This is an optimization exercise on Yosys and OpenROAD, whose aim is small area, not a production implementation.
Where RTL was checked, it was by simulation tests only, not by an equivalence proof against the original.
Some runs may be left out. An edit can pass the tests and still lose a function that they never use.
Only the layout flow was run in runs 5 to 7 and 9; the RTL was not checked for function there.
The clock cells of runs 11 to 13 come from the design's own scripts or RTL, not from TritonCTS.
The clock input has no modelled driver; a real chip could not lean on it and would need a root buffer or a full tree.
Power and IR-drop figures of this design are not reliable: the tool's default activity estimate is inflated in some of its runs.

`run.sh`:
```
#!/bin/bash
# synth_recipe.tcl (not shown) runs the flow's synth.tcl, then flattens the netlist and writes it again
# the make line also repeats each setting of config.mk as NAME=value (left out here)
make -C /OpenROAD-flow-scripts/flow DESIGN_CONFIG=/design/flow/config.mk WORK_HOME=/design/flow/orfs CLKGATE_MAP_FILE= SYNTH_SCRIPT=/design/flow/synth_recipe.tcl finish
```
`config.mk`:
```
export PLATFORM = sky130hd
export DESIGN_NAME = dragonbridge_top
export DESIGN_NICKNAME = dragonbridge_top
export VERILOG_FILES = /design/flow/design.v
export SDC_FILE = /design/flow/constraint.sdc
export NUM_CORES = 4
export LEC_CHECK = 0
export CAP_MARGIN = 20
export CORE_MARGIN = 2
export CORE_UTILIZATION = 40
export PLACE_DENSITY = 0.6
export SLEW_MARGIN = 20
```
`constraint.sdc`:
```
create_clock -name core_clock -period 10.0 [get_ports {clk}]
set_input_delay 2.0000 -clock core_clock [delete_from_list [all_inputs] [get_ports {clk}]]
set_output_delay 2.0000 -clock core_clock [all_outputs]
set_load 0.01 [all_outputs]
```
`design.v`:
```
`timescale 1ns / 1ps
module dragonbridge_top(
		input wire clk,
		input wire rst_n,
		output wire[2:0] led,
		input wire rxd,
		output wire txd,
		output wire cs_n,
		output wire sck,
		output wire mosi,
		input wire miso,
		input wire i2c_sda_i,
		output wire i2c_sda_o,
		output wire i2c_scl_o
	);
	reg rst_s;
	reg rst;
	assign led = {cs_n, txd, rxd};
	always @(posedge clk)
	begin
		rst_s <= ~rst_n;
		rst <= rst_s;
	end
	wire[7:0] spi_clk_div;
	wire spi_cpol;
	wire spi_cpha;
	wire spi_transfer_req;
	wire spi_transfer_ready;
	wire spi_transfer_done;
	wire[7:0] spi_to_agent;
	wire[7:0] spi_from_agent;
	wire[15:0] i2c_clk_div;
	wire i2c_start_req;
	wire i2c_stop_req;
	wire i2c_write_req;
	wire i2c_read_req;
	wire i2c_ready;
	wire i2c_host_ack;
	wire i2c_agent_ack;
	wire[7:0] i2c_to_agent;
	wire[7:0] i2c_from_agent;
	wire[15:0] uart_clk_div;
	wire uart_tx_req;
	wire[7:0] uart_tx_data;
	wire[7:0] uart_rx_data;
	wire uart_tx_ready;
	wire uart_rx_ready;
	dragonbridge_fsm dragonbridge_fsm_i(
		.clk(clk),
		.rst(rst),
		.spi_cs_n(cs_n),
		.spi_clk_div(spi_clk_div),
		.spi_cpol(spi_cpol),
		.spi_cpha(spi_cpha),
		.spi_transfer_req(spi_transfer_req),
		.spi_transfer_ready(spi_transfer_ready),
		.spi_transfer_done(spi_transfer_done),
		.spi_to_agent(spi_to_agent),
		.spi_from_agent(spi_from_agent),
		.i2c_clk_div(i2c_clk_div),
		.i2c_start_req(i2c_start_req),
		.i2c_stop_req(i2c_stop_req),
		.i2c_write_req(i2c_write_req),
		.i2c_read_req(i2c_read_req),
		.i2c_ready(i2c_ready),
		.i2c_host_ack(i2c_host_ack),
		.i2c_agent_ack(i2c_agent_ack),
		.i2c_to_agent(i2c_to_agent),
		.i2c_from_agent(i2c_from_agent),
		.uart_clk_div(uart_clk_div),
		.uart_tx_req(uart_tx_req),
		.uart_tx_data(uart_tx_data),
		.uart_rx_data(uart_rx_data),
		.uart_tx_ready(uart_tx_ready),
		.uart_rx_ready(uart_rx_ready),
		.cmd_count(),
		.last_tx(),
		.last_rx()
	);
	uart_gen2 uart_i(
		.clk(clk),
		.reset(rst),
		.clk_div(uart_clk_div),
		.tx_req(uart_tx_req),
		.tx_data(uart_tx_data),
		.rx(rxd),
		.tx(txd),
		.rx_data(uart_rx_data),
		.tx_ready(uart_tx_ready),
		.rx_ready(uart_rx_ready));
	spi_host spi_i(
		.clk(clk),
		.rst(rst),
		.clk_div(spi_clk_div),
		.cpol(spi_cpol),
		.cpha(spi_cpha),
		.sck(sck),
		.mosi(mosi),
		.miso(miso),
		.transfer_req(spi_transfer_req),
		.transfer_ready(spi_transfer_ready),
		.transfer_done(spi_transfer_done),
		.to_agent(spi_to_agent),
		.from_agent(spi_from_agent));
	I2C_phy_gen2 I2C_phy_i(
		.clk(clk),
		.rst(rst),
		.clk_div(i2c_clk_div),
		.start_req(i2c_start_req),
		.stop_req(i2c_stop_req),
		.write_req(i2c_write_req),
		.read_req(i2c_read_req),
		.ready(i2c_ready),
		.master_ack(i2c_host_ack),
		.slave_ack(i2c_agent_ack),
		.data_from_master(i2c_to_agent),
		.data_from_slave(i2c_from_agent),
		.i2c_sda_i(i2c_sda_i),
		.i2c_sda_o(i2c_sda_o),
		.i2c_scl_o(i2c_scl_o));
endmodule
`timescale 1ns / 1ps
module dragonbridge_fsm(
		input wire clk,
		input wire rst,
		output reg spi_cs_n,
		output reg[7:0] spi_clk_div,
		output reg spi_cpol,
		output reg spi_cpha,
		output reg spi_transfer_req,
		input wire spi_transfer_ready,
		input wire spi_transfer_done,
		output reg[7:0] spi_to_agent,
		input wire[7:0] spi_from_agent,
		output reg[15:0] i2c_clk_div,
		output reg i2c_start_req,
		output reg i2c_stop_req,
		output reg i2c_write_req,
		output reg i2c_read_req,
		input wire i2c_ready,
		output reg i2c_host_ack,
		input wire i2c_agent_ack,
		output reg[7:0] i2c_to_agent,
		input wire[7:0] i2c_from_agent,
		output reg[15:0] uart_clk_div,
		output reg uart_tx_req,
		output reg[7:0] uart_tx_data,
		input wire[7:0] uart_rx_data,
		input wire uart_tx_ready,
		input wire uart_rx_ready,
		output reg[7:0] cmd_count,
		output reg[7:0] last_tx,
		output reg[7:0] last_rx
	);
	localparam[7:0] CMD_NOP = 8'h00;		 
	localparam[7:0] CMD_TEST = 8'h01;	 
	localparam[7:0] CMD_BAUD = 8'h02;	 
	localparam[7:0] CMD_SPI_SPEED = 8'h03;	 
	localparam[7:0] CMD_SPI_MODE = 8'h04;	 
	localparam[7:0] CMD_SPI_CHIPSEL = 8'h05;	 
	localparam[7:0] CMD_SPI_TRANSFER = 8'h06;	 
	localparam[7:0] CMD_I2C_SPEED = 8'h07;	 
	localparam[7:0] CMD_I2C_START = 8'h08;	 
	localparam[7:0] CMD_I2C_STOP = 8'h09;	 
	localparam[7:0] CMD_I2C_WRITE = 8'h0A;	 
	localparam[7:0] CMD_I2C_READ = 8'h0B;	 
	localparam[7:0] CMD_I2C_HOST_ACK = 8'h0C;	 
	localparam[7:0] CMD_I2C_AGENT_ACK = 8'h0D;	 
	localparam[7:0] S_IDLE = 8'h00;
	localparam[7:0] S_TEST = 8'h01;
	localparam[7:0] S_TEST_REQ = 8'h02;
	localparam[7:0] S_BAUD_H = 8'h03;
	localparam[7:0] S_BAUD_L = 8'h04;
	localparam[7:0] S_SPI_SPEED = 8'h05;
	localparam[7:0] S_SPI_MODE = 8'h06;
	localparam[7:0] S_SPI_CHIPSEL = 8'h07;
	localparam[7:0] S_SPI_TRANSFER_GET = 8'h08;
	localparam[7:0] S_SPI_TRANSFER_SRQ = 8'h09;
	localparam[7:0] S_SPI_TRANSFER_SGT = 8'h0A;
	localparam[7:0] S_SPI_TRANSFER_URQ = 8'h0B;
	localparam[7:0] S_I2C_SPEED_H = 8'h0C;
	localparam[7:0] S_I2C_SPEED_L = 8'h0D;
	localparam[7:0] S_I2C_START_R = 8'h0E;
	localparam[7:0] S_I2C_START_W = 8'h0F;
	localparam[7:0] S_I2C_STOP_R = 8'h10;
	localparam[7:0] S_I2C_STOP_W = 8'h11;
	localparam[7:0] S_I2C_WRITE_GET = 8'h12;
	localparam[7:0] S_I2C_WRITE_W = 8'h13;
	localparam[7:0] S_I2C_READ_IGT = 8'h14;
	localparam[7:0] S_I2C_READ_URQ = 8'h15;
	localparam[7:0] S_I2C_HOST_ACK = 8'h16;
	localparam[7:0] S_I2C_AGENT_ACK = 8'h17;
	reg[7:0] state;
	reg[7:0] baud_buf;
	always @(posedge clk or posedge rst)
	begin
		if(rst)
		begin
			spi_cs_n <= 1'b0;
			spi_clk_div <= 8'h00;	 
			spi_cpol <= 1'b0;
			spi_cpha <= 1'b0;
			spi_transfer_req <= 1'b0;
			spi_to_agent <= 8'h00;
			i2c_clk_div <= 16'h0000;
			i2c_start_req <= 1'b0;
			i2c_stop_req <= 1'b0;
			i2c_write_req <= 1'b0;
			i2c_read_req <= 1'b0;
			i2c_host_ack <= 1'b0;
			i2c_to_agent <= 8'h00;
			uart_clk_div <= 16'd433;	 
			uart_tx_req <= 1'b0;
			uart_tx_data <= 8'h00;
			cmd_count <= 8'h00;
			last_tx <= 8'h00;
			last_rx <= 8'h00;
			state <= S_IDLE;
			baud_buf <= 8'h00;
		end
		else
		begin
			case(state)
			S_IDLE:
			begin
				if(uart_rx_ready)
				begin
					cmd_count <= cmd_count + 8'h01;
					case(uart_rx_data)
					CMD_NOP: ;
					CMD_TEST: state <= S_TEST;
					CMD_BAUD: state <= S_BAUD_H;
					CMD_SPI_SPEED: state <= S_SPI_SPEED;
					CMD_SPI_MODE: state <= S_SPI_MODE;
					CMD_SPI_CHIPSEL: state <= S_SPI_CHIPSEL;
					CMD_SPI_TRANSFER: state <= S_SPI_TRANSFER_GET;
					CMD_I2C_SPEED: state <= S_I2C_SPEED_H;
					CMD_I2C_START: state <= S_I2C_START_R;
					CMD_I2C_STOP: state <= S_I2C_STOP_R;
					CMD_I2C_WRITE: state <= S_I2C_WRITE_GET;
					CMD_I2C_READ: state <= S_I2C_READ_IGT;
					CMD_I2C_HOST_ACK: state <= S_I2C_HOST_ACK;
					CMD_I2C_AGENT_ACK: state <= S_I2C_AGENT_ACK;
					default: ;
					endcase
				end
			end
			S_TEST:
			begin
				if(uart_rx_ready)
				begin
					uart_tx_data <= uart_rx_data;
					uart_tx_req <= 1'b1;
					state <= S_TEST_REQ;
				end
			end
			S_TEST_REQ:
			begin
				if(uart_tx_ready)
				begin
					uart_tx_req <= 1'b0;
					state <= S_IDLE;
				end
			end
			S_BAUD_H:
			begin
				if(uart_rx_ready)
				begin
					baud_buf <= uart_rx_data;
					state <= S_BAUD_L;
				end
			end
			S_BAUD_L:
			begin
				if(uart_rx_ready)
				begin
					uart_clk_div <= {baud_buf, uart_rx_data};
					state <= S_IDLE;
				end
			end
			S_SPI_SPEED:
			begin
				if(uart_rx_ready)
				begin
					spi_clk_div <= uart_rx_data;
					state <= S_IDLE;
				end
			end
			S_SPI_MODE:
			begin
				if(uart_rx_ready)
				begin
					spi_cpha <= uart_rx_data[0];
					spi_cpol <= uart_rx_data[1];
					state <= S_IDLE;
				end
			end
			S_SPI_CHIPSEL:
			begin
				if(uart_rx_ready)
				begin
					spi_cs_n <= uart_rx_data[0];
					state <= S_IDLE;
				end
			end
			S_SPI_TRANSFER_GET:
			begin
				if(uart_rx_ready)
				begin
					spi_to_agent <= uart_rx_data;
					last_tx <= uart_rx_data;
					spi_transfer_req <= 1'b1;
					state <= S_SPI_TRANSFER_SRQ;
				end
			end
			S_SPI_TRANSFER_SRQ:
			begin
				if(spi_transfer_ready)
				begin
					spi_transfer_req <= 1'b0;
					state <= S_SPI_TRANSFER_SGT;
				end
			end
			S_SPI_TRANSFER_SGT:
			begin
				if(spi_transfer_done)
				begin
					uart_tx_data <= spi_from_agent;
					last_rx <= spi_from_agent;
					uart_tx_req <= 1'b1;
					state <= S_SPI_TRANSFER_URQ;
				end
			end
			S_SPI_TRANSFER_URQ:
			begin
				if(uart_tx_ready)
				begin
					uart_tx_req <= 1'b0;
					state <= S_IDLE;
				end
			end
			S_I2C_SPEED_H:
			begin
				if(uart_rx_ready)
				begin
					i2c_clk_div[15:8] <= uart_rx_data;
					state <= S_I2C_SPEED_L;
				end
			end
			S_I2C_SPEED_L:
			begin
				if(uart_rx_ready)
				begin
					i2c_clk_div[7:0] <= uart_rx_data;
					state <= S_IDLE;
				end
			end
			S_I2C_START_R:
			begin
				i2c_start_req <= 1'b1;
				state <= S_I2C_START_W;
			end
			S_I2C_START_W:
			begin
				if(i2c_ready)
				begin
					i2c_start_req <= 1'b0;
					state <= S_IDLE;
				end
			end
			S_I2C_STOP_R:
			begin
				i2c_stop_req <= 1'b1;
				state <= S_I2C_STOP_W;
			end
			S_I2C_STOP_W:
			begin
				if(i2c_ready)
				begin
					i2c_stop_req <= 1'b0;
					state <= S_IDLE;
				end
			end
			S_I2C_WRITE_GET:
			begin
				if(uart_rx_ready)
				begin
					i2c_to_agent <= uart_rx_data;
					last_tx <= uart_rx_data;
					i2c_write_req <= 1'b1;
					state <= S_I2C_WRITE_W;
				end
			end
			S_I2C_WRITE_W:
			begin
				if(i2c_ready)
				begin
					i2c_write_req <= 1'b0;
					state <= S_IDLE;
				end
			end
			S_I2C_READ_IGT:
			begin
				i2c_read_req <= 1'b1;
				if(i2c_ready)
				begin
					i2c_read_req <= 1'b0;
					uart_tx_data <= i2c_from_agent;
					last_rx <= i2c_from_agent;
					uart_tx_req <= 1'b1;
					state <= S_I2C_READ_URQ;
				end
			end
			S_I2C_READ_URQ:
			begin
				if(uart_tx_ready)
				begin
					uart_tx_req <= 1'b0;
					state <= S_IDLE;
				end
			end
			S_I2C_HOST_ACK:
			begin
				if(uart_rx_ready)
				begin
					i2c_host_ack <= uart_rx_data[0];
					state <= S_IDLE;
				end
			end
			S_I2C_AGENT_ACK:
			begin
				uart_tx_data <= {7'h00, i2c_agent_ack};
				uart_tx_req <= 1'b1;
				if(uart_tx_ready)
				begin
					uart_tx_req <= 1'b0;
					state <= S_IDLE;
				end
			end
			default: ;
			endcase
		end
	end
endmodule
module uart_gen2(
		input wire clk,
		input wire reset,
		input wire[15:0] clk_div,
		input wire tx_req,
		input wire[7:0] tx_data,
		input wire rx,
		output wire tx,
		output reg[7:0] rx_data,
		output reg tx_ready,
		output reg rx_ready);
	reg[15:0] rx_timer;
	reg[9:0] rx_frame;
	reg rx_active;
	reg[15:0] tx_timer;
	reg[9:0] tx_frame;
	reg tx_active;
	wire rx_time;
	wire tx_time;
	reg rx_s;
	reg prev_tx_req;
	assign tx_time = (tx_timer == clk_div);
	assign rx_time = (rx_timer == clk_div);
	assign tx = tx_frame[0];
	always @(posedge clk)
	begin
		rx_s <= rx;
		prev_tx_req <= tx_req;
		if(reset)
		begin
			rx_timer <= 0;
			rx_active <= 0;
			tx_active <= 0;
			tx_timer <= 0;
			tx_ready <= 0;
			rx_ready <= 0;
			rx_data <= 0;
			tx_frame <= 10'b1111111111;
			rx_frame <= 10'b1111111111;
		end
		else
		begin
			if(rx_active)
			begin
				if(rx_time)
				begin
					rx_timer <= 0;
					rx_frame <= {rx_s, rx_frame[9:1]};
				end
				else
					rx_timer <= rx_timer + 16'h01;
			end
			else
			begin
				rx_timer <= {1'b0, clk_div[15:1]};	 
				rx_frame <= 10'b1111111111;
			end
			if(~rx_s)	 
				rx_active <= 1'b1;
			if(~rx_frame[0] & rx_active)
			begin
				rx_active <= 1'b0;
				rx_ready <= 1'b1;
				rx_data <= rx_frame[8:1];
			end
			else
				rx_ready <= 1'b0;
			if(tx_active)
			begin
				if(tx_time)
				begin
					tx_timer <= 0;
					tx_frame <= {1'b0, tx_frame[9:1]};
				end
				else
					tx_timer <= tx_timer + 16'h01;
			end
			else
			begin
				tx_timer <= 0;
				tx_frame <= 10'b1111111111;
			end
			if(tx_req & (~prev_tx_req))
			begin
				tx_active <= 1'b1;
				tx_frame <= {1'b1, tx_data, 1'b0};
			end
			if((tx_frame[9:1] == 9'h00) && tx_time)
			begin
				tx_active <= 1'b0;
				tx_frame <= 10'b1111111111;
				tx_ready <= 1'b1;
			end
			else
				tx_ready <= 1'b0;
		end
	end
endmodule
module spi_host(
		input wire clk,
		input wire rst,
		input wire[7:0] clk_div,
		input wire cpol,
		input wire cpha,
		output reg sck,
		output wire mosi,
		input wire miso,
		input wire transfer_req,
		output wire transfer_ready,
		output reg transfer_done,
		input wire[7:0] to_agent,
		output wire[7:0] from_agent);
	wire timer_pulse;
	wire last_cycle;
	wire load_en;
	wire shift_en;
	wire next_load_en;
	wire next_shift_en;
	wire[7:0] load_data;
	reg[3:0] cycle_count;
	reg[7:0] timer;
	reg transfer_active;
	reg load_en_ff;
	reg shift_en_ff;
	reg[7:0] load_data_hold;
	reg[7:0] tx_shift;
	reg[7:0] rx_shift;
	assign timer_pulse = ~|timer;
	assign last_cycle = &cycle_count;
	assign next_load_en = last_cycle & transfer_req;
	assign load_en = cpha ? load_en_ff : next_load_en;
	assign next_shift_en = transfer_active & cycle_count[0];
	assign shift_en = cpha ? shift_en_ff : next_shift_en;
	assign load_data = cpha ? load_data_hold : to_agent;
	assign mosi = tx_shift[7];
	assign transfer_ready = last_cycle & timer_pulse;
	assign from_agent = rx_shift;
	always @(posedge clk or posedge rst)
	begin
		if(rst)
		begin
			sck <= 1'b0;
			transfer_done <= 1'b0;
			cycle_count <= 4'hF;
			timer <= 8'h00;
			transfer_active <= 1'b0;
			load_en_ff <= 1'b0;
			shift_en_ff <= 1'b0;
			load_data_hold <= 8'h00;
			tx_shift <= 8'h00;
			rx_shift <= 8'h00;
		end
		else
		begin
			if(timer_pulse)
			begin
				if(last_cycle & transfer_req)
					cycle_count <= 4'h0;
				else if(~last_cycle)
					cycle_count <= cycle_count + 4'h1;
			end
			if(timer == clk_div || (transfer_ready & ~transfer_req))
				timer <= 8'h0;
			else
				timer <= timer + 8'h01;
			if(transfer_ready)
				transfer_active <= transfer_req;
			if(timer_pulse)
			begin
				load_en_ff <= next_load_en;
				shift_en_ff <= next_shift_en;
				load_data_hold <= to_agent;
			end
			if(shift_en & timer_pulse)
				tx_shift <= {tx_shift[6:0], load_data[0]};
			if((shift_en ^ cpha) & timer_pulse)
				rx_shift <= {rx_shift[6:0], miso};
			if(load_en & timer_pulse)
				tx_shift <= load_data;
			if(timer_pulse)
			begin
				if(last_cycle)
					sck <= cpol;
				else
					sck <= ~sck;
			end
			transfer_done <= transfer_active & last_cycle & timer_pulse;
		end
	end
endmodule
module I2C_phy_gen2(
		input wire clk,
		input wire rst,
		input wire[15:0] clk_div,
		input wire start_req,
		input wire stop_req,
		input wire write_req,
		input wire read_req,
		output reg ready,
		input wire master_ack,
		output wire slave_ack,
		input wire[7:0] data_from_master,
		output wire[7:0] data_from_slave,
		input wire i2c_sda_i,
		output wire i2c_sda_o,
		output wire i2c_scl_o);
	wire clk_p1;	 
	wire clk_p2;	 
	reg clk_i2c;	 
	reg clk_active;
	reg tx_active;
	reg rx_active;
	reg[15:0] clk_cnt;
	reg prev_start_req;
	reg prev_stop_req;
	reg prev_write_req;
	reg prev_read_req;
	reg start_req_flag;
	reg stop_req_flag;
	reg write_req_flag;
	reg read_req_flag;
	reg[10:0] tx_frame;	 
	reg[8:0] rx_frame;	 
	wire tx_done;
	wire rx_done;
	assign clk_p1 = (clk_cnt == 16'h0000);
	assign clk_p2 = (clk_cnt == {1'b0, clk_div[15:1]});
	assign tx_done = &tx_frame[8:0] & tx_active;
	assign rx_done = &tx_frame[8:0] & rx_active;
	assign i2c_scl_o = clk_i2c;
	assign i2c_sda_o = tx_frame[10];
	assign data_from_slave = rx_frame[8:1];
	assign slave_ack = ~rx_frame[0];
	always @(posedge clk)
	begin
		ready <= 1'b0;
		if(rst)
		begin
			clk_cnt <= 16'h0000;
			clk_i2c <= 1'b1;
			tx_frame[10] <= 1'b1;
			clk_active <= 1'b0;
			tx_active <= 1'b0;
			rx_active <= 1'b0;
			prev_start_req <= 1'b0;
			prev_stop_req <= 1'b0;
			prev_write_req <= 1'b0;
			prev_read_req <= 1'b0;
			start_req_flag <= 1'b0;
			stop_req_flag <= 1'b0;
			write_req_flag <= 1'b0;
			read_req_flag <= 1'b0;
		end
		else
		begin
			prev_start_req <= start_req;
			prev_stop_req <= stop_req;
			prev_write_req <= write_req;
			prev_read_req <= read_req;
			if(start_req & ~prev_start_req)
				start_req_flag <= 1'b1;
			if(stop_req & ~prev_stop_req)
				stop_req_flag <= 1'b1;
			if(write_req & ~prev_write_req)
				write_req_flag <= 1'b1;
			if(read_req & ~prev_read_req)
				read_req_flag <= 1'b1;
			if(clk_cnt == clk_div)
				clk_cnt <= 16'h0000;
			else
				clk_cnt <= clk_cnt + 16'h0001;
			if(clk_active & clk_p2)
				clk_i2c <= ~clk_i2c;
			if((tx_active | rx_active) & clk_p1 & ~clk_i2c)
				tx_frame <= {tx_frame[9:0], 1'b1};
			if((tx_active | rx_active) & clk_p1 & clk_i2c)
				rx_frame <= {rx_frame[7:0], i2c_sda_i};
			if(start_req_flag & clk_p1 & clk_i2c)	 
				clk_active <= 1'b1;
			if(start_req_flag & clk_p1 & ~clk_i2c)	 
				tx_frame[10] <= 1'b1;
			if(start_req_flag & clk_p1 & clk_i2c & clk_active)
			begin
				clk_active <= 1'b0;	 
				tx_frame[10] <= 1'b0;	 
				start_req_flag <= 1'b0;
				ready <= 1'b1;
			end
			if(stop_req_flag & clk_p1 & clk_i2c)	 
				clk_active <= 1'b1;
			if(stop_req_flag & clk_p1 & ~clk_i2c)	 
				tx_frame[10] <= 1'b0;
			if(stop_req_flag & clk_p1 & clk_i2c & clk_active)
			begin
				clk_active <= 1'b0;	 
				tx_frame[10] <= 1'b1;	 
				stop_req_flag <= 1'b0;
				ready <= 1'b1;
			end
			if(write_req_flag & clk_p1 & clk_i2c)	 
			begin
				clk_active <= 1'b1;
				tx_active <= 1'b1;
				write_req_flag <= 1'b0;
				tx_frame[9:0] <= {data_from_master, 1'b1, 1'b0};
			end
			if(tx_done & clk_p1 & clk_i2c)
			begin
				clk_active <= 1'b0;
				tx_active <= 1'b0;
				ready <= 1'b1;
			end
			if(read_req_flag & clk_p1 & clk_i2c)
			begin
				clk_active <= 1'b1;
				rx_active <= 1'b1;
				read_req_flag <= 1'b0;
				tx_frame[9:0] <= {8'hff, ~master_ack, 1'b0};
			end
			if(rx_done & clk_p1 & clk_i2c)
			begin
				clk_active <= 1'b0;
				rx_active <= 1'b0;
				ready <= 1'b1;
			end
		end
	end
endmodule
```
**Run 1: static IR drop**

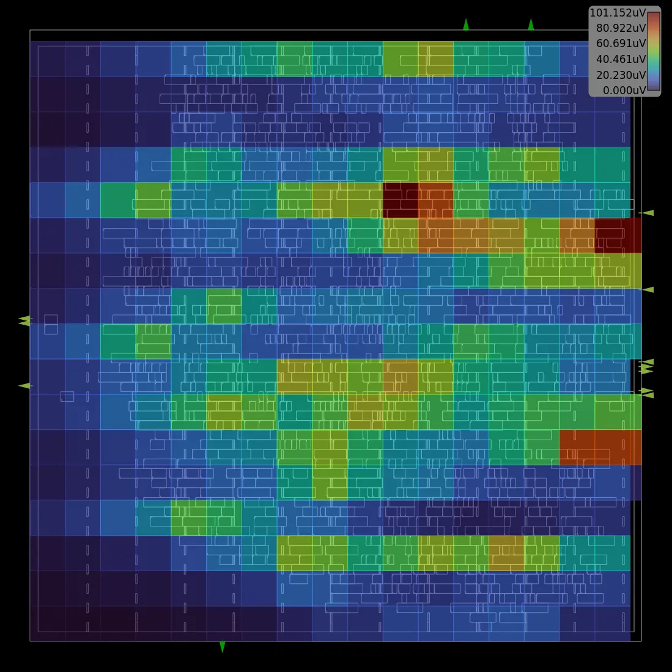

**Run 1: wiring heat map**

The bar under the picture is 50 um long. 35 x 35 tiles, from white (low) to dark blue (high), scaled to the fullest tile. Values are wire area over tile area, all layers added.
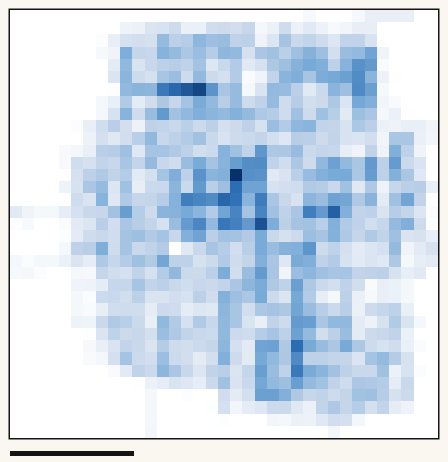
nearly empty tiles: 29%
mean over tiles: 0.13
emptiest ninth of the die: bottom left
fullest tile: 0.63
densest ninth of the die: middle

**Run 1: met1 routing**

Supply wires on this layer in grey.
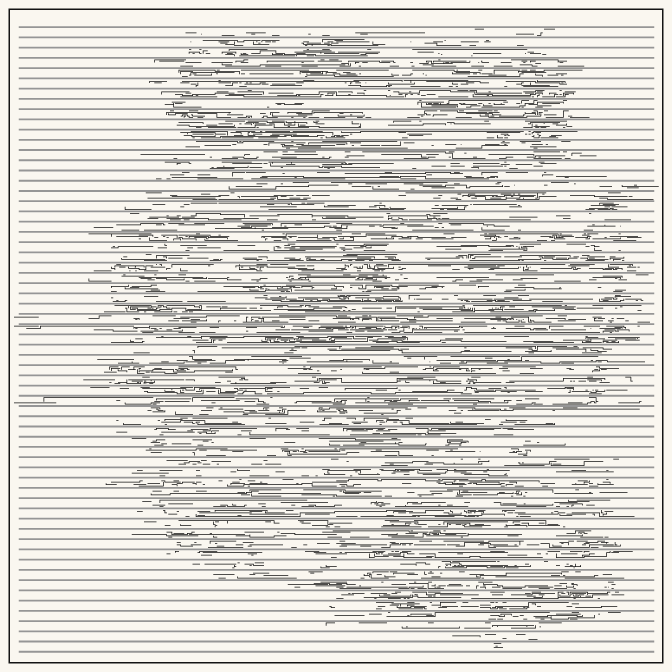
share of all routed wire: 51%
longest straight run: 46.9 um
Vias: 7878
final wirelength: 24600 um
met1 Use GR: 24.3%

**Run 1: logic cells by family**

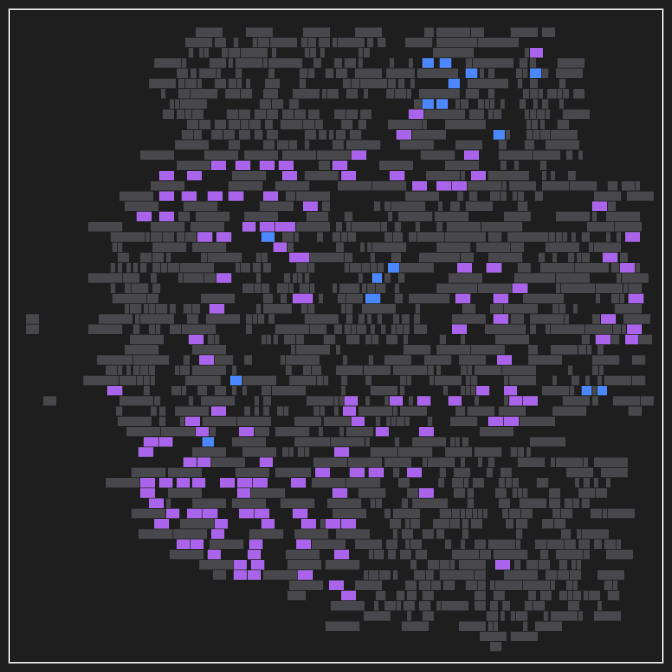
legend:
  purple:
    family: mux cells
    cells: 127
    most_used: mux2_2
  blue:
    family: non-inverting ao/oa cells
    cells: 16
    most_used: o22a_1
commonest non-fill, non-tap cell in the layout: dfrtp_1
multi-input combinational area share: 42.0%
Non-Filler Instances: 1488

==> metrics.cfg, run 1 <==
[timing]
fin_crit_ps=5000
period_share_pct=50.0
tightest_slew_ps=942
rsz0062_at_grt=no
finalSetupViolCount=0

[setup_path]
r2r_cells=8
crit_arrival_ps=3000
path_cells=clkdlybuf4s50_1 > clkdlybuf4s50_1
critPathKind=in2out
cp-end-kind=primary output
path_buf_inv=2
cp_num_cells=2
critPathMaxFanout=2
cp_slowest_cell=clkdlybuf4s50_1

[grt]
grt_antenna_before_repair=0

[synth]
synth.distinct_cells=77
synth_compound_area_share_pct=8.54
synth_xor_area_share_pct=9.03
yosys_warnings=5
synth-seq-cells=245

[detailed_routing]
wire_per_inst_um=16.6
wl_met2_um=10700
highest_layer=met4

[cells_and_area]
antenna_cells=0
largestClassByArea=registers
bufAreaShareNonClock_pct=1.50
finish.utilization_pct=45.3
nNonClkBuffers=21
drive_gt1_share_pct=14.5
seq_cell_count=245
fillers=2650

[run_status]
status=timing/DRC/antenna clean

[floorplanning]
taps=378
die_area_um2=30000

[place]
dp.cells=1436
hpwl_um=16000

[min_path]
whs_endpoint=rst
min_from=rst_s

[run]
maxCapViolCount=0

[clock_network]
cts_tree=yes
path_clk_slew_ps=60

## run 1: cell usage in the layout (no fill, tap or decap), types with 4 or more instances in the layout
| cell | instances |
|---|---|
| nand4_1 | 25 |
| a21oi_1 | 40 |
| mux2_2 | 81 |
| clkbuf_1 | 10 |
| dfxtp_1 | 98 |
| nor2b_1 | 7 |
| nand2_1 | 109 |
| edfxtp_1 | 19 |
| a222oi_1 | 8 |
| mux2i_1 | 36 |
| clkinv_1 | 6 |
| a31oi_1 | 7 |
| nor2_1 | 89 |
| o21ai_0 | 37 |
| dfstp_2 | 9 |
| inv_1 | 24 |
| nand3_1 | 32 |
| ha_1 | 7 |
| mux2_1 | 7 |
| nor3_1 | 26 |
| buf_4 | 8 |
| dfrtp_1 | 119 |
| xor2_1 | 28 |
| clkinv_2 | 5 |
| o22a_1 | 7 |
| clkdlybuf4s50_1 | 13 |
| and4_1 | 5 |
| nor4_1 | 8 |
| o21ai_1 | 4 |
| nand2b_1 | 4 |
| a22oi_1 | 8 |
| and3_1 | 16 |
| o22ai_1 | 11 |
| or3_1 | 8 |
| clkbuf_16 | 29 |
| xnor2_1 | 90 |
## Run 2: files that changed since run 1, shown whole
==> design.v <==
`timescale 1ns / 1ps
module dragonbridge_top(
		input wire clk,
		input wire rst_n,
		output wire[2:0] led,
		input wire rxd,
		output wire txd,
		output wire cs_n,
		output wire sck,
		output wire mosi,
		input wire miso,
		input wire i2c_sda_i,
		output wire i2c_sda_o,
		output wire i2c_scl_o
	);
	reg rst_s;
	reg rst;
	always @(posedge clk)
	begin
		rst_s <= ~rst_n;
		rst <= rst_s;
	end
	localparam[4:0] S_IDLE    = 5'h00;
	localparam[4:0] A_TEST    = 5'h01;
	localparam[4:0] A_BAUDH   = 5'h02;
	localparam[4:0] A_SPISPD  = 5'h03;
	localparam[4:0] A_SPIMODE = 5'h04;
	localparam[4:0] A_CS      = 5'h05;
	localparam[4:0] A_SPIGET  = 5'h06;
	localparam[4:0] A_I2CH    = 5'h07;
	localparam[4:0] I_DLY2S   = 5'h08;	 
	localparam[4:0] I_DLY2P   = 5'h09;
	localparam[4:0] A_WRGET   = 5'h0A;
	localparam[4:0] I_DLY2R   = 5'h0B;
	localparam[4:0] A_HACK    = 5'h0C;
	localparam[4:0] S_DLY     = 5'h0D;	 
	localparam[4:0] A_BAUDL   = 5'h10;
	localparam[4:0] A_I2CL    = 5'h11;
	localparam[4:0] S_SRQ     = 5'h12;	 
	localparam[4:0] S_SGT     = 5'h13;	 
	localparam[4:0] S_TXST    = 5'h14;	 
	localparam[4:0] S_TXW     = 5'h15;	 
	localparam[4:0] S_RDY     = 5'h16;	 
	localparam[4:0] I_DLY1    = 5'h17;
	localparam[4:0] I_FLAG    = 5'h18;	 
	localparam[4:0] I_CLK     = 5'h19;	 
	localparam[4:0] I_ACT     = 5'h1A;	 
	reg[4:0] st;
	reg[1:0] op;	 
	reg[8:0] udiv;	 
	reg bhi;
	reg[7:0] sdiv;
	reg cpol;
	reg cpha;
	reg cs_r;
	reg[15:0] idiv;
	reg hack;
	reg rx_s;
	reg rx_act;
	reg[8:0] rx_tmr;
	reg[9:0] rx_fr;
	wire rx_time = (rx_tmr == udiv);
	wire rdy = ~rx_fr[0] & ~rx_act;
	wire[7:0] rb = rx_fr[8:1];
	always @(posedge clk)
	begin
		rx_s <= rxd;
		if(rst)
			rx_act <= 1'b0;
		else if(~rx_fr[0] & rx_act)
			rx_act <= 1'b0;
		else if(~rx_s)
			rx_act <= 1'b1;
		if(~rx_act)
			rx_tmr <= {1'b0, udiv[8:1]};
		else if(rx_time)
			rx_tmr <= 9'd0;
		else
			rx_tmr <= rx_tmr + 9'd1;
		if(rst | ~rx_act)
			rx_fr <= 10'h3FF;
		else if(rx_time)
			rx_fr <= {rx_s, rx_fr[9:1]};
	end
	reg[8:0] D;	 
	reg[8:0] T;	 
	reg[3:0] C;	 
	reg txd_r;
	reg ack;
	reg sck_r;
	reg mosi_r;
	reg scl_r;
	reg sda_r;
	reg[15:0] cnt;
	wire p1 = (cnt == 16'd0);
	wire p2 = (cnt == {1'b0, idiv[15:1]});
	wire clk_act = (st == I_CLK) | (st == I_ACT);
	wire t_udiv = (T == udiv);
	wire t_sdiv = (T[7:0] == sdiv);
	wire pulse = (T[7:0] == 8'd0);
	wire c15 = (C == 4'hF);
	wire spi_last = (st == S_SGT) & pulse & c15;
	wire i_p1h = p1 & scl_r;
	wire i_p1l = p1 & ~scl_r;
	assign led = {cs_n, txd, rxd};
	assign txd = txd_r;
	assign cs_n = cs_r;
	assign sck = sck_r;
	assign mosi = mosi_r;
	assign i2c_sda_o = sda_r;
	assign i2c_scl_o = scl_r;
	always @(posedge clk)
	begin
		if(rst)
			cnt <= 16'd0;
		else if(cnt == idiv)
			cnt <= 16'd0;
		else
			cnt <= cnt + 16'd1;
		if(rst)
			scl_r <= 1'b1;
		else if(clk_act & p2)
			scl_r <= ~scl_r;
		if(rst)
			sda_r <= 1'b1;
		else if(((st == I_FLAG) | (st == I_CLK)) & ~op[1] & i_p1l)
			sda_r <= ~op[0];
		else if((st == I_CLK) & i_p1h)
			sda_r <= op[0];
		else if((st == I_ACT) & i_p1l)
			sda_r <= D[8];
		if((st == I_ACT) & i_p1h & c15)
			ack <= i2c_sda_i;
		case(st)
			S_SRQ, S_SGT: T <= (spi_last | t_sdiv) ? 9'd0 : T + 9'd1;
			S_TXW: T <= t_udiv ? 9'd0 : T + 9'd1;
			default: T <= 9'd0;
		endcase
		if(st == S_SRQ)
			C <= 4'd0;
		else if(st == S_SGT)
		begin
			if(pulse & ~c15)
				C <= C + 4'd1;
		end
		else if((st == I_FLAG) & op[1] & i_p1h)
			C <= 4'd6;
		else if((st == I_ACT) & i_p1l)
			C <= C + 4'd1;
		case(st)
			S_IDLE: if(rdy)
			begin
				if(rb == 8'h0B)
					D <= {~hack, 8'hFF};
				else
					D <= {8'h80, ~ack};
			end
			A_TEST, A_SPIGET, A_WRGET: if(rdy) D <= {1'b1, rb};
			S_SGT: if(pulse & C[0]) D <= {D[7:0], miso};
			I_FLAG: if(op[1] & i_p1h) D <= {D[7:0], D[8]};
			I_ACT: if(i_p1h)
			begin
				if(c15)
					D[8] <= 1'b1;
				else if(C != 4'd6)
					D <= {D[7:0], i2c_sda_i};
			end
			S_TXST: D[8] <= 1'b1;
			S_TXW: if(t_udiv) D <= {1'b0, D[8:1]};
			default: ;
		endcase
		if(rst)
			txd_r <= 1'b1;
		else if(st == S_TXST)
			txd_r <= 1'b0;
		else if((st == S_TXW) & t_udiv)
			txd_r <= D[0] | (D == 9'd0);
		if((st == A_BAUDH) & rdy)
			bhi <= rb[0];
		if(rst)
			st <= S_IDLE;
		else case(st)
			S_IDLE: if(rdy)
			begin
				op <= rb[1:0];
				st <= ((rb[7:4] == 4'h0) && (rb[3:1] != 3'b111)) ? {1'b0, rb[3:0]} : S_IDLE;
			end
			A_TEST: if(rdy) st <= S_TXST;
			A_BAUDH: if(rdy) st <= A_BAUDL;
			A_SPISPD, A_SPIMODE, A_CS, A_HACK, A_BAUDL, A_I2CL: if(rdy) st <= S_IDLE;
			A_SPIGET: if(rdy) st <= S_SRQ;
			A_I2CH: if(rdy) st <= A_I2CL;
			A_WRGET: if(rdy) st <= I_DLY1;
			I_DLY2S, I_DLY2P, I_DLY2R: st <= I_DLY1;
			S_DLY: st <= S_TXST;
			S_SRQ: st <= S_SGT;
			S_SGT: if(spi_last) st <= S_DLY;
			S_TXST: st <= S_TXW;
			S_TXW: if(t_udiv & (D == 9'd0)) st <= S_RDY;
			S_RDY: st <= S_IDLE;
			I_DLY1: st <= I_FLAG;
			I_FLAG: if(i_p1h) st <= op[1] ? I_ACT : I_CLK;
			I_CLK: if(i_p1h) st <= S_RDY;
			I_ACT: if(i_p1h & c15) st <= op[0] ? S_DLY : S_RDY;
			default: st <= S_IDLE;
		endcase
	end
	always @(posedge clk or posedge rst)
	begin
		if(rst)
		begin
			sck_r <= 1'b0;
			mosi_r <= 1'b0;
		end
		else
		begin
			if(st != S_SGT)
				sck_r <= cpol;
			else if(pulse)
				sck_r <= c15 ? cpol : ~sck_r;
			if((st == S_SRQ) & ~cpha)
				mosi_r <= D[7];
			else if((st == S_SGT) & pulse & ~c15)
			begin
				if(cpha & ~C[0])
					mosi_r <= D[7];
				else if(~cpha & C[0])
					mosi_r <= D[6];
			end
		end
	end
	always @(posedge clk or posedge rst)
	begin
		if(rst)
		begin
			udiv <= 9'd433;
			sdiv <= 8'h00;
			cpol <= 1'b0;
			cpha <= 1'b0;
			cs_r <= 1'b0;
			idiv <= 16'h0000;
			hack <= 1'b0;
		end
		else if(rdy)
		begin
			case(st)
				A_BAUDL: udiv <= {bhi, rb};
				A_SPISPD: sdiv <= rb;
				A_SPIMODE:
				begin
					cpha <= rb[0];
					cpol <= rb[1];
				end
				A_CS: cs_r <= rb[0];
				A_I2CH: idiv[15:8] <= rb;
				A_I2CL: idiv[7:0] <= rb;
				A_HACK: hack <= rb[0];
				default: ;
			endcase
		end
	end
endmodule
==> config.mk <==
export PLATFORM = sky130hd
export DESIGN_NAME = dragonbridge_top
export DESIGN_NICKNAME = dragonbridge_top
export VERILOG_FILES = /design/flow/design.v
export SDC_FILE = /design/flow/constraint.sdc
export NUM_CORES = 4
export LEC_CHECK = 0
export ABC_AREA = 1
export CAP_MARGIN = 20
export CORE_MARGIN = 2
export CORE_UTILIZATION = 40
export PLACE_DENSITY = 0.6
export SLEW_MARGIN = 20
==> metrics.cfg, run 2 <==
[place]
hpwl_um=11200

[cells_and_area]
fillers=1564
antenna_cells=0
layout.cells.non_filler=1065
multi_input_area_share_pct=46.3
finish.utilization_pct=44.6
seq_cell_count=112
layout_common_cells=205 x nand2_1, 95 x inv_1, 91 x nor2_1, 69 x nand3_1, 60 x dfxtp_1
largestClassByArea=multi-input combinational cells
bufAreaShareNonClock_pct=2.02
nNonClkBuffers=14
final_common_cell=nand2_1

[synth]
synth-seq-cells=112
yosys_warnings=1

[run_status]
status=timing/DRC/antenna clean

[setup_path]
cp-end-kind=primary output
path_cells=clkdlybuf4s50_1 > clkdlybuf4s50_1
critPathMaxFanout=2
cp_slowest_cell=clkdlybuf4s50_1

[clock_network]
cts_tree=yes
path_clk_slew_ps=70

[timing]
fin_crit_ps=5000
period_share_pct=50.0
finalSetupViolCount=0

[run]
maxCapViolCount=0

[floorplanning]
die_area_um2=16600
taps=211

[detailed_routing]
dr_total_vias=5357
wire_per_inst_um=14.0

-- run 2: cell count changes after synthesis, moves of 18 or more --
cell and change:
nand2_1 +96, dfrtp_1 -85, mux2_2 -81, inv_1 +71, xnor2_1 -60, dfxtp_1 -38, nand3_1 +37, mux2i_1 -36
clkbuf_1 -29, a21oi_1 -18
-- run 2: metal layers --
metal  track usage (%)  part of all wire (%)  vias to the layer above
li1                  -                     -                     2751
met1              26.6                    48                     2446
met2              29.9                    44                      150
met3              3.83                   6.1                       10
met4              4.80                   1.2                        0
met5                 0                     0                        -
-- run 2: worst paths after layout --
check	from	end	slack, ps	cells after the start
worst max-delay path	rxd	led[0]	5000	2
worst min-delay path	rst_s	rst	330	0
worst max register to register	st[4]	D[5]	7350	8
worst min register to register	rst_s	rst	330	0
max in group asynchronous	rst	hack	9110	2
min in group asynchronous	rst	idiv[12]	470	2
**Run 2: wiring heat map**

The bar under the picture is 50 um long. 26 x 26 tiles, from white (low) to dark blue (high), scaled to the fullest tile. Values are wire area over tile area, all layers added.
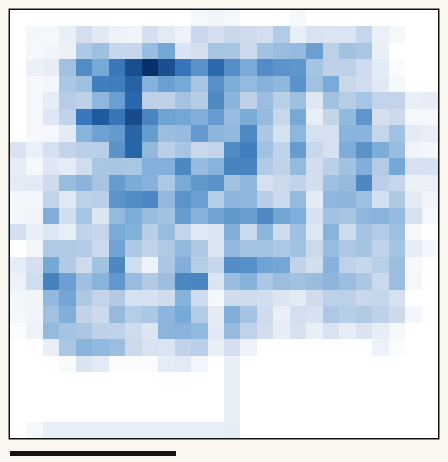
densest ninth of the die: middle
fullest tile: 0.60
emptiest ninth of the die: bottom right
tiles over half the peak: 12%
mean over tiles: 0.14

**Run 2: static IR drop**

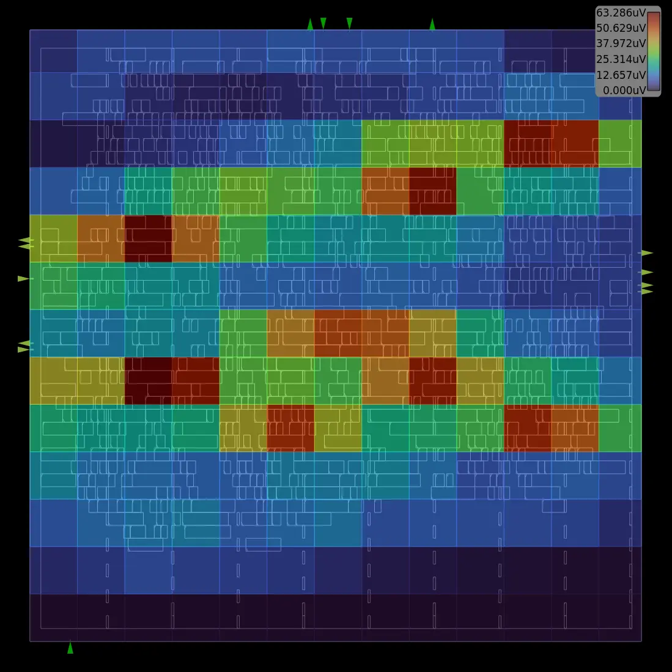

**Run 2: PDN straps and rails**

The bar under the picture is 50 um long. Pins as bars on the die edge. Tap cells in grey.
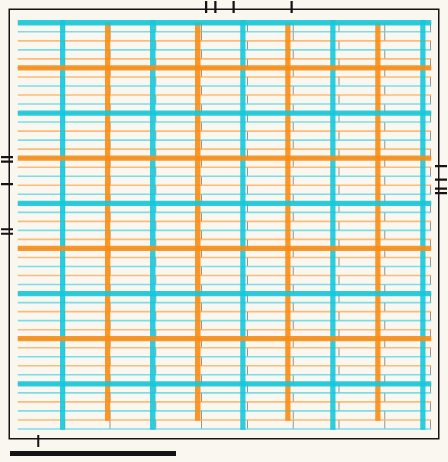
legend:
  cyan:
    net: VSS
  orange:
    net: VDD
rows: 45
signal pins: 14

--- run 3 (diff from run 2) ---
--- a/config.mk
+++ b/config.mk
@@ -6,5 +6,4 @@
 export NUM_CORES = 4
 export LEC_CHECK = 0
-export ABC_AREA = 1
 export CAP_MARGIN = 20
 export CORE_MARGIN = 2
==> metrics.cfg, run 3 <==
[cells_and_area]
fillers=1425
drive_gt1_share_pct=11.6
antenna_cells=0
layout.cells.non_filler=826
ff_latch_area_um2=2570
nets=645
layout_common_cells=60 x dfxtp_1, 60 x nor2_1, 57 x nand2_1, 56 x xnor2_1, 39 x mux2_2

[grt]
grt_overflow_total=0
grt_max_degree=45
grt_antenna_before_repair=0
grt_pass1_wl_um=24000

[detailed_routing]
wire_per_inst_um=17.6
dr_total_vias=4711
wirelength_um=14500
drtPass1Iterations=7

[setup_path]
critPathKind=in2out
r2r_setup_slack_ps=6950
reg2reg_from=st[1]
r2r_cells=5
path_buf_inv=2
path_cells=clkdlybuf4s50_1 > clkdlybuf4s50_1
crit_arrival_ps=3000
crit_path_end=led[0]
cp_slowest_cell=clkdlybuf4s50_1
r2r-end=D[3]
cp_num_cells=2

[synth]
ys_seq_area_share_pct=42.2
synth_xor_area_share_pct=13.1
synth-async-reset-ratio_pct=34.8
yosys_warnings=1
synth.distinct_cells=65
synth-seq-cells=112

[clock_network]
path_clk_slew_ps=70
cts_tree=yes

[min_path]
min_from=rst_s
hold_path_depth=0
whs_endpoint=rst

[timing]
period_share_pct=50.0
tightest_slew_ps=984
rsz0062_at_grt=no
fin_crit_ps=5000

[run]
maxCapViolCount=0

[place]
dp.cells=810
hpwl_um=10100

[floorplanning]
die_area_um2=16200

[run_status]
status=timing/DRC/antenna clean

[run 3: final cells by class]
cell class	count	share of cell area [%]
clock buffers	10	3.62
repair buffers	17	2.43
well taps	188	3.56
clock inverters	6	1.00
multi-input cells	473	49.3
inverters	20	1.14
flip-flops and latches	112	39.0
[run 3: logic make-up after synthesis]
| family | after synthesis |
|---|---|
| DFF | 112 |
| and+or+nand+nor | 233 |
| AOI/OAI and AO/OA | 91 |
| adders and majority gates | 7 |
| xor gates and xnor gates | 91 |
| muxes | 51 |
| buffers and inverters | 68 |
[run 3: metal layers]
metal  up-vias  GRT usage (%)  routed length, um
li1       2243              -                  -
met1      2268           25.8               6580
met2       171           29.1               6650
met3        29           4.31                954
met4         0           6.33                348
met5         -              0                  0
[run 3: metrics by stage]
stage	hold WS [ps]	utilization [%]	setup slack, ps
3_3_place_gp	312	41.9	4990
4_1_cts	330	43.9	4990
6_report	329	43.9	5000
2_1_floorplan	310	-	5880
5_1_grt	347	43.9	4960
3_5_place_dp	314	41.9	4990
**Run 3: met1 routing**

Supply wires on this layer in grey.
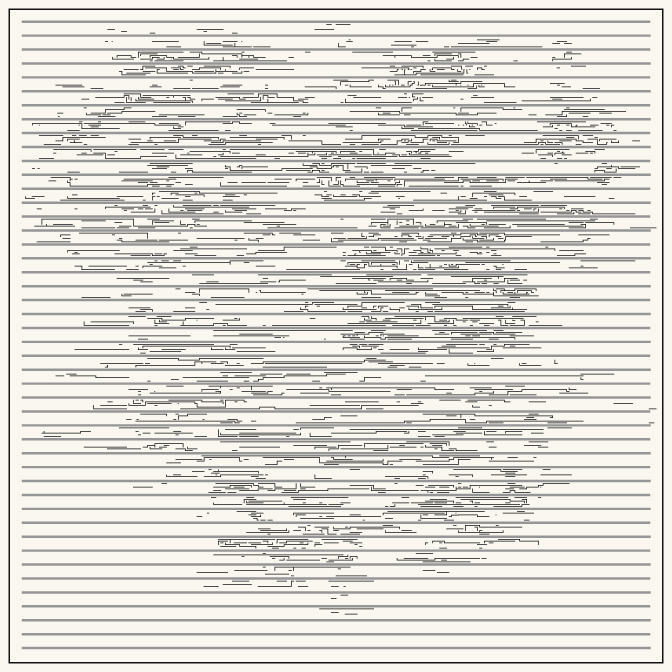
share of all routed wire: 45%
main direction: horizontal
longest straight run: 45.1 um

**Run 3: PDN straps and rails**

The bar under the picture is 50 um long. Pins as bars on the die edge. Tap cells in grey.
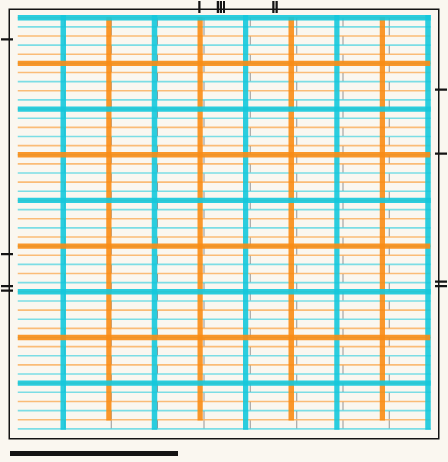
legend:
  orange:
    net: VDD
  cyan:
    net: VSS
rows: 45
met1 rails: 46
Die Ht: 127 um
core box area: 15000 um^2

**Run 3: static IR drop**

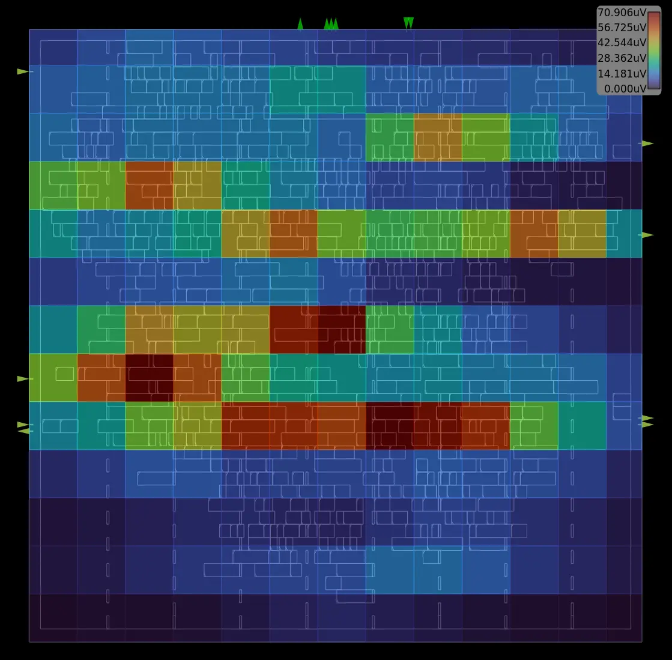

--- run 4 (diff from run 3) ---
--- a/config.mk
+++ b/config.mk
@@ -9,4 +9,7 @@
 export CORE_MARGIN = 2
 export CORE_UTILIZATION = 40
+export CTS_BUF_LIST = sky130_fd_sc_hd__clkbuf_8
+export CTS_CLUSTER_DIAMETER = 100
+export CTS_CLUSTER_SIZE = 30
 export PLACE_DENSITY = 0.6
 export SLEW_MARGIN = 20
==> metrics.cfg, run 4 <==
[setup_path]
path_buf_inv=2
path_cells=clkdlybuf4s50_1 > clkdlybuf4s50_1
cp_slowest_cell=clkdlybuf4s50_1
critPathKind=in2out
cp-end-kind=primary output
crit_arrival_ps=3000

[timing]
setup_slack_ps=5000
finalSetupViolCount=0
fin_hold_ws_ps=336
tightest_slew_ps=986
rsz0062_at_grt=no

[detailed_routing]
dr_total_vias=4684
wire_per_inst_um=17.6
wirelength_um=14600
drtPass1Iterations=6

[synth]
synth-seq-cells=112
ys_seq_area_share_pct=42.2
synthCells=653
synth-async-reset-ratio_pct=34.8
yosys_warnings=1
synth.distinct_cells=65

[clock_network]
cts_tree=yes
path_clk_slew_ps=100

[run]
maxCapViolCount=0

[place]
dpl_worst_slack_ps=4990
dp.cells=810
hpwl_um=10100

[floorplanning]
die_h_um=127
die_area_um2=16200

[grt]
grt_antenna_before_repair=0
grt_max_degree=45
grt_pass1_wl_um=23900

[cells_and_area]
fillers=1444
drive_gt1_share_pct=11.6
nets=645
layout_common_cells=60 x dfxtp_1, 60 x nor2_1, 57 x nand2_1, 56 x xnor2_1, 39 x mux2_2
antenna_cells=0
finish.utilization_pct=43.2

[run_status]
status=timing/DRC/antenna clean

run 4: cell type report:
cell class                 count  area (um^2)  area share [%]
inverter                      20         75.1            1.16
multi-input combinational    473         3250            50.0
clock buffer                  10          138            2.12
sequential                   112         2570            39.6
timing repair buffer          17          160            2.46
tap                          188          235            3.62
clock inverter                 6         66.3            1.02
run 4: path summary, 6_finish.rpt:
check	startpoint	endpoint	slack (ps)	cells past startpoint
max reg2reg	st[1]	D[3]	6940	5
min reg2reg	rst_s	rst	340	0
max	rxd	led[0]	5000	2
min	rst_s	rst	340	0
max in group asynchronous	rst	mosi_r	9030	2
min in group asynchronous	rst	idiv[15]	580	2
run 4: layer usage:
layer | up-vias | wire, um | track usage, %
li1 | 2238 | - | -
met1 | 2266 | 6690 | 25.5
met2 | 156 | 6710 | 29.0
met3 | 24 | 866 | 4.65
met4 | 0 | 308 | 6.92
met5 | - | 0 | 0
run 4: cell families after synthesis:
logic type,share of synthesized area (%)
XOR/XNOR,13.1
buffers and inverters,4.62
AND/OR/NAND/NOR,18.9
flip-flops,42.2
multiplexers,9.18
AO/OA/AOI/OAI,10.5
adder cells (fa/ha/maj),1.44
**Run 4: logic cells by family**

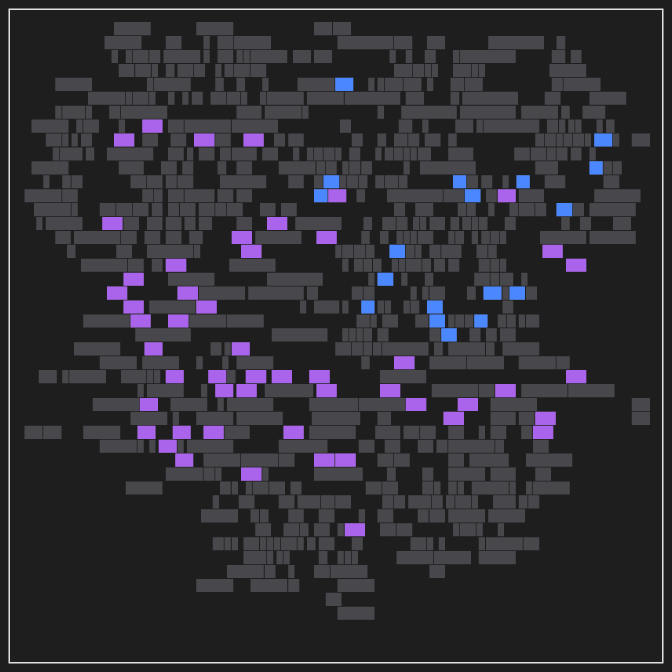
legend:
  blue:
    family: non-inverting ao/oa cells
    cells: 18
  purple:
    family: mux cells
    cells: 51
    most_used: mux2_2

**Run 4: static IR drop**

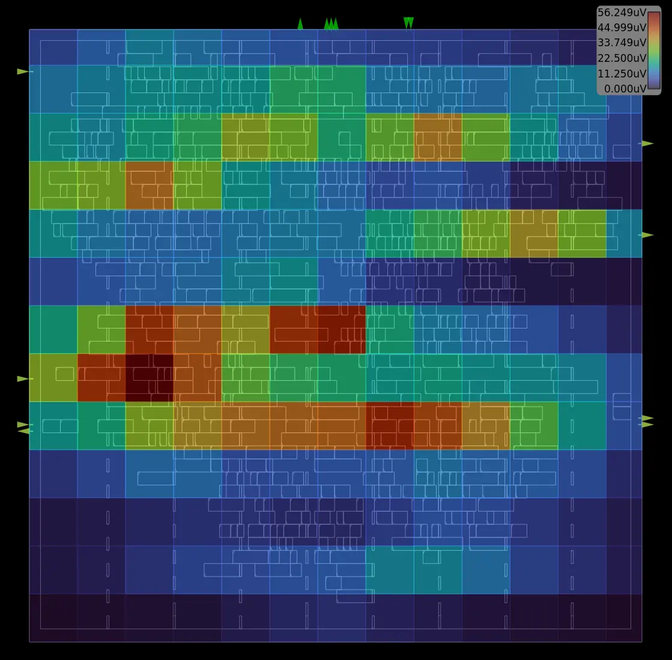

**Run 4: wiring heat map**

The bar under the picture is 50 um long. 25 x 25 tiles, from white (low) to dark blue (high), scaled to the fullest tile. Values are wire area over tile area, all layers added.
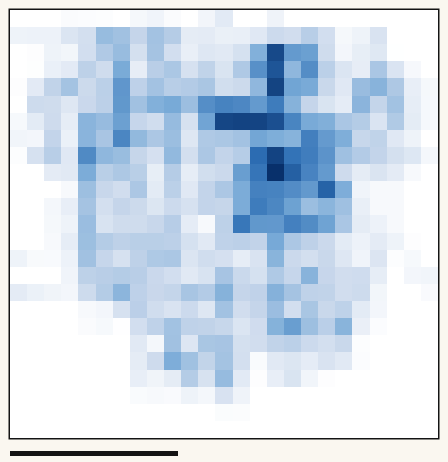
mean over tiles: 0.14
fullest tile: 0.73
tiles over half the peak: 8.6%
nearly empty tiles: 29%
emptiest ninth of the die: bottom left

--- run 5 (diff from run 4) ---
--- a/design.v
+++ b/design.v
@@ -233,4 +233,11 @@
 	begin
 		if(rst)
+			cs_r <= 1'b0;
+		else if(rdy & (st == A_CS))
+			cs_r <= rb[0];
+	end
+	always @(posedge clk)
+	begin
+		if(rst)
 		begin
 			udiv <= 9'd433;
@@ -238,5 +245,4 @@
 			cpol <= 1'b0;
 			cpha <= 1'b0;
-			cs_r <= 1'b0;
 			idiv <= 16'h0000;
 			hack <= 1'b0;
@@ -252,5 +258,4 @@
 					cpol <= rb[1];
 				end
-				A_CS: cs_r <= rb[0];
 				A_I2CH: idiv[15:8] <= rb;
 				A_I2CL: idiv[7:0] <= rb;
--- a/config.mk
+++ b/config.mk
@@ -8,8 +8,8 @@
 export CAP_MARGIN = 20
 export CORE_MARGIN = 2
-export CORE_UTILIZATION = 40
+export CORE_UTILIZATION = 60
 export CTS_BUF_LIST = sky130_fd_sc_hd__clkbuf_8
-export CTS_CLUSTER_DIAMETER = 100
-export CTS_CLUSTER_SIZE = 30
-export PLACE_DENSITY = 0.6
+export CTS_CLUSTER_DIAMETER = 400
+export CTS_CLUSTER_SIZE = 40
+export PLACE_DENSITY = 0.75
 export SLEW_MARGIN = 20
==> metrics.cfg, run 5 <==
[cells_and_area]
ff_latch_area_um2=2390
largestClassByArea=multi-input combinational cells
final_common_cell=dfxtp_1
fillers=863
n_clock_buffer=9
seq_cell_count=112
bufAreaShareNonClock_pct=2.78
seq_area_share_pct=36.8
multi_input_gates=518
layout_common_cells=96 x dfxtp_1, 65 x nand2_1, 60 x xnor2_1, 58 x nor2_1, 35 x nand3_1
clkCellAreaFrac_pct=3.09
drive_gt1_share_pct=6.77
antenna_cells=0

[synth]
synth_xor_area_share_pct=11.9
muxShareOfSynthArea_pct=6.22
synth_top_family_by_area=simple AND/OR/NAND/NOR gates
ys_seq_area_share_pct=38.5
yosys_warnings=1
synth-seq-cells=112
synthCells=716

[place]
hpwl_um=10200
dpl_worst_slack_ps=5000

[timing]
rsz0062_at_grt=no
fin_crit_ps=5010
finalSetupViolCount=0
period_share_pct=50.1

[run_status]
status=timing/DRC/antenna clean

[detailed_routing]
highest_layer=met4
dr_total_vias=5156
drtPass1Iterations=6
wl_met2_um=6850
wl_met1_um=6520
wl_met3_um=991
wire_per_inst_um=17.8

[floorplanning]
die_area_um2=11200
taps=136
core-area_um2=10200

[clock_network]
cts_tree=yes

[setup_path]
critPathKind=in2out
critPathMaxFanout=2
crit_arrival_ps=3010
path_cells=clkdlybuf4s50_1 > clkdlybuf4s50_1
cp_slowest_cell=clkdlybuf4s50_1

[grt]
grt_max_degree=42

[run]
maxCapViolCount=0

run 5: cell count changes in the layout (fill, tap and decap cells not counted), moves of 7 or more:
| cell | change |
|---|---|
| dfxtp_1 | +36 |
| mux2_2 | -35 |
| dfrtp_1 | -31 |
| mux2i_1 | +22 |
| a21oi_1 | +14 |
| xor2_1 | -11 |
| inv_1 | +8 |
| nand2_1 | +8 |
| o21ai_0 | +7 |
run 5: layer usage:
metal | vias to the layer above | global-route usage (%)
met5 | - | 0
met4 | 0 | 10.2
met3 | 33 | 6.18
met2 | 193 | 43.4
met1 | 2464 | 36.3
li1 | 2466 | -
run 5: cell families after synthesis:
family | count (synthesis)
adder cells (fa/ha/maj) | 7
flip-flops | 112
AND/OR/NAND/NOR | 271
multiplexers | 38
AO/OA/AOI/OAI | 118
buffers and inverters | 86
XOR/XNOR | 84
run 5: path summary, 6_finish.rpt:
kind / to / startpoint / slack [ps] / cells past startpoint
setup / recovery: led[0] / rxd / 4990 / 2
setup reg to reg: D[8] / st[1] / 6830 / 5
max in group asynchronous: sck_r / rst / 9210 / 2
min in group asynchronous: cs_r / rst / 510 / 2
hold / removal: rst / rst_s / 340 / 0
hold reg to reg: rst / rst_s / 340 / 0
**Run 5: PDN straps and rails**

The bar under the picture is 20 um long. Pins as bars on the die edge. Tap cells in grey.
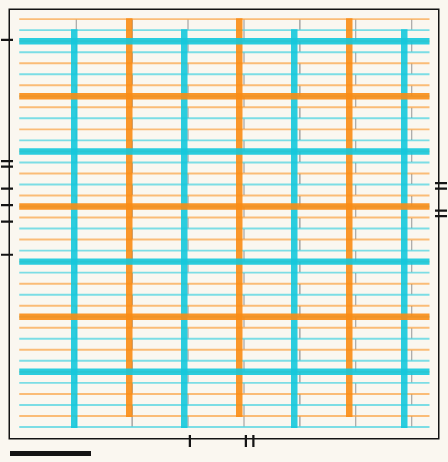
legend:
  cyan:
    net: VSS
  orange:
    net: VDD
met1 rails: 38
signal pins: 14
tap cells: 136
met5 straps: 7
die width: 106 um
Die Ht: 106 um

**Run 5: met1 routing**

Supply wires on this layer in grey.
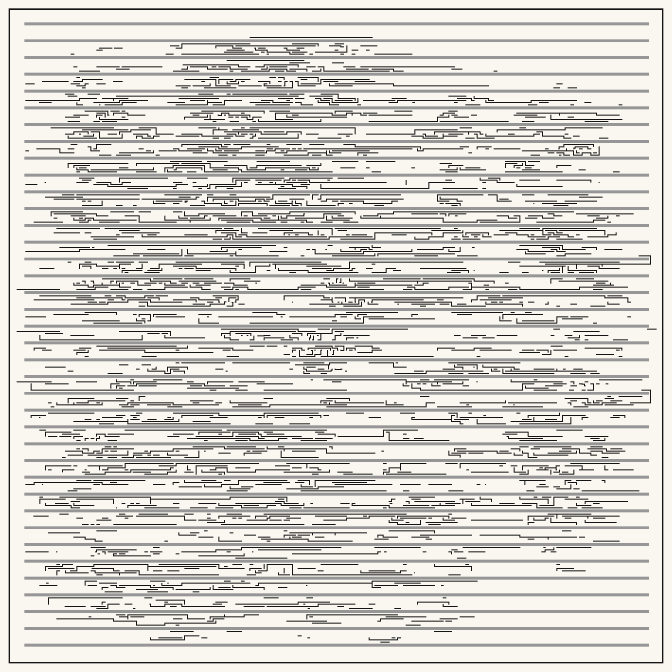
share of all routed wire: 44%
wire length on this layer: 6520 um
main direction: horizontal

**Run 5: static IR drop**

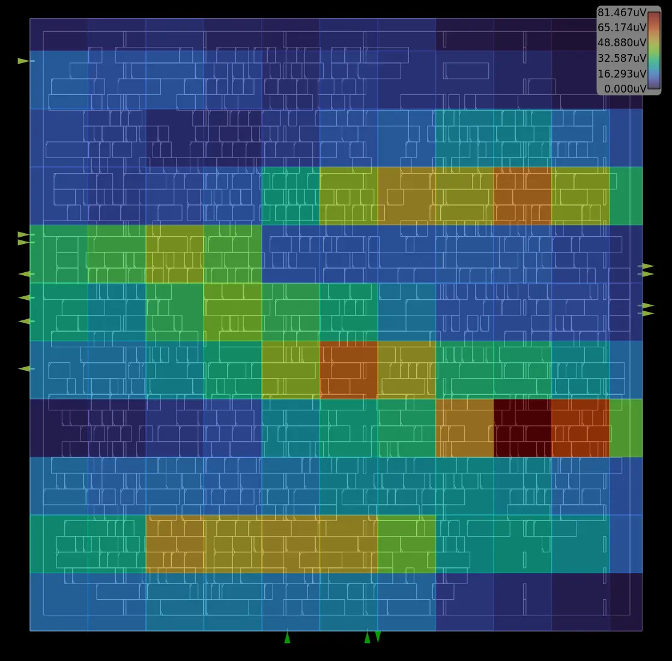

--- run 6 (diff from run 5) ---
--- a/config.mk
+++ b/config.mk
@@ -9,7 +9,7 @@
 export CORE_MARGIN = 2
 export CORE_UTILIZATION = 60
-export CTS_BUF_LIST = sky130_fd_sc_hd__clkbuf_8
+export CTS_BUF_LIST = sky130_fd_sc_hd__clkbuf_16
 export CTS_CLUSTER_DIAMETER = 400
-export CTS_CLUSTER_SIZE = 40
+export CTS_CLUSTER_SIZE = 60
 export PLACE_DENSITY = 0.75
 export SLEW_MARGIN = 20
==> metrics.cfg, run 6 <==
[floorplanning]
die_area_um2=11200
dieWidth_um=106

[grt]
met1_usage_pct=36.2
grt_overflow_total=0
grt_max_degree=42
global_route.usage.met3_pct=6.25
met2_usage_pct=44.1

[timing]
finalSetupViolCount=0
setup_slack_ps=4990
tightest_slew_ps=978
fin_crit_ps=5010
rsz0062_at_grt=no
fin_hold_ws_ps=334
period_share_pct=50.1

[synth]
ys_seq_area_share_pct=38.5
yosys_warnings=1

[detailed_routing]
drtPass1Iterations=8
wl_met3_um=1070
wl_met2_um=6970
wl_met1_um=6360

[cells_and_area]
antenna_cells=0
final_common_cell=dfxtp_1

[setup_path]
cp_slowest_cell=clkdlybuf4s50_1
critPathMaxFanout=2
worstSetupStartpoint=rxd
cp-end-kind=primary output
path_cells=clkdlybuf4s50_1 > clkdlybuf4s50_1

[clock_network]
path_clk_slew_ps=80

[min_path]
min_from=rst_s

[run_status]
status=timing/DRC/antenna clean

run 6: layout make-up:
class                           instances  area (um^2)
Inverter                               28          105
Fill cell                             851         3600
Tap cell                              136          170
Timing Repair Buffer                   20          180
Sequential cell                       112         2390
Clock buffer                            9          225
Multi-Input combinational cell        518         3440
Clock inverter                          7         76.3
run 6: kinds of logic after synthesis:
kind of cell	after synthesis	synth area share, %
AOI/OAI and AO/OA	118	13.1
xor gates and xnor gates	84	11.9
adders and majority gates	7	1.41
buffers and inverters	86	5.96
DFF	112	38.5
muxes	38	6.22
and+or+nand+nor	271	22.9
run 6: through the flow:
step	area (um^2)	util, %	instances
2_1_floorplan	6190	-	716
5_1_grt	6590	64.7	830
3_5_place_dp	6290	61.7	814
4_1_cts	6590	64.7	830
6_report	6590	64.7	830
3_3_place_gp	6280	61.7	813
run 6: worst paths after layout:
check	cells after the start	endpoint
worst max-delay path	2	led[0]
worst min-delay path	0	rst
worst max register to register	5	D[8]
worst min register to register	0	rst
max in group asynchronous	2	sck_r
min in group asynchronous	2	cs_r
**Run 6: met1 routing**

Supply wires on this layer in grey.
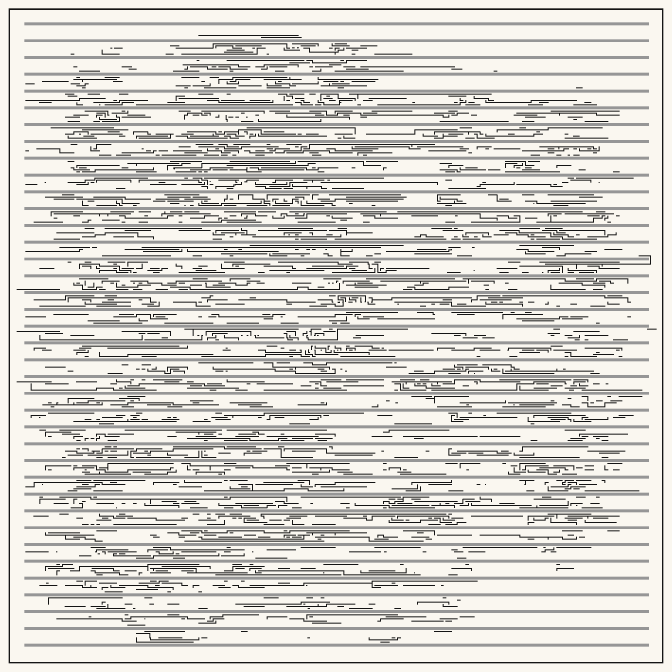
main direction: horizontal
share of all routed wire: 43%
wire length on this layer: 6360 um
longest straight run: 38.6 um
nets with wire on the layer: 658

**Run 6: static IR drop**

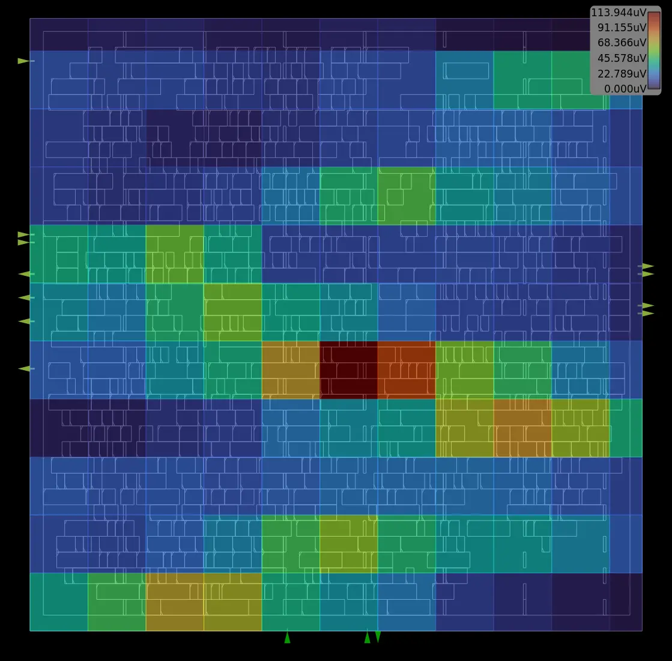

**Run 6: wiring heat map**

The bar under the picture is 20 um long. 21 x 21 tiles, from white (low) to dark blue (high), scaled to the fullest tile. Values are wire area over tile area, all layers added.
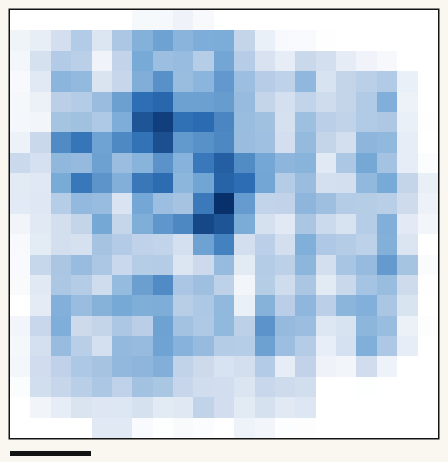
densest ninth of the die: middle
fullest tile: 0.78
tiles over half the peak: 13%
nearly empty tiles: 15%
emptiest ninth of the die: bottom right
mean over tiles: 0.22
Vias: 5166
routed length per placed instance: 17.8 um

--- run 7 (diff from run 6) ---
==> flow/run.sh (new file) <==
#!/bin/bash
set -o pipefail
CTS="-sink_clustering_enable -repair_clock_nets -dont_use_dummy_load -buf_list sky130_fd_sc_hd__clkbuf_8 -sink_clustering_size 40 -sink_clustering_max_diameter 400"
bash standard.sh "BUFFER_PORTS_ARGS=-buffer_cell sky130_fd_sc_hd__buf_1" "CTS_ARGS=$CTS" finish > flow_make.log 2>&1
==> standard.sh (new file) <==
#!/bin/bash
# synth_recipe.tcl (not shown) runs the flow's synth.tcl, then flattens the netlist and writes it again
# the make line also repeats each setting of config.mk as NAME=value (left out here)
make -C /OpenROAD-flow-scripts/flow DESIGN_CONFIG=/design/flow/config.mk WORK_HOME=/design/flow/orfs CLKGATE_MAP_FILE= SYNTH_SCRIPT=/design/flow/synth_recipe.tcl "${@:-finish}"
--- a/config.mk
+++ b/config.mk
@@ -9,7 +9,4 @@
 export CORE_MARGIN = 2
 export CORE_UTILIZATION = 60
-export CTS_BUF_LIST = sky130_fd_sc_hd__clkbuf_16
-export CTS_CLUSTER_DIAMETER = 400
-export CTS_CLUSTER_SIZE = 60
 export PLACE_DENSITY = 0.75
 export SLEW_MARGIN = 20
removed: run.sh
==> metrics.cfg, run 7 <==
[synth]
ys_seq_area_share_pct=38.5
synth-seq-cells=112
synth-async-reset-ratio_pct=2.68
yosys_warnings=1
synthAdderAreaFrac_pct=1.41
muxShareOfSynthArea_pct=6.22
synth.distinct_cells=73
synth_xor_area_share_pct=11.9
synthCells=716
synth_compound_area_share_pct=13.1
synth_top_family_by_area=simple AND/OR/NAND/NOR gates

[clock_network]
path_clk_slew_ps=110
cts_tree=yes

[timing]
period_share_pct=42.3
rsz0062_at_grt=no
finalSetupViolCount=0
fin_crit_ps=4230
fin_hold_ws_ps=339
setup_slack_ps=5770

[floorplanning]
die_area_um2=11200
die_h_um=106
dieWidth_um=106

[run]
maxCapViolCount=0

[cells_and_area]
finish.utilization_pct=62.1
ff_latch_area_um2=2390
layout_common_cells=96 x dfxtp_1, 65 x nand2_1, 60 x xnor2_1, 58 x nor2_1, 35 x nand3_1
drive_gt1_share_pct=5.83
fillers=881
multiInputGateArea_um2=3450
antenna_cells=0
nets=700
design_area_um2=6330

[place]
dp.cells=813
dpl_worst_slack_ps=5770
hpwl_um=10400
dpl-instance-area_um2=6200

[grt]
grt_pass1_wl_um=24500
grt_max_degree=42
grt_overflow_total=0
grt_antenna_before_repair=0

[min_path]
min_from=rst_s

[setup_path]
worstSetupStartpoint=rxd
path_buf_inv=2
critPathMaxFanout=2
path_cells=buf_1 > buf_1
reg2reg_from=st[1]
cp_slowest_cell=buf_1
critPathKind=in2out

[run_status]
status=timing/DRC/antenna clean

==> run 7: cell counts after synthesis <==
Identical to the previous run, type by type.
==> run 7: final cells by class <==
class / instances / share of cell area [%]
sequential: 112 / 37.7
timing repair buffer: 19 / 1.44
tap: 136 / 2.69
inverter: 28 / 1.66
clock buffer: 9 / 1.96
multi-input combinational: 518 / 54.5
==> run 7: final timing paths <==
check                      endpoint  slack [ps]  depth (start not counted)
max                          led[0]        5770                          2
min                             rst         340                          0
max reg2reg                    D[8]        6850                          5
min reg2reg                     rst         340                          0
max in group asynchronous    mosi_r        9170                          2
min in group asynchronous      cs_r         530                          2
==> run 7: per-layer routing <==
metal / part of all wire [%] / wire (um) / up-vias / global-route usage, %
li1: - / - / 2469 / -
met1: 43 / 6290 / 2446 / 35.0
met2: 47 / 6880 / 208 / 44.7
met3: 7.2 / 1070 / 39 / 6.18
met4: 3.3 / 479 / 0 / 11.2
met5: 0 / 0 / - / 0
**Run 7: logic cells by family**

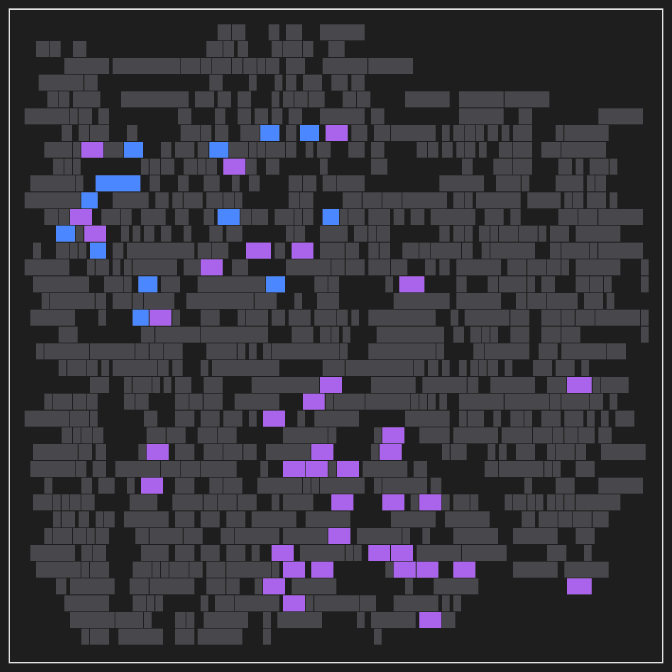
legend:
  blue:
    family: non-inverting ao/oa cells
    cells: 13
    most_used: o21a_1
  purple:
    family: mux cells
    cells: 38
    most_used: mux2i_1
multi-input combinational area share: 54.5%
commonest non-fill, non-tap cell in the layout: dfxtp_1
Non-Filler Instances: 822

**Run 7: met1 routing**

Supply wires on this layer in grey.
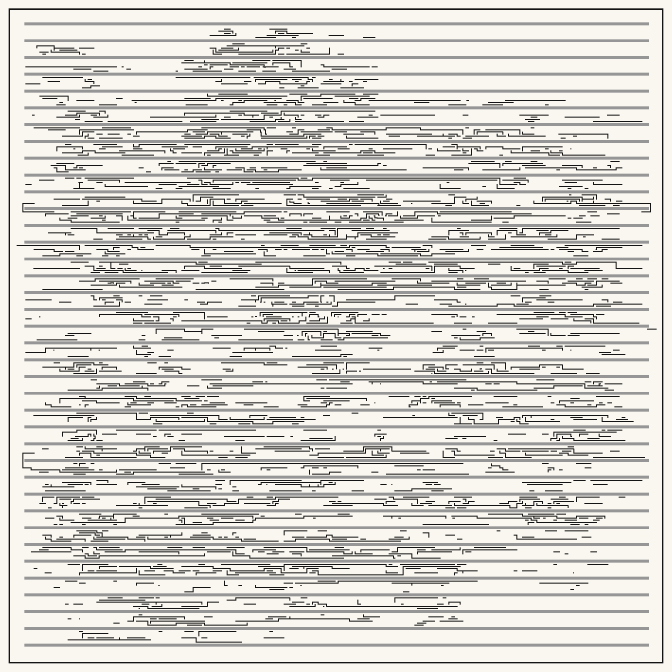
longest straight run: 42.3 um
share of all routed wire: 43%
main direction: horizontal
met1 Use GR: 35.0%
Vias: 5162
final wirelength: 14700 um

**Run 7: static IR drop**

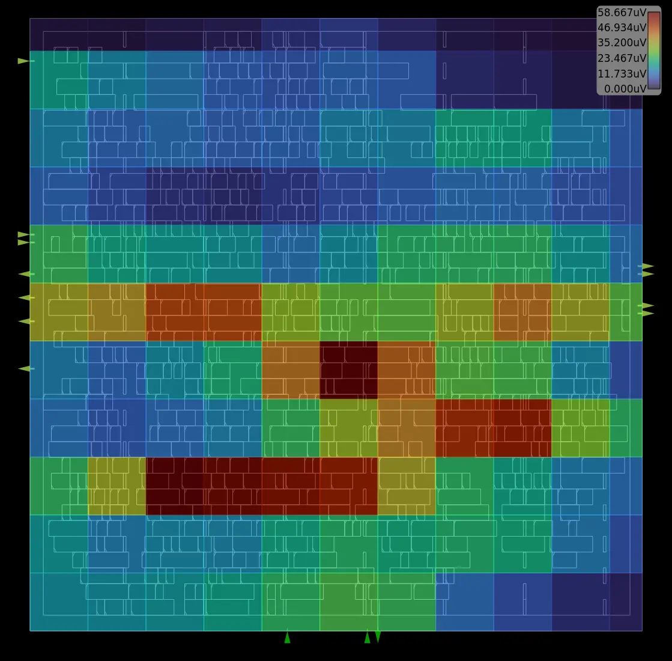

--- run 8 (diff from run 7) ---
--- a/design.v
+++ b/design.v
@@ -141,5 +141,5 @@
 		else if(st == S_SGT)
 		begin
-			if(pulse & ~c15)
+			if(pulse)
 				C <= C + 4'd1;
 		end
@@ -151,5 +151,5 @@
 			S_IDLE: if(rdy)
 			begin
-				if(rb == 8'h0B)
+				if(rb[1])	 
 					D <= {~hack, 8'hFF};
 				else
==> flow/run.sh (replaced) <==
#!/bin/bash
# Own layout flow. It runs the standard flow (standard.sh) with three changes:
#  - synthesis: synth_recipe.tcl unchanged, except that Yosys's final ABC technology
#    mapping uses the area-oriented script flow/area.abc instead of ORFS's speed script
#    (registers are mapped before ABC, so they are the standard synthesis's registers);
#  - port buffers: every input and output port still gets a buffer, but a buf_1;
#  - clock tree: TritonCTS without dummy loads, clkbuf_8 buffers.
# Each tool's full log stays in orfs/logs/...; make's own output goes to flow_make.log.
set -o pipefail
HERE=$(pwd)
export MY_ABC_SCRIPT=$HERE/flow/area.abc
cat > $HERE/my_synth.tcl <<EOT
proc abc {args} {
  set i [lsearch \$args -script]
  if {\$i >= 0} { lset args [expr {\$i+1}] \$::env(MY_ABC_SCRIPT) }
  yosys abc {*}\$args
}
EOT
cat $HERE/synth_recipe.tcl >> $HERE/my_synth.tcl
CTS="-sink_clustering_enable -repair_clock_nets -dont_use_dummy_load -buf_list sky130_fd_sc_hd__clkbuf_8 -sink_clustering_size 40 -sink_clustering_max_diameter 400"
bash standard.sh "SYNTH_SCRIPT=$HERE/my_synth.tcl" "BUFFER_PORTS_ARGS=-buffer_cell sky130_fd_sc_hd__buf_1" "CTS_ARGS=$CTS" finish > $HERE/flow_make.log 2>&1
==> flow/area.abc (new file) <==
strash
&get -n
&deepsyn -T 120
&put
dch -f
map -a
mfs2
strash
dch -f
map -a
topo
==> metrics.cfg, run 8 <==
[grt]
top_usage_layer=met2
grt_antenna_before_repair=0
met2_usage_pct=47.9
grt_overflow_total=0

[timing]
tightest_slew_ps=870
setup_slack_ps=5770
finalSetupViolCount=0
period_share_pct=42.3

[clock_network]
cts_tree=yes

[cells_and_area]
final_common_cell=clkinv_1
layout_common_cells=126 x clkinv_1, 96 x dfxtp_1, 88 x nor2_1, 53 x nand2_1
antenna_cells=0

[run_status]
status=timing/DRC/antenna clean

[setup_path]
cp-end-kind=primary output
crit_arrival_ps=2230
r2r_setup_slack_ps=6870

[floorplanning]
die_area_um2=9590

[min_path]
min_from=rst_s

[place]
dpl-instance-area_um2=5470

[synth]
yosys_warnings=1

[detailed_routing]
wire_per_inst_um=17.7
wl_met3_um=947

run 8: cell count changes after synthesis, moves of 22 or more:
cell	before	now
clkinv_1	1	126
xnor2_1	60	2
o22ai_1	9	48
mux2i_1	34	0
clkbuf_1	33	0
nor2_1	58	88
inv_1	27	0
nor3_1	17	40
nand3_1	35	13
run 8: logic make-up (layout without fill, tap and decap cells):
logic type / count (synthesis) / count (layout) / synth area share (%)
xor gates and xnor gates: 11 / 11 / 1.82
buffers and inverters: 129 / 150 / 9.36
adders and majority gates: 7 / 7 / 1.65
and+or+nand+nor: 224 / 224 / 18.6
AOI/OAI and AO/OA: 196 / 196 / 23.5
DFF: 112 / 112 / 45.1
run 8: how the worst max path moves through the flow:
| stage | startpoint | end | cells past startpoint |
|---|---|---|---|
| 2_1_floorplan | rxd | led[0] | 1 |
| 3_3_place_gp | rxd | led[0] | 2 |
| 3_5_place_dp | rxd | led[0] | 2 |
| 4_1_cts | rxd | led[0] | 2 |
| 5_1_grt | rxd | led[0] | 2 |
| 6_report | rxd | led[0] | 2 |
run 8: final cells by class:
class	count	share of cell area [%]
inverter	126	8.45
timing repair buffer	15	1.14
tap	108	2.41
multi-input combinational	438	43.1
clock buffer	9	2.21
sequential	112	42.6
**Run 8: PDN straps and rails**

The bar under the picture is 20 um long. Pins as bars on the die edge. Tap cells in grey.
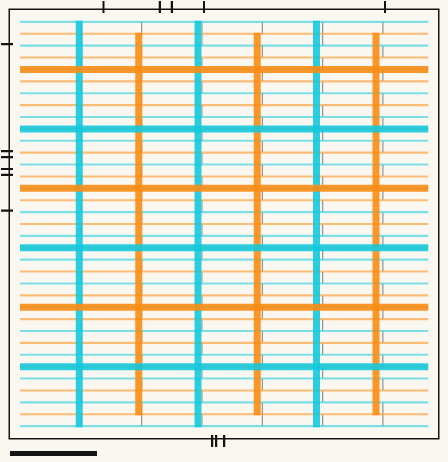
legend:
  orange:
    net: VDD
  cyan:
    net: VSS
signal pins: 14
met4 straps: 6
met5 straps: 6
met1 rails: 35
tap cells: 108
Die Ht: 97.9 um
die width: 97.9 um
core box area: 8640 um^2

**Run 8: met1 routing**

Supply wires on this layer in grey.
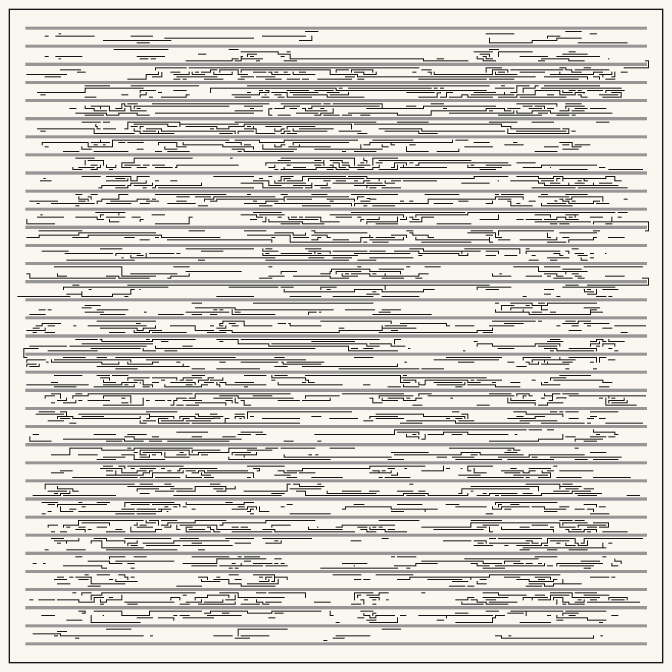
longest straight run: 54.3 um
nets with wire on the layer: 680
share of all routed wire: 45%
main direction: horizontal
Vias: 5052
met1 Use GR: 43.4%
final wirelength: 14300 um

**Run 8: static IR drop**

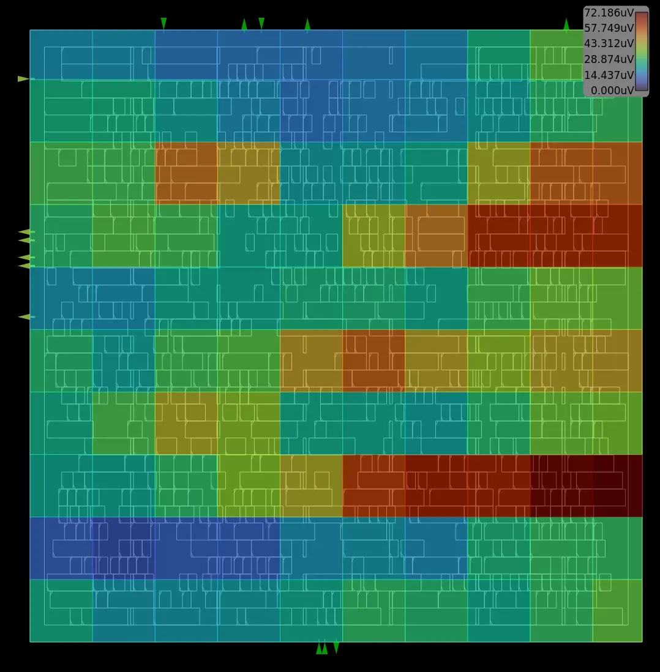

--- run 9 (diff from run 8) ---
--- a/design.v
+++ b/design.v
@@ -49,5 +49,4 @@
 	reg[1:0] op;	 
 	reg[8:0] udiv;	 
-	reg bhi;
 	reg[7:0] sdiv;
 	reg cpol;
@@ -156,5 +155,5 @@
 					D <= {8'h80, ~ack};
 			end
-			A_TEST, A_SPIGET, A_WRGET: if(rdy) D <= {1'b1, rb};
+			A_TEST, A_SPIGET, A_WRGET, A_BAUDH: if(rdy) D <= {1'b1, rb};
 			S_SGT: if(pulse & C[0]) D <= {D[7:0], miso};
 			I_FLAG: if(op[1] & i_p1h) D <= {D[7:0], D[8]};
@@ -176,6 +175,4 @@
 		else if((st == S_TXW) & t_udiv)
 			txd_r <= D[0] | (D == 9'd0);
-		if((st == A_BAUDH) & rdy)
-			bhi <= rb[0];
 		if(rst)
 			st <= S_IDLE;
@@ -251,5 +248,5 @@
 		begin
 			case(st)
-				A_BAUDL: udiv <= {bhi, rb};
+				A_BAUDL: udiv <= {D[0], rb};
 				A_SPISPD: sdiv <= rb;
 				A_SPIMODE:
--- a/flow/run.sh
+++ b/flow/run.sh
@@ -18,4 +18,4 @@
 EOT
 cat $HERE/synth_recipe.tcl >> $HERE/my_synth.tcl
-CTS="-sink_clustering_enable -repair_clock_nets -dont_use_dummy_load -buf_list sky130_fd_sc_hd__clkbuf_8 -sink_clustering_size 40 -sink_clustering_max_diameter 400"
+CTS="-sink_clustering_enable -repair_clock_nets -dont_use_dummy_load -buf_list {sky130_fd_sc_hd__clkbuf_4 sky130_fd_sc_hd__clkbuf_8} -sink_clustering_size 40 -sink_clustering_max_diameter 400"
 bash standard.sh "SYNTH_SCRIPT=$HERE/my_synth.tcl" "BUFFER_PORTS_ARGS=-buffer_cell sky130_fd_sc_hd__buf_1" "CTS_ARGS=$CTS" finish > $HERE/flow_make.log 2>&1
==> flow/area.abc (replaced) <==
strash
ifraig
dc2
strash
dch -f
map -a
mfs2
strash
dc2
dch -f
map -a
mfs2
strash
dch -f
&get -n
&nf -R 1000 -p -a -F 8 -A 4
&put
topo
==> metrics.cfg, run 9 <==
[run_status]
status=timing/DRC/antenna clean

[floorplanning]
die_h_um=98.4
dieWidth_um=98.4
core-area_um2=8680
taps=108

[timing]
rsz0062_at_grt=no
setup_slack_ps=5770
finalSetupViolCount=0

[synth]
synthCells=643
synthSimpleGateAreaFrac_pct=23.7
synth-seq-cells=111
muxShareOfSynthArea_pct=2.46
synthAdderAreaFrac_pct=1.64
synth_compound_area_share_pct=20.4

[cells_and_area]
seq_area_share_pct=41.7
fillers=784
inverters=52
drive_gt1_share_pct=1.80
seq_cell_count=111
design_area_um2=5650
largestClassByArea=multi-input combinational cells
multiInputGateArea_um2=2770

[run]
maxCapViolCount=0

[grt]
grt_pass1_wl_um=22500
grt_antenna_before_repair=0

[detailed_routing]
drtPass1Iterations=5
wire_per_inst_um=17.7

[setup_path]
cp_slowest_cell=buf_1
critPathMaxFanout=2
path_buf_inv=2
crit_arrival_ps=2230

[clock_network]
path_clk_slew_ps=100

[place]
dp.cells=764

==> run 9: cell count changes after synthesis, moves of 8 or more <==
cell,change
a222oi_1,+8
nand2_1,+60
o21ai_0,-15
and3_1,+24
a21oi_1,+8
o22ai_1,-27
a221oi_1,+11
mux2i_1,+12
clkinv_1,-74
nor2_1,-50
a22oi_1,-14
==> run 9: per-layer routing <==
| metal | part of all wire, % | global-route usage [%] | wire length, um |
|---|---|---|---|
| met5 | 0 | 0 | 0 |
| met4 | 1.5 | 8.11 | 203 |
| met3 | 8.8 | 7.66 | 1200 |
| met2 | 44 | 43.9 | 6090 |
| met1 | 45 | 40.5 | 6200 |
==> run 9: path summary, 6_finish.rpt <==
check | end | from | slack [ps] | depth (start not counted)
min in group asynchronous | cs_r | rst | 500 | 2
max in group asynchronous | sck_r | rst | 9220 | 2
min | rst | rst_s | 340 | 0
max reg2reg | D[0] | st[4] | 6600 | 7
min reg2reg | rst | rst_s | 340 | 0
max | led[0] | rxd | 5770 | 2
**Run 9: met1 routing**

Supply wires on this layer in grey.
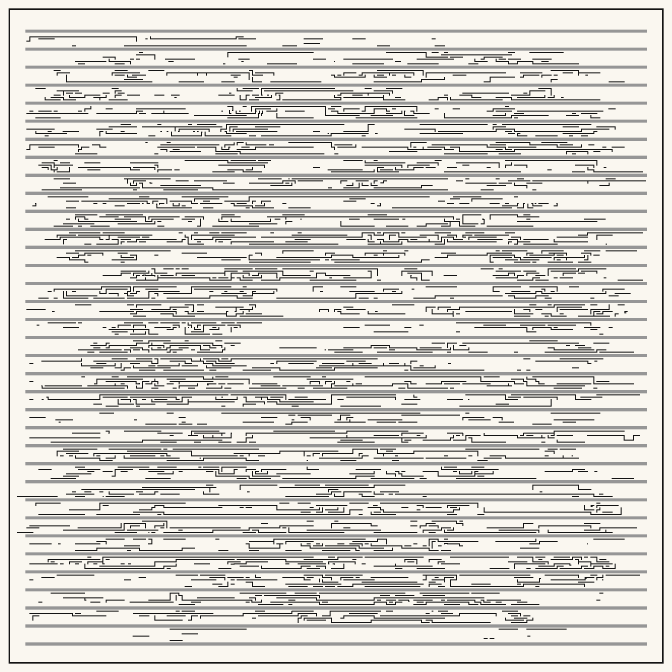
longest straight run: 35.4 um
share of all routed wire: 45%
wire length on this layer: 6200 um
main direction: horizontal
final wirelength: 13700 um
Vias: 5056

**Run 9: static IR drop**

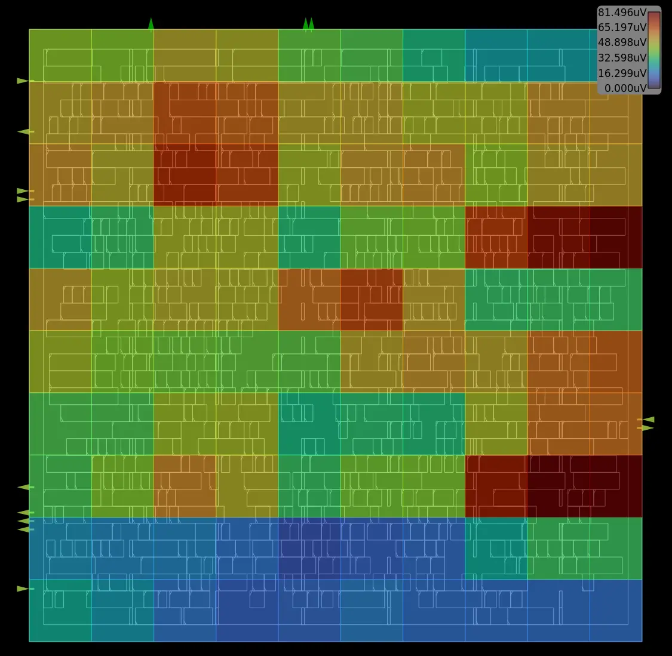

**Run 9: PDN straps and rails**

The bar under the picture is 20 um long. Pins as bars on the die edge. Tap cells in grey.
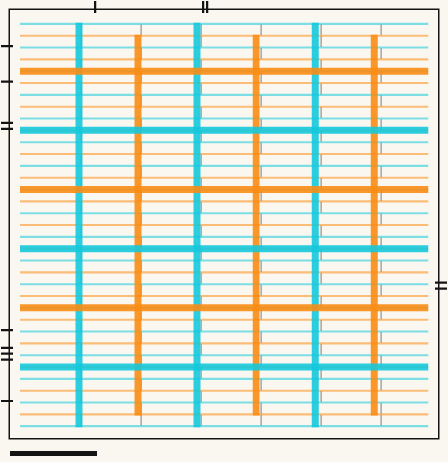
legend:
  orange:
    net: VDD
  cyan:
    net: VSS
met1 rails: 35
rows: 34
met5 straps: 6
met4 straps: 6
tap cells: 108

--- run 10 (diff from run 9) ---
--- a/design.v
+++ b/design.v
@@ -45,7 +45,7 @@
 	localparam[4:0] I_FLAG    = 5'h18;	 
 	localparam[4:0] I_CLK     = 5'h19;	 
-	localparam[4:0] I_ACT     = 5'h1A;	 
+	localparam[4:0] I_ACTW    = 5'h1A;	 
+	localparam[4:0] I_ACTR    = 5'h1B;	 
 	reg[4:0] st;
-	reg[1:0] op;	 
 	reg[8:0] udiv;	 
 	reg[7:0] sdiv;
@@ -85,4 +85,6 @@
 	reg[8:0] T;	 
 	reg[3:0] C;	 
+	wire[1:0] op = C[1:0];
+	wire i_act = (st == I_ACTW) | (st == I_ACTR);
 	reg txd_r;
 	reg ack;
@@ -94,5 +96,5 @@
 	wire p1 = (cnt == 16'd0);
 	wire p2 = (cnt == {1'b0, idiv[15:1]});
-	wire clk_act = (st == I_CLK) | (st == I_ACT);
+	wire clk_act = (st == I_CLK) | i_act;
 	wire t_udiv = (T == udiv);
 	wire t_sdiv = (T[7:0] == sdiv);
@@ -127,7 +129,7 @@
 		else if((st == I_CLK) & i_p1h)
 			sda_r <= op[0];
-		else if((st == I_ACT) & i_p1l)
+		else if(i_act & i_p1l)
 			sda_r <= D[8];
-		if((st == I_ACT) & i_p1h & c15)
+		if(i_act & i_p1h & c15)
 			ack <= i2c_sda_i;
 		case(st)
@@ -136,5 +138,7 @@
 			default: T <= 9'd0;
 		endcase
-		if(st == S_SRQ)
+		if(st == S_IDLE)
+			C <= {2'b00, rb[1:0]};
+		else if(st == S_SRQ)
 			C <= 4'd0;
 		else if(st == S_SGT)
@@ -145,5 +149,5 @@
 		else if((st == I_FLAG) & op[1] & i_p1h)
 			C <= 4'd6;
-		else if((st == I_ACT) & i_p1l)
+		else if(i_act & i_p1l)
 			C <= C + 4'd1;
 		case(st)
@@ -158,5 +162,5 @@
 			S_SGT: if(pulse & C[0]) D <= {D[7:0], miso};
 			I_FLAG: if(op[1] & i_p1h) D <= {D[7:0], D[8]};
-			I_ACT: if(i_p1h)
+			I_ACTW, I_ACTR: if(i_p1h)
 			begin
 				if(c15)
@@ -180,5 +184,4 @@
 			S_IDLE: if(rdy)
 			begin
-				op <= rb[1:0];
 				st <= ((rb[7:4] == 4'h0) && (rb[3:1] != 3'b111)) ? {1'b0, rb[3:0]} : S_IDLE;
 			end
@@ -197,7 +200,8 @@
 			S_RDY: st <= S_IDLE;
 			I_DLY1: st <= I_FLAG;
-			I_FLAG: if(i_p1h) st <= op[1] ? I_ACT : I_CLK;
+			I_FLAG: if(i_p1h) st <= op[1] ? (op[0] ? I_ACTR : I_ACTW) : I_CLK;
 			I_CLK: if(i_p1h) st <= S_RDY;
-			I_ACT: if(i_p1h & c15) st <= op[0] ? S_DLY : S_RDY;
+			I_ACTW: if(i_p1h & c15) st <= S_RDY;
+			I_ACTR: if(i_p1h & c15) st <= S_DLY;
 			default: st <= S_IDLE;
 		endcase
==> flow/run.sh (replaced) <==
#!/bin/bash
# Own layout flow. It runs the standard flow (standard.sh) with three changes:
#  - synthesis: synth_recipe.tcl unchanged, except that Yosys's final ABC technology
#    mapping (after the registers are mapped, so the registers are the standard
#    synthesis's) is run with each of the area-oriented scripts flow/abc_*.script,
#    and the smallest result is kept;
#  - port buffers: every input and output port still gets a buffer, but a buf_1;
#  - clock tree: TritonCTS without dummy loads, clkbuf_8 buffers.
# Each tool's full log stays in orfs/logs/...; make's own output goes to flow_make.log.
set -o pipefail
HERE=$(pwd)
export MY_ABC_SCRIPTS="$(ls $HERE/flow/abc_*.script | tr '\n' ' ')"
cat > $HERE/my_synth.tcl <<'EOT'
proc abc {args} {
  set i [lsearch $args -script]
  if {$i < 0} { yosys abc {*}$args; return }
  set libargs ""
  foreach lib $::env(LIB_FILES) { append libargs "-liberty $lib " }
  yosys design -save pre_abc
  set besta 1e18
  set bestsc ""
  foreach sc $::env(MY_ABC_SCRIPTS) {
    yosys design -load pre_abc
    set a $args
    lset a [expr {$i+1}] $sc
    yosys abc {*}$a
    set txt [yosys tee -q -s result.string stat {*}$libargs]
    if {[regexp {Chip area for module[^:]*:\s*([0-9.]+)} $txt -> area]} {
      puts "MYABC $sc area $area"
      if {$area < $besta} { set besta $area; set bestsc $sc; yosys design -save best_abc }
    }
  }
  puts "MYABC best $bestsc $besta"
  yosys design -load best_abc
}
EOT
cat $HERE/synth_recipe.tcl >> $HERE/my_synth.tcl
CTS="-sink_clustering_enable -repair_clock_nets -dont_use_dummy_load -buf_list sky130_fd_sc_hd__clkbuf_8 -sink_clustering_size 40 -sink_clustering_max_diameter 400"
bash standard.sh "SYNTH_SCRIPT=$HERE/my_synth.tcl" "BUFFER_PORTS_ARGS=-buffer_cell sky130_fd_sc_hd__buf_1" "CTS_ARGS=$CTS" finish > $HERE/flow_make.log 2>&1
==> flow/abc_0.script (new file) <==
strash
ifraig
dc2
strash
dch -f
map -a
mfs2
strash
dc2
dch -f
map -a
mfs2
strash
dch -f
&get -n
&nf -R 1000 -p -a -F 8 -A 4
&put
topo
==> flow/abc_1.script (new file) <==
strash
&get -n
&deepsyn -T 40 -S 1
&put
dch -f
map -a
mfs2
strash
dc2
dch -f
map -a
mfs2
strash
dch -f
&get -n
&nf -R 1000 -p -a -F 8 -A 4
&put
topo
==> flow/abc_2.script (new file) <==
strash
&get -n
&deepsyn -T 40 -S 2
&put
dch -f
map -a
mfs2
strash
dc2
dch -f
map -a
mfs2
strash
dch -f
&get -n
&nf -R 1000 -p -a -F 8 -A 4
&put
topo
==> flow/abc_3.script (new file) <==
strash
&get -n
&deepsyn -T 40 -S 3
&put
dch -f
map -a
mfs2
strash
dc2
dch -f
map -a
mfs2
strash
dch -f
&get -n
&nf -R 1000 -p -a -F 8 -A 4
&put
topo
==> flow/abc_4.script (new file) <==
strash
&get -n
&deepsyn -T 40 -S 4
&put
dch -f
map -a
mfs2
strash
dc2
dch -f
map -a
mfs2
strash
dch -f
&get -n
&nf -R 1000 -p -a -F 8 -A 4
&put
topo
==> flow/abc_5.script (new file) <==
strash
&get -n
&deepsyn -T 40 -S 5
&put
dch -f
map -a
mfs2
strash
dc2
dch -f
map -a
mfs2
strash
dch -f
&get -n
&nf -R 1000 -p -a -F 8 -A 4
&put
topo
removed: flow/area.abc
==> metrics.cfg, run 10 <==
[min_path]
min_from=rst_s
whs_endpoint=rst
hold_path_depth=0

[cells_and_area]
ff_latch_area_um2=2320
clkCellAreaFrac_pct=2.28
nets=600
multi_input_area_share_pct=48.6
layout.cells.non_filler=691
fillers=709
inverters=42
multi_input_gates=411
seq_cell_count=109

[synth]
synth-seq-cells=109
synth-async-reset-ratio_pct=2.75

[grt]
grt_antenna_before_repair=0
top_usage_layer=met2
met2_usage_pct=49.2
grt_max_degree=19
global_route.usage.met3_pct=6.05
grt_pass1_wl_um=21600

[setup_path]
crit_arrival_ps=2230
critPathMaxFanout=2
r2r_setup_slack_ps=6620
reg2reg_from=st[3]

[floorplanning]
core-area_um2=8260
die_area_um2=9290
die_h_um=96.4
dieWidth_um=96.4

[place]
dp.cells=682

[run_status]
status=timing/DRC/antenna clean

[detailed_routing]
wl_met3_um=925
highest_layer=met4

[clock_network]
path_clk_slew_ps=80

[timing]
finalSetupViolCount=0
fin_hold_ws_ps=335

-- run 10: cell types whose count changed after synthesis, sizes merged, moves of 6 or more --
| cell | previous run | this run |
|---|---|---|
| nand2 | 113 | 38 |
| a21oi | 56 | 37 |
| a211oi | 3 | 11 |
| and3 | 24 | 17 |
| nand2b | 2 | 8 |
| clkinv | 52 | 42 |
| o22a | 0 | 10 |
| nor3 | 35 | 24 |
| a22o | 0 | 29 |
| mux2i | 12 | 1 |
-- run 10: cells by family (layout without fill, tap and decap cells) --
| kind of cell | Yosys count | after routing | share of synthesized area (%) |
|---|---|---|---|
| buffers and inverters | 45 | 66 | 3.52 |
| and+or+nand+nor | 187 | 187 | 18.4 |
| adders and majority gates | 7 | 7 | 1.71 |
| DFF | 109 | 109 | 45.2 |
| xor gates and xnor gates | 27 | 27 | 4.62 |
| AOI/OAI and AO/OA | 187 | 187 | 25.9 |
| muxes | 3 | 3 | 0.635 |
-- run 10: worst max-delay path by stage --
stage / startpoint / end / slack [ps]
floorplan: rxd / led[0] / 5880
global placement: rxd / led[0] / 5770
detailed placement: rxd / led[0] / 5760
CTS: rxd / led[0] / 5760
global route: rxd / led[0] / 5730
finish: rxd / led[0] / 5770
**Run 10: PDN straps and rails**

The bar under the picture is 20 um long. Pins as bars on the die edge. Tap cells in grey.
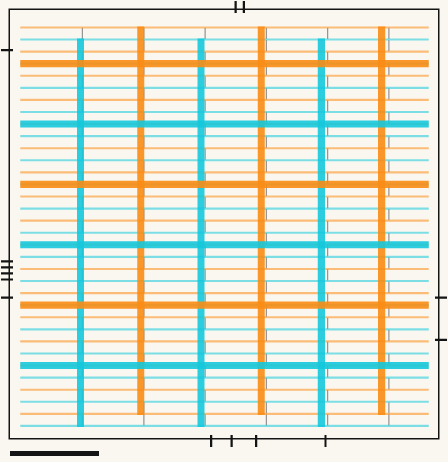
legend:
  orange:
    net: VDD
  cyan:
    net: VSS
met1 rails: 34
rows: 33
met5 straps: 6
met4 straps: 6

**Run 10: wiring heat map**

The bar under the picture is 20 um long. 19 x 19 tiles, from white (low) to dark blue (high), scaled to the fullest tile. Values are wire area over tile area, all layers added.
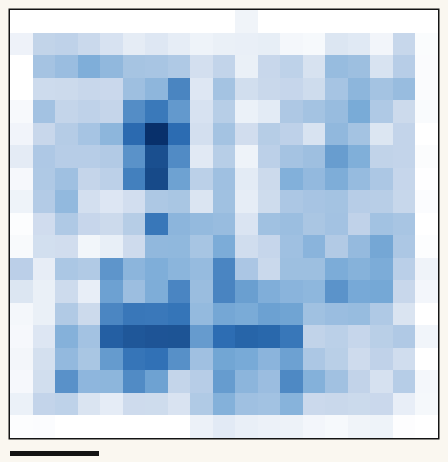
tiles over half the peak: 14%
densest ninth of the die: bottom middle
fullest tile: 0.79
emptiest ninth of the die: top right
nearly empty tiles: 11%
mean over tiles: 0.23

**Run 10: met1 routing**

Supply wires on this layer in grey.
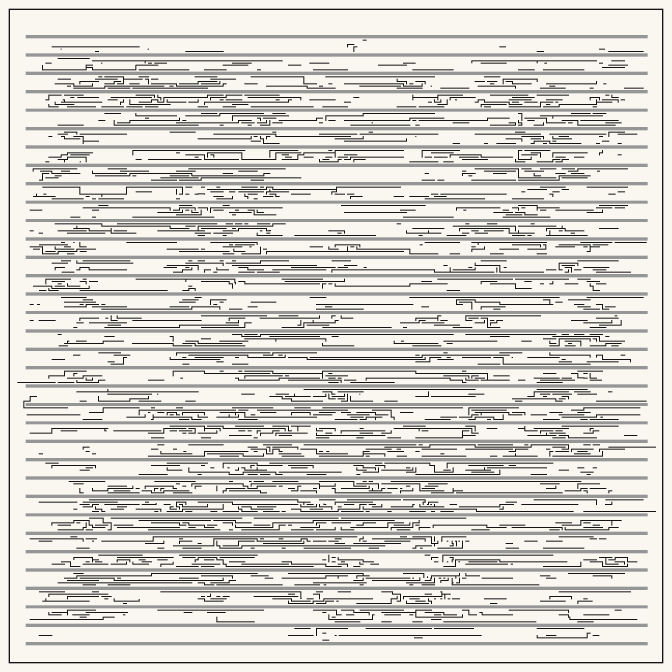
nets with wire on the layer: 573
wire length on this layer: 5870 um
share of all routed wire: 44%
met1 Use GR: 41.4%
final wirelength: 13400 um
Vias: 4683

--- run 11 (diff from run 10) ---
--- a/flow/run.sh
+++ b/flow/run.sh
@@ -6,5 +6,6 @@
 #    and the smallest result is kept;
 #  - port buffers: every input and output port still gets a buffer, but a buf_1;
-#  - clock tree: TritonCTS without dummy loads, clkbuf_8 buffers.
+#  - clock tree: built by flow/my_cts.tcl (the PRE_CTS_TCL hook) instead of TritonCTS:
+#    the clock port drives four clkbuf cells, each driving a quarter of the flip-flops.
 # Each tool's full log stays in orfs/logs/...; make's own output goes to flow_make.log.
 set -o pipefail
@@ -37,3 +38,4 @@
 cat $HERE/synth_recipe.tcl >> $HERE/my_synth.tcl
 CTS="-sink_clustering_enable -repair_clock_nets -dont_use_dummy_load -buf_list sky130_fd_sc_hd__clkbuf_8 -sink_clustering_size 40 -sink_clustering_max_diameter 400"
-bash standard.sh "SYNTH_SCRIPT=$HERE/my_synth.tcl" "BUFFER_PORTS_ARGS=-buffer_cell sky130_fd_sc_hd__buf_1" "CTS_ARGS=$CTS" finish > $HERE/flow_make.log 2>&1
+export MY_CLK_BUF=sky130_fd_sc_hd__clkbuf_16 MY_CLK_NX=2 MY_CLK_NY=2
+bash standard.sh "SYNTH_SCRIPT=$HERE/my_synth.tcl" "PRE_CTS_TCL=$HERE/flow/my_cts.tcl" "BUFFER_PORTS_ARGS=-buffer_cell sky130_fd_sc_hd__buf_1" "CTS_ARGS=$CTS" finish > $HERE/flow_make.log 2>&1
==> flow/my_cts.tcl (new file) <==
# PRE_CTS_TCL hook: a hand-built clock tree replaces TritonCTS. The clock port
# drives MY_CLK_NBUF buffers (MY_CLK_BUF cells); each drives the flip-flops of one
# region of the placement (the regions split the flip-flops evenly).
rename clock_tree_synthesis orig_clock_tree_synthesis
proc my_split {items axis n} {
  # split a list of {iterm x y} into n groups of nearly equal size along axis (1=x, 2=y)
  set s [lsort -integer -index $axis $items]
  set len [llength $s]
  set out {}
  for {set i 0} {$i < $n} {incr i} {
    set a [expr {($len * $i) / $n}]
    set b [expr {($len * ($i + 1)) / $n - 1}]
    lappend out [lrange $s $a $b]
  }
  return $out
}
proc clock_tree_synthesis {args} {
  puts "my_cts: hand-built clock tree instead of clock_tree_synthesis $args"
  set db [ord::get_db]
  set block [ord::get_db_block]
  set clknet [[lindex [$block getBTerms] [lsearch -exact [lmap b [$block getBTerms] {$b getName}] clk]] getNet]
  set sinks {}
  foreach it [$clknet getITerms] {
    set loc [[$it getInst] getLocation]
    lappend sinks [list $it [lindex $loc 0] [lindex $loc 1]]
  }
  puts "my_cts: [llength $sinks] sinks"
  set nx $::env(MY_CLK_NX)
  set ny $::env(MY_CLK_NY)
  set clusters {}
  foreach col [my_split $sinks 1 $nx] {
    foreach cl [my_split $col 2 $ny] { lappend clusters $cl }
  }
  set master [$db findMaster $::env(MY_CLK_BUF)]
  set k 0
  foreach cl $clusters {
    set sx 0; set sy 0
    foreach s $cl { incr sx [lindex $s 1]; incr sy [lindex $s 2] }
    set cx [expr {$sx / [llength $cl]}]
    set cy [expr {$sy / [llength $cl]}]
    set inst [odb::dbInst_create $block $master "clkbuf_hand_$k"]
    set net [odb::dbNet_create $block "clknet_hand_$k"]
    $net setSigType CLOCK
    [$inst findITerm A] connect $clknet
    [$inst findITerm X] connect $net
    foreach s $cl { set it [lindex $s 0]; $it disconnect; $it connect $net }
    $inst setLocation $cx $cy
    $inst setPlacementStatus PLACED
    puts "my_cts: buffer $k at $cx $cy drives [llength $cl] sinks"
    incr k
  }
  $clknet setSigType CLOCK
  set_propagated_clock [all_clocks]
}
removed: flow/abc_2.script
removed: flow/abc_3.script
removed: flow/abc_4.script
removed: flow/abc_5.script
==> metrics.cfg, run 11 <==
[grt]
grt_antenna_before_repair=0
grt_max_degree=29
grt_overflow_total=0
grt_pass1_wl_um=21700

[cells_and_area]
multi_input_gates=428
final_common_cell=dfxtp_1
antenna_cells=0
ff_latch_area_um2=2320
multi_input_area_share_pct=48.8
layout.cells.non_filler=707
seq_cell_count=109
inverters=47
fillers=721
largestClassByArea=multi-input combinational cells
seq_area_share_pct=42.7
drive_gt1_share_pct=0.997
nets=616
finish.utilization_pct=65.8

[timing]
finalSetupViolCount=0
rsz0062_at_grt=no
period_share_pct=42.4
tightest_slew_ps=970
setup_slack_ps=5760

[synth]
ys_seq_area_share_pct=44.9
synth-seq-cells=109
synth-async-reset-ratio_pct=2.75
yosys_warnings=1
synth.distinct_cells=50
synthCells=587

[setup_path]
r2r-end=D[4]
path_cells=buf_1 > buf_1
path_buf_inv=2
cp-end-kind=primary output
reg2reg_from=st[1]
cp_num_cells=2
r2r_setup_slack_ps=6890
crit_path_end=led[0]
cp_slowest_cell=buf_1
crit_arrival_ps=2240
r2r_cells=5

[floorplanning]
dieWidth_um=96.7
die_area_um2=9360
die_h_um=96.7

[detailed_routing]
wirelength_um=13100
drtPass1Iterations=5
dr_total_vias=4681
wire_per_inst_um=18.5

[min_path]
min_from=rst_s
whs_endpoint=rst
hold_path_depth=0

[place]
dpl-instance-area_um2=5330
hpwl_um=9400
dpl_worst_slack_ps=5760

[run]
maxCapViolCount=0

[run_status]
status=timing/DRC/antenna clean

[clock_network]
path_clk_slew_ps=90

run 11: cell count changes after synthesis, sizes merged, moves of 6 or more:
cell,previous run,this run
a211oi,11,3
a22o,29,20
o22a,10,16
nand2,38,57
o22ai,22,28
o21ai,19,13
run 11: layer usage:
layer | vias up | GRT usage (%) | wire [um] | part of all wire (%)
li1 | 2267 | - | - | -
met5 | - | 0 | 0 | 0
met3 | 27 | 2.24 | 884 | 6.8
met4 | 0 | 7.80 | 322 | 2.5
met2 | 195 | 44.2 | 6120 | 47
met1 | 2192 | 38.7 | 5740 | 44
run 11: cells by family after synthesis:
| group | Yosys count | share of synthesized area [%] |
|---|---|---|
| AOI/OAI and AO/OA | 175 | 23.9 |
| muxes | 4 | 0.800 |
| and+or+nand+nor | 221 | 21.3 |
| xor gates and xnor gates | 21 | 3.56 |
| buffers and inverters | 50 | 3.86 |
| adders and majority gates | 7 | 1.70 |
| DFF | 109 | 44.9 |
**Run 11: logic cells by family**

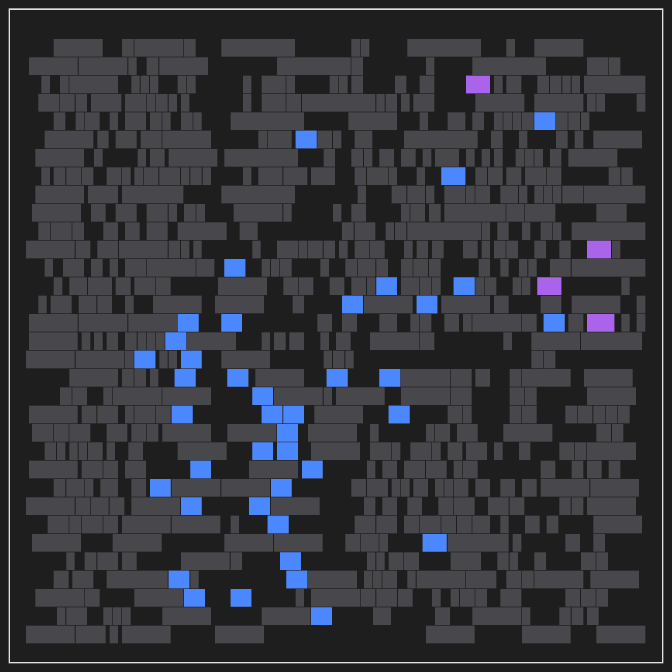
legend:
  purple:
    family: mux cells
    cells: 4
    most_used: mux2i_1
  blue:
    family: non-inverting ao/oa cells
    cells: 40
    most_used: a22o_1

**Run 11: static IR drop**

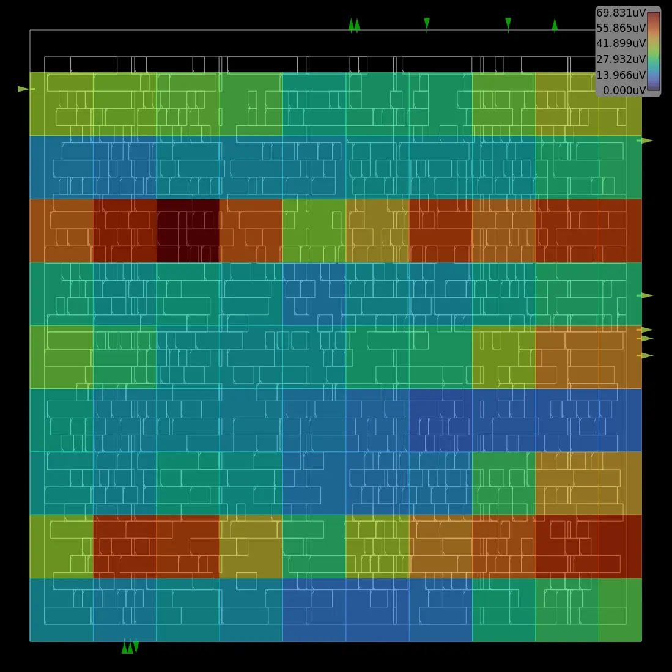

**Run 11: wiring heat map**

The bar under the picture is 20 um long. 19 x 19 tiles, from white (low) to dark blue (high), scaled to the fullest tile. Values are wire area over tile area, all layers added.
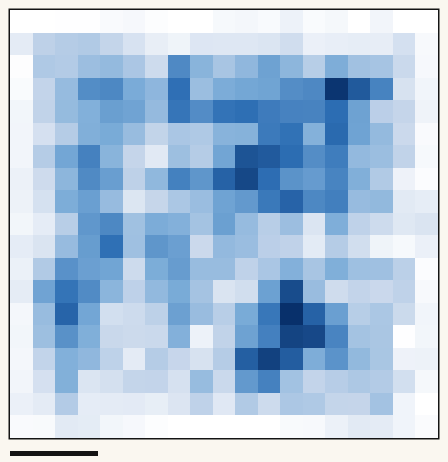
densest ninth of the die: middle
mean over tiles: 0.23
fullest tile: 0.67
nearly empty tiles: 5.8%
emptiest ninth of the die: bottom left

--- run 12 (diff from run 11) ---
--- a/flow/run.sh
+++ b/flow/run.sh
@@ -37,5 +37,4 @@
 EOT
 cat $HERE/synth_recipe.tcl >> $HERE/my_synth.tcl
-CTS="-sink_clustering_enable -repair_clock_nets -dont_use_dummy_load -buf_list sky130_fd_sc_hd__clkbuf_8 -sink_clustering_size 40 -sink_clustering_max_diameter 400"
 export MY_CLK_BUF=sky130_fd_sc_hd__clkbuf_16 MY_CLK_NX=2 MY_CLK_NY=2
-bash standard.sh "SYNTH_SCRIPT=$HERE/my_synth.tcl" "PRE_CTS_TCL=$HERE/flow/my_cts.tcl" "BUFFER_PORTS_ARGS=-buffer_cell sky130_fd_sc_hd__buf_1" "CTS_ARGS=$CTS" finish > $HERE/flow_make.log 2>&1
+bash standard.sh "SYNTH_SCRIPT=$HERE/my_synth.tcl" "PRE_CTS_TCL=$HERE/flow/my_cts.tcl" "BUFFER_PORTS_ARGS=-buffer_cell sky130_fd_sc_hd__buf_1" finish > $HERE/flow_make.log 2>&1
==> flow/abc_2.script (new file) <==
strash
&get -n
&deepsyn -T 40 -S 2
&put
dch -f
map -a
mfs2
strash
dc2
dch -f
map -a
mfs2
strash
dch -f
&get -n
&nf -R 1000 -p -a -F 8 -A 4
&put
topo
==> flow/abc_3.script (new file) <==
strash
&get -n
&deepsyn -T 40 -S 3
&put
dch -f
map -a
mfs2
strash
dc2
dch -f
map -a
mfs2
strash
dch -f
&get -n
&nf -R 1000 -p -a -F 8 -A 4
&put
topo
==> flow/abc_4.script (new file) <==
strash
&get -n
&deepsyn -T 40 -S 4
&put
dch -f
map -a
mfs2
strash
dc2
dch -f
map -a
mfs2
strash
dch -f
&get -n
&nf -R 1000 -p -a -F 8 -A 4
&put
topo
==> flow/abc_5.script (new file) <==
strash
&get -n
&deepsyn -T 40 -S 5
&put
dch -f
map -a
mfs2
strash
dc2
dch -f
map -a
mfs2
strash
dch -f
&get -n
&nf -R 1000 -p -a -F 8 -A 4
&put
topo
==> flow/abc_6.script (new file) <==
strash
&get -n
&deepsyn -T 40 -S 6
&put
dch -f
map -a
mfs2
strash
dc2
dch -f
map -a
mfs2
strash
dch -f
&get -n
&nf -R 1000 -p -a -F 8 -A 4
&put
topo
==> flow/abc_7.script (new file) <==
strash
&get -n
&deepsyn -T 40 -S 7
&put
dch -f
map -a
mfs2
strash
dc2
dch -f
map -a
mfs2
strash
dch -f
&get -n
&nf -R 1000 -p -a -F 8 -A 4
&put
topo
==> flow/abc_8.script (new file) <==
strash
&get -n
&deepsyn -T 40 -S 8
&put
dch -f
map -a
mfs2
strash
dc2
dch -f
map -a
mfs2
strash
dch -f
&get -n
&nf -R 1000 -p -a -F 8 -A 4
&put
topo
==> metrics.cfg, run 12 <==
[run_status]
status=timing/DRC/antenna clean

[cells_and_area]
final_common_cell=dfxtp_1
inverters=42
layout_common_cells=94 x dfxtp_1, 42 x clkinv_1, 41 x nor2_1, 38 x nand2_1, 37 x a21oi_1
multi_input_gates=411
nets=595
finish.utilization_pct=65.5

[min_path]
whs_endpoint=rst

[setup_path]
path_buf_inv=2
crit_arrival_ps=2230
reg2reg_from=st[3]
r2r_cells=9
critPathKind=in2out
r2r_setup_slack_ps=6600

[run]
maxCapViolCount=0

[floorplanning]
die_area_um2=9290
dieWidth_um=96.4
taps=105

[clock_network]
path_clk_slew_ps=110

[place]
dpl-instance-area_um2=5300
dp.cells=682

[timing]
finalSetupViolCount=0
setup_slack_ps=5770
fin_crit_ps=4230

[synth]
synth-seq-cells=109
synthCells=565

[detailed_routing]
wire_per_inst_um=19.5

[grt]
grt_antenna_before_repair=0
grt_overflow_total=0

## run 12: layer usage
metal / GRT usage (%) / vias to the layer above / routed length [um]
met5: 0 / - / 0
met2: 49.3 / 208 / 6290
met3: 2.79 / 20 / 1010
met1: 40.7 / 2237 / 5870
met4: 6.34 / 0 / 225
li1: - / 2191 / -
## run 12: how the worst max path moves through the flow
stage                   to  slack (ps)  cells past startpoint
finish              led[0]        5770                      2
global route        led[0]        5730                      2
CTS                 led[0]        5760                      2
detailed placement  led[0]        5760                      2
global placement    led[0]        5770                      2
floorplan           led[0]        5880                      1
## run 12: cell families (layout without fill, tap and decap cells)
group	Yosys count	count (layout)	synth area share, %
DFF	109	109	45.2
AOI/OAI and AO/OA	187	187	25.9
muxes	3	3	0.635
buffers and inverters	45	61	3.52
xor gates and xnor gates	27	27	4.62
and+or+nand+nor	187	187	18.4
adders and majority gates	7	7	1.71
**Run 12: logic cells by family**

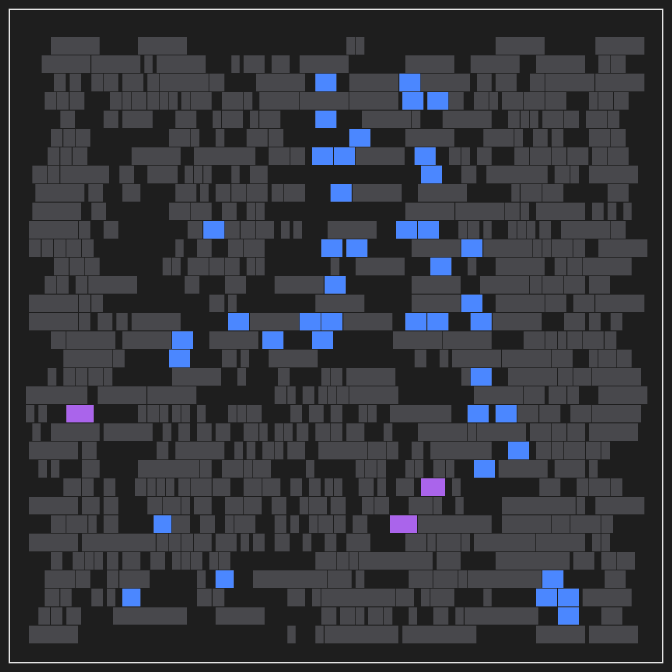
legend:
  purple:
    family: mux cells
    cells: 3
    most_used: mux2_1
  blue:
    family: non-inverting ao/oa cells
    cells: 42
    most_used: a22o_1
Non-Filler Instances: 686
multi-input combinational area share: 48.8%

**Run 12: static IR drop**

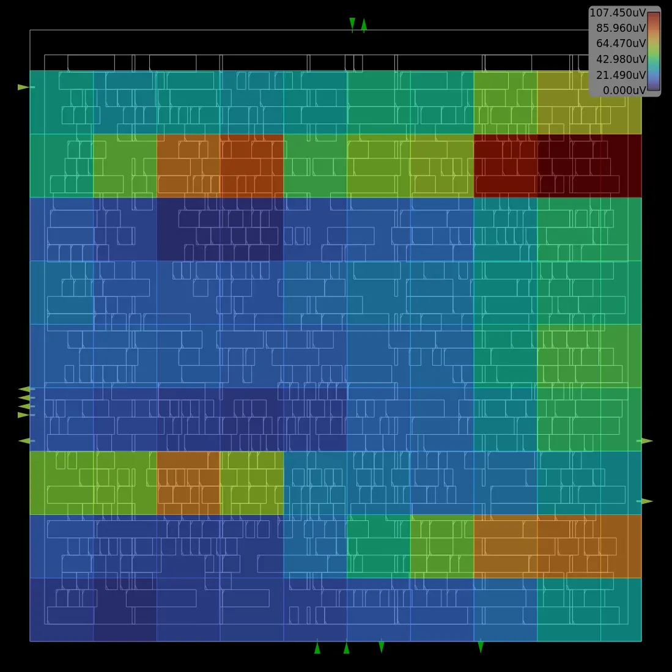

**Run 12: wiring heat map**

The bar under the picture is 20 um long. 19 x 19 tiles, from white (low) to dark blue (high), scaled to the fullest tile. Values are wire area over tile area, all layers added.
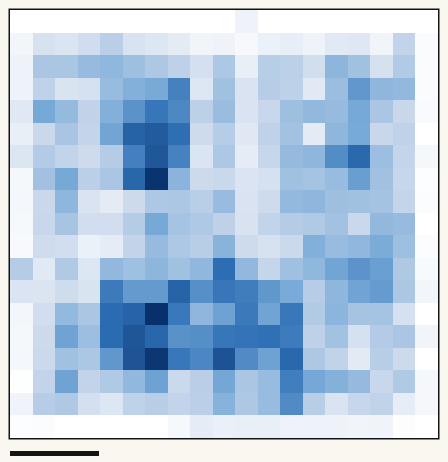
mean over tiles: 0.23
densest ninth of the die: bottom middle
nearly empty tiles: 9.4%
tiles over half the peak: 19%

--- run 13 (diff from run 12) ---
--- a/design.v
+++ b/design.v
@@ -97,7 +97,7 @@
 	wire p2 = (cnt == {1'b0, idiv[15:1]});
 	wire clk_act = (st == I_CLK) | i_act;
-	wire t_udiv = (T == udiv);
-	wire t_sdiv = (T[7:0] == sdiv);
-	wire pulse = (T[7:0] == 8'd0);
+	wire tz = (T == 9'd0);
+	wire pulse = tz;
+	wire t_udiv = tz;
 	wire c15 = (C == 4'hF);
 	wire spi_last = (st == S_SGT) & pulse & c15;
@@ -134,6 +134,7 @@
 			ack <= i2c_sda_i;
 		case(st)
-			S_SRQ, S_SGT: T <= (spi_last | t_sdiv) ? 9'd0 : T + 9'd1;
-			S_TXW: T <= t_udiv ? 9'd0 : T + 9'd1;
+			S_SRQ, S_SGT: T <= spi_last ? 9'd0 : (tz ? {1'b0, sdiv} : T - 9'd1);
+			S_TXST: T <= udiv;
+			S_TXW: T <= tz ? udiv : T - 9'd1;
 			default: T <= 9'd0;
 		endcase
@@ -160,5 +161,5 @@
 			end
 			A_TEST, A_SPIGET, A_WRGET, A_BAUDH: if(rdy) D <= {1'b1, rb};
-			S_SGT: if(pulse & C[0]) D <= {D[7:0], miso};
+			S_SGT: if(pulse & C[0]) D[7:0] <= {D[6:0], miso};
 			I_FLAG: if(op[1] & i_p1h) D <= {D[7:0], D[8]};
 			I_ACTW, I_ACTR: if(i_p1h)
@@ -169,5 +170,4 @@
 					D <= {D[7:0], i2c_sda_i};
 			end
-			S_TXST: D[8] <= 1'b1;
 			S_TXW: if(t_udiv) D <= {1'b0, D[8:1]};
 			default: ;
==> metrics.cfg, run 13 <==
[clock_network]
path_clk_slew_ps=110

[cells_and_area]
antenna_cells=0
final_common_cell=dfxtp_1
drive_gt1_share_pct=1.59
finish.utilization_pct=65.0
nets=582

[floorplanning]
dieWidth_um=95.5

[setup_path]
reg2reg_from=st[2]
r2r_cells=12
worstSetupStartpoint=rxd
path_buf_inv=2
crit_arrival_ps=2230
crit_path_end=led[0]
cp-end-kind=primary output
path_cells=buf_1 > buf_1
critPathKind=in2out
r2r_setup_slack_ps=6240

[synth]
synthCells=550
synth.distinct_cells=55
ys_seq_area_share_pct=46.1

[min_path]
whs_endpoint=rst
hold_path_depth=0

[timing]
tightest_slew_ps=981
period_share_pct=42.3
fin_crit_ps=4230

[run_status]
status=timing/DRC/antenna clean

[grt]
grt_overflow_total=0

==> run 13: metal layers <==
layer  GRT usage [%]  vias up  part of all wire [%]
met3            2.21       25                   6.7
li1                -     2132                     -
met2            46.7      207                    46
met4            5.83        0                   2.3
met5               0        -                     0
met1            41.6     2064                    45
==> run 13: cell families after synthesis <==
family                   count (synthesis)  share of synthesized area [%]
XOR/XNOR                                22                           3.83
buffers and inverters                   49                           3.88
AO/OA/AOI/OAI                          170                           24.5
adder cells (fa/ha/maj)                  8                           1.99
multiplexers                             5                           1.02
flip-flops                             109                           46.1
AND/OR/NAND/NOR                        187                           18.7
==> run 13: cell type report <==
type	instances	area, um^2	area share [%]
Multi-Input combinational cell	392	2520	47.5
Buffer	4	100	1.88
Inverter	46	173	3.25
Sequential cell	109	2320	43.6
Timing Repair Buffer	16	71.3	1.34
Tap cell	105	131	2.47
==> run 13: through the flow <==
step	cells	worst slack, ps	area [um^2]
floorplan	550	5880	5020
global placement	668	5770	5200
detailed placement	668	5770	5210
CTS	672	5770	5310
global route	672	5670	5320
finish	672	5770	5320
**Run 13: wiring heat map**

The bar under the picture is 20 um long. 19 x 19 tiles, from white (low) to dark blue (high), scaled to the fullest tile. Values are wire area over tile area, all layers added.
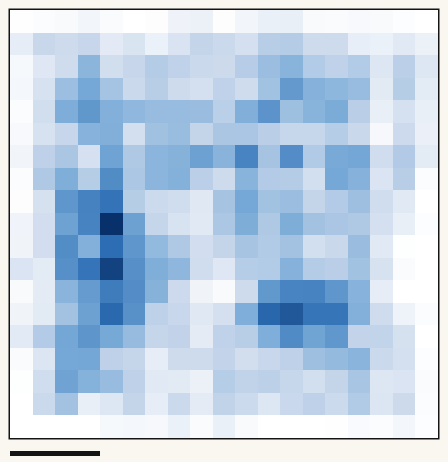
mean over tiles: 0.23
densest ninth of the die: left middle
nearly empty tiles: 9.1%
fullest tile: 0.83

**Run 13: static IR drop**

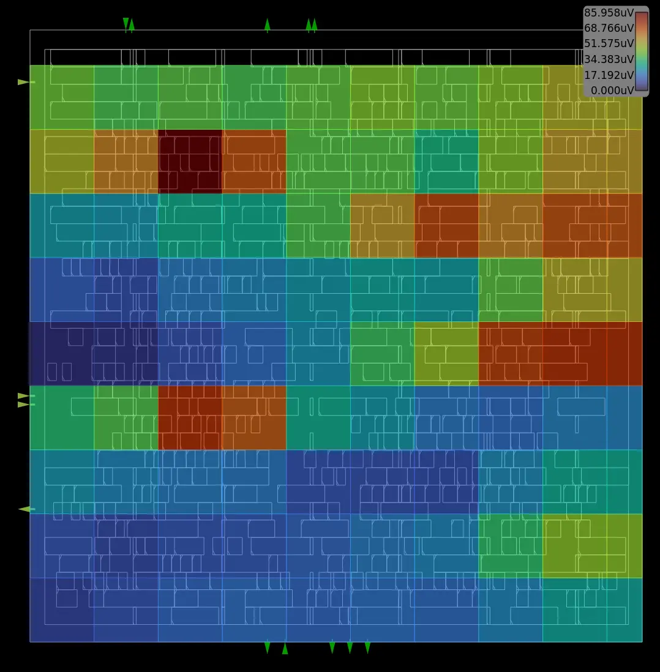

**Run 13: met1 routing**

Supply wires on this layer in grey.
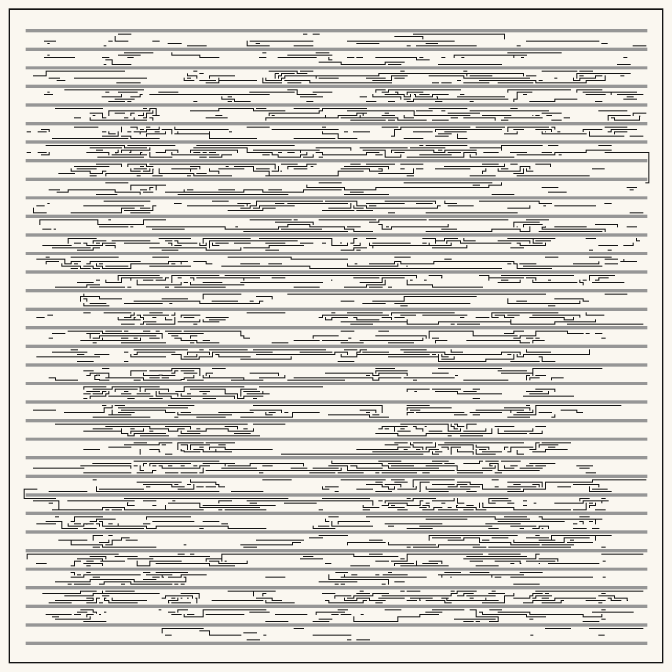
share of all routed wire: 45%
main direction: horizontal
longest straight run: 37.7 um
met1 Use GR: 41.6%
Vias: 4428
final wirelength: 12900 um

-- re-timing with driven ports --
The results above use ideal ports. As a check the final layouts listed here were re-extracted and re-timed, cells and wires unchanged.
Step 1, drivers: a clkbuf_16 drives clk and a buf_2 each remaining input, both assumed.
Step 2 adds t to the input delays and takes it off the output delays; t is the mean of the earliest and latest rising clock arrival at the registers after step 1. Input paths then give back, and output paths get back, about the clock's delay inside the block.
Slacks: no drivers / after step 1 / after step 2; pairs: no drivers / after step 1.
| run | t, ns | setup slack, ns | worst hold slack (ns) | worst setup path at the end | clock arrival spread, ns |
|---|---|---|---|---|---|
| run 1 | 0.583 | 5.004 / 4.976 / 4.976 | 0.345 / 0.345 / 0.345 | input to output | 0.011 / 0.011 |
| run 2 | 0.393 | 5.003 / 4.980 / 4.980 | 0.331 / 0.331 / 0.331 | input to output | 0.014 / 0.014 |
| run 3 | 0.395 | 4.995 / 4.974 / 4.974 | 0.329 / 0.329 / 0.329 | input to output | 0.007 / 0.007 |
| run 4 | 0.432 | 4.995 / 4.974 / 4.974 | 0.336 / 0.336 / 0.336 | input to output | 0.011 / 0.011 |
| run 5 | 0.414 | 4.995 / 4.969 / 4.969 | 0.342 / 0.342 / 0.342 | input to output | 0.017 / 0.017 |
| run 6 | 0.397 | 4.995 / 4.969 / 4.969 | 0.334 / 0.334 / 0.334 | input to output | 0.010 / 0.010 |
| run 7 | 0.400 | 5.773 / 5.748 / 5.748 | 0.339 / 0.339 / 0.339 | input to output | 0.034 / 0.034 |
| run 8 | 0.395 | 5.773 / 5.750 / 5.750 | 0.338 / 0.338 / 0.338 | input to output | 0.029 / 0.029 |
| run 9 | 0.409 | 5.771 / 5.747 / 5.747 | 0.336 / 0.336 / 0.336 | input to output | 0.021 / 0.021 |
| run 10 | 0.393 | 5.770 / 5.747 / 5.747 | 0.335 / 0.335 / 0.335 | input to output | 0.035 / 0.035 |
| run 11 | 0.246 | 5.765 / 5.740 / 5.740 | 0.345 / 0.345 / 0.345 | input to output | 0.017 / 0.017 |
| run 12 | 0.251 | 5.770 / 5.747 / 5.747 | 0.342 / 0.342 / 0.342 | input to output | 0.014 / 0.014 |
| run 13 | 0.239 | 5.770 / 5.748 / 5.748 | 0.342 / 0.342 / 0.342 | input to output | 0.012 / 0.011 |
After both steps setup and hold are still met in every run listed. The setup slack of run 1, which loses most, moves by -0.028 ns with the drivers and by -0.028 ns with both steps.
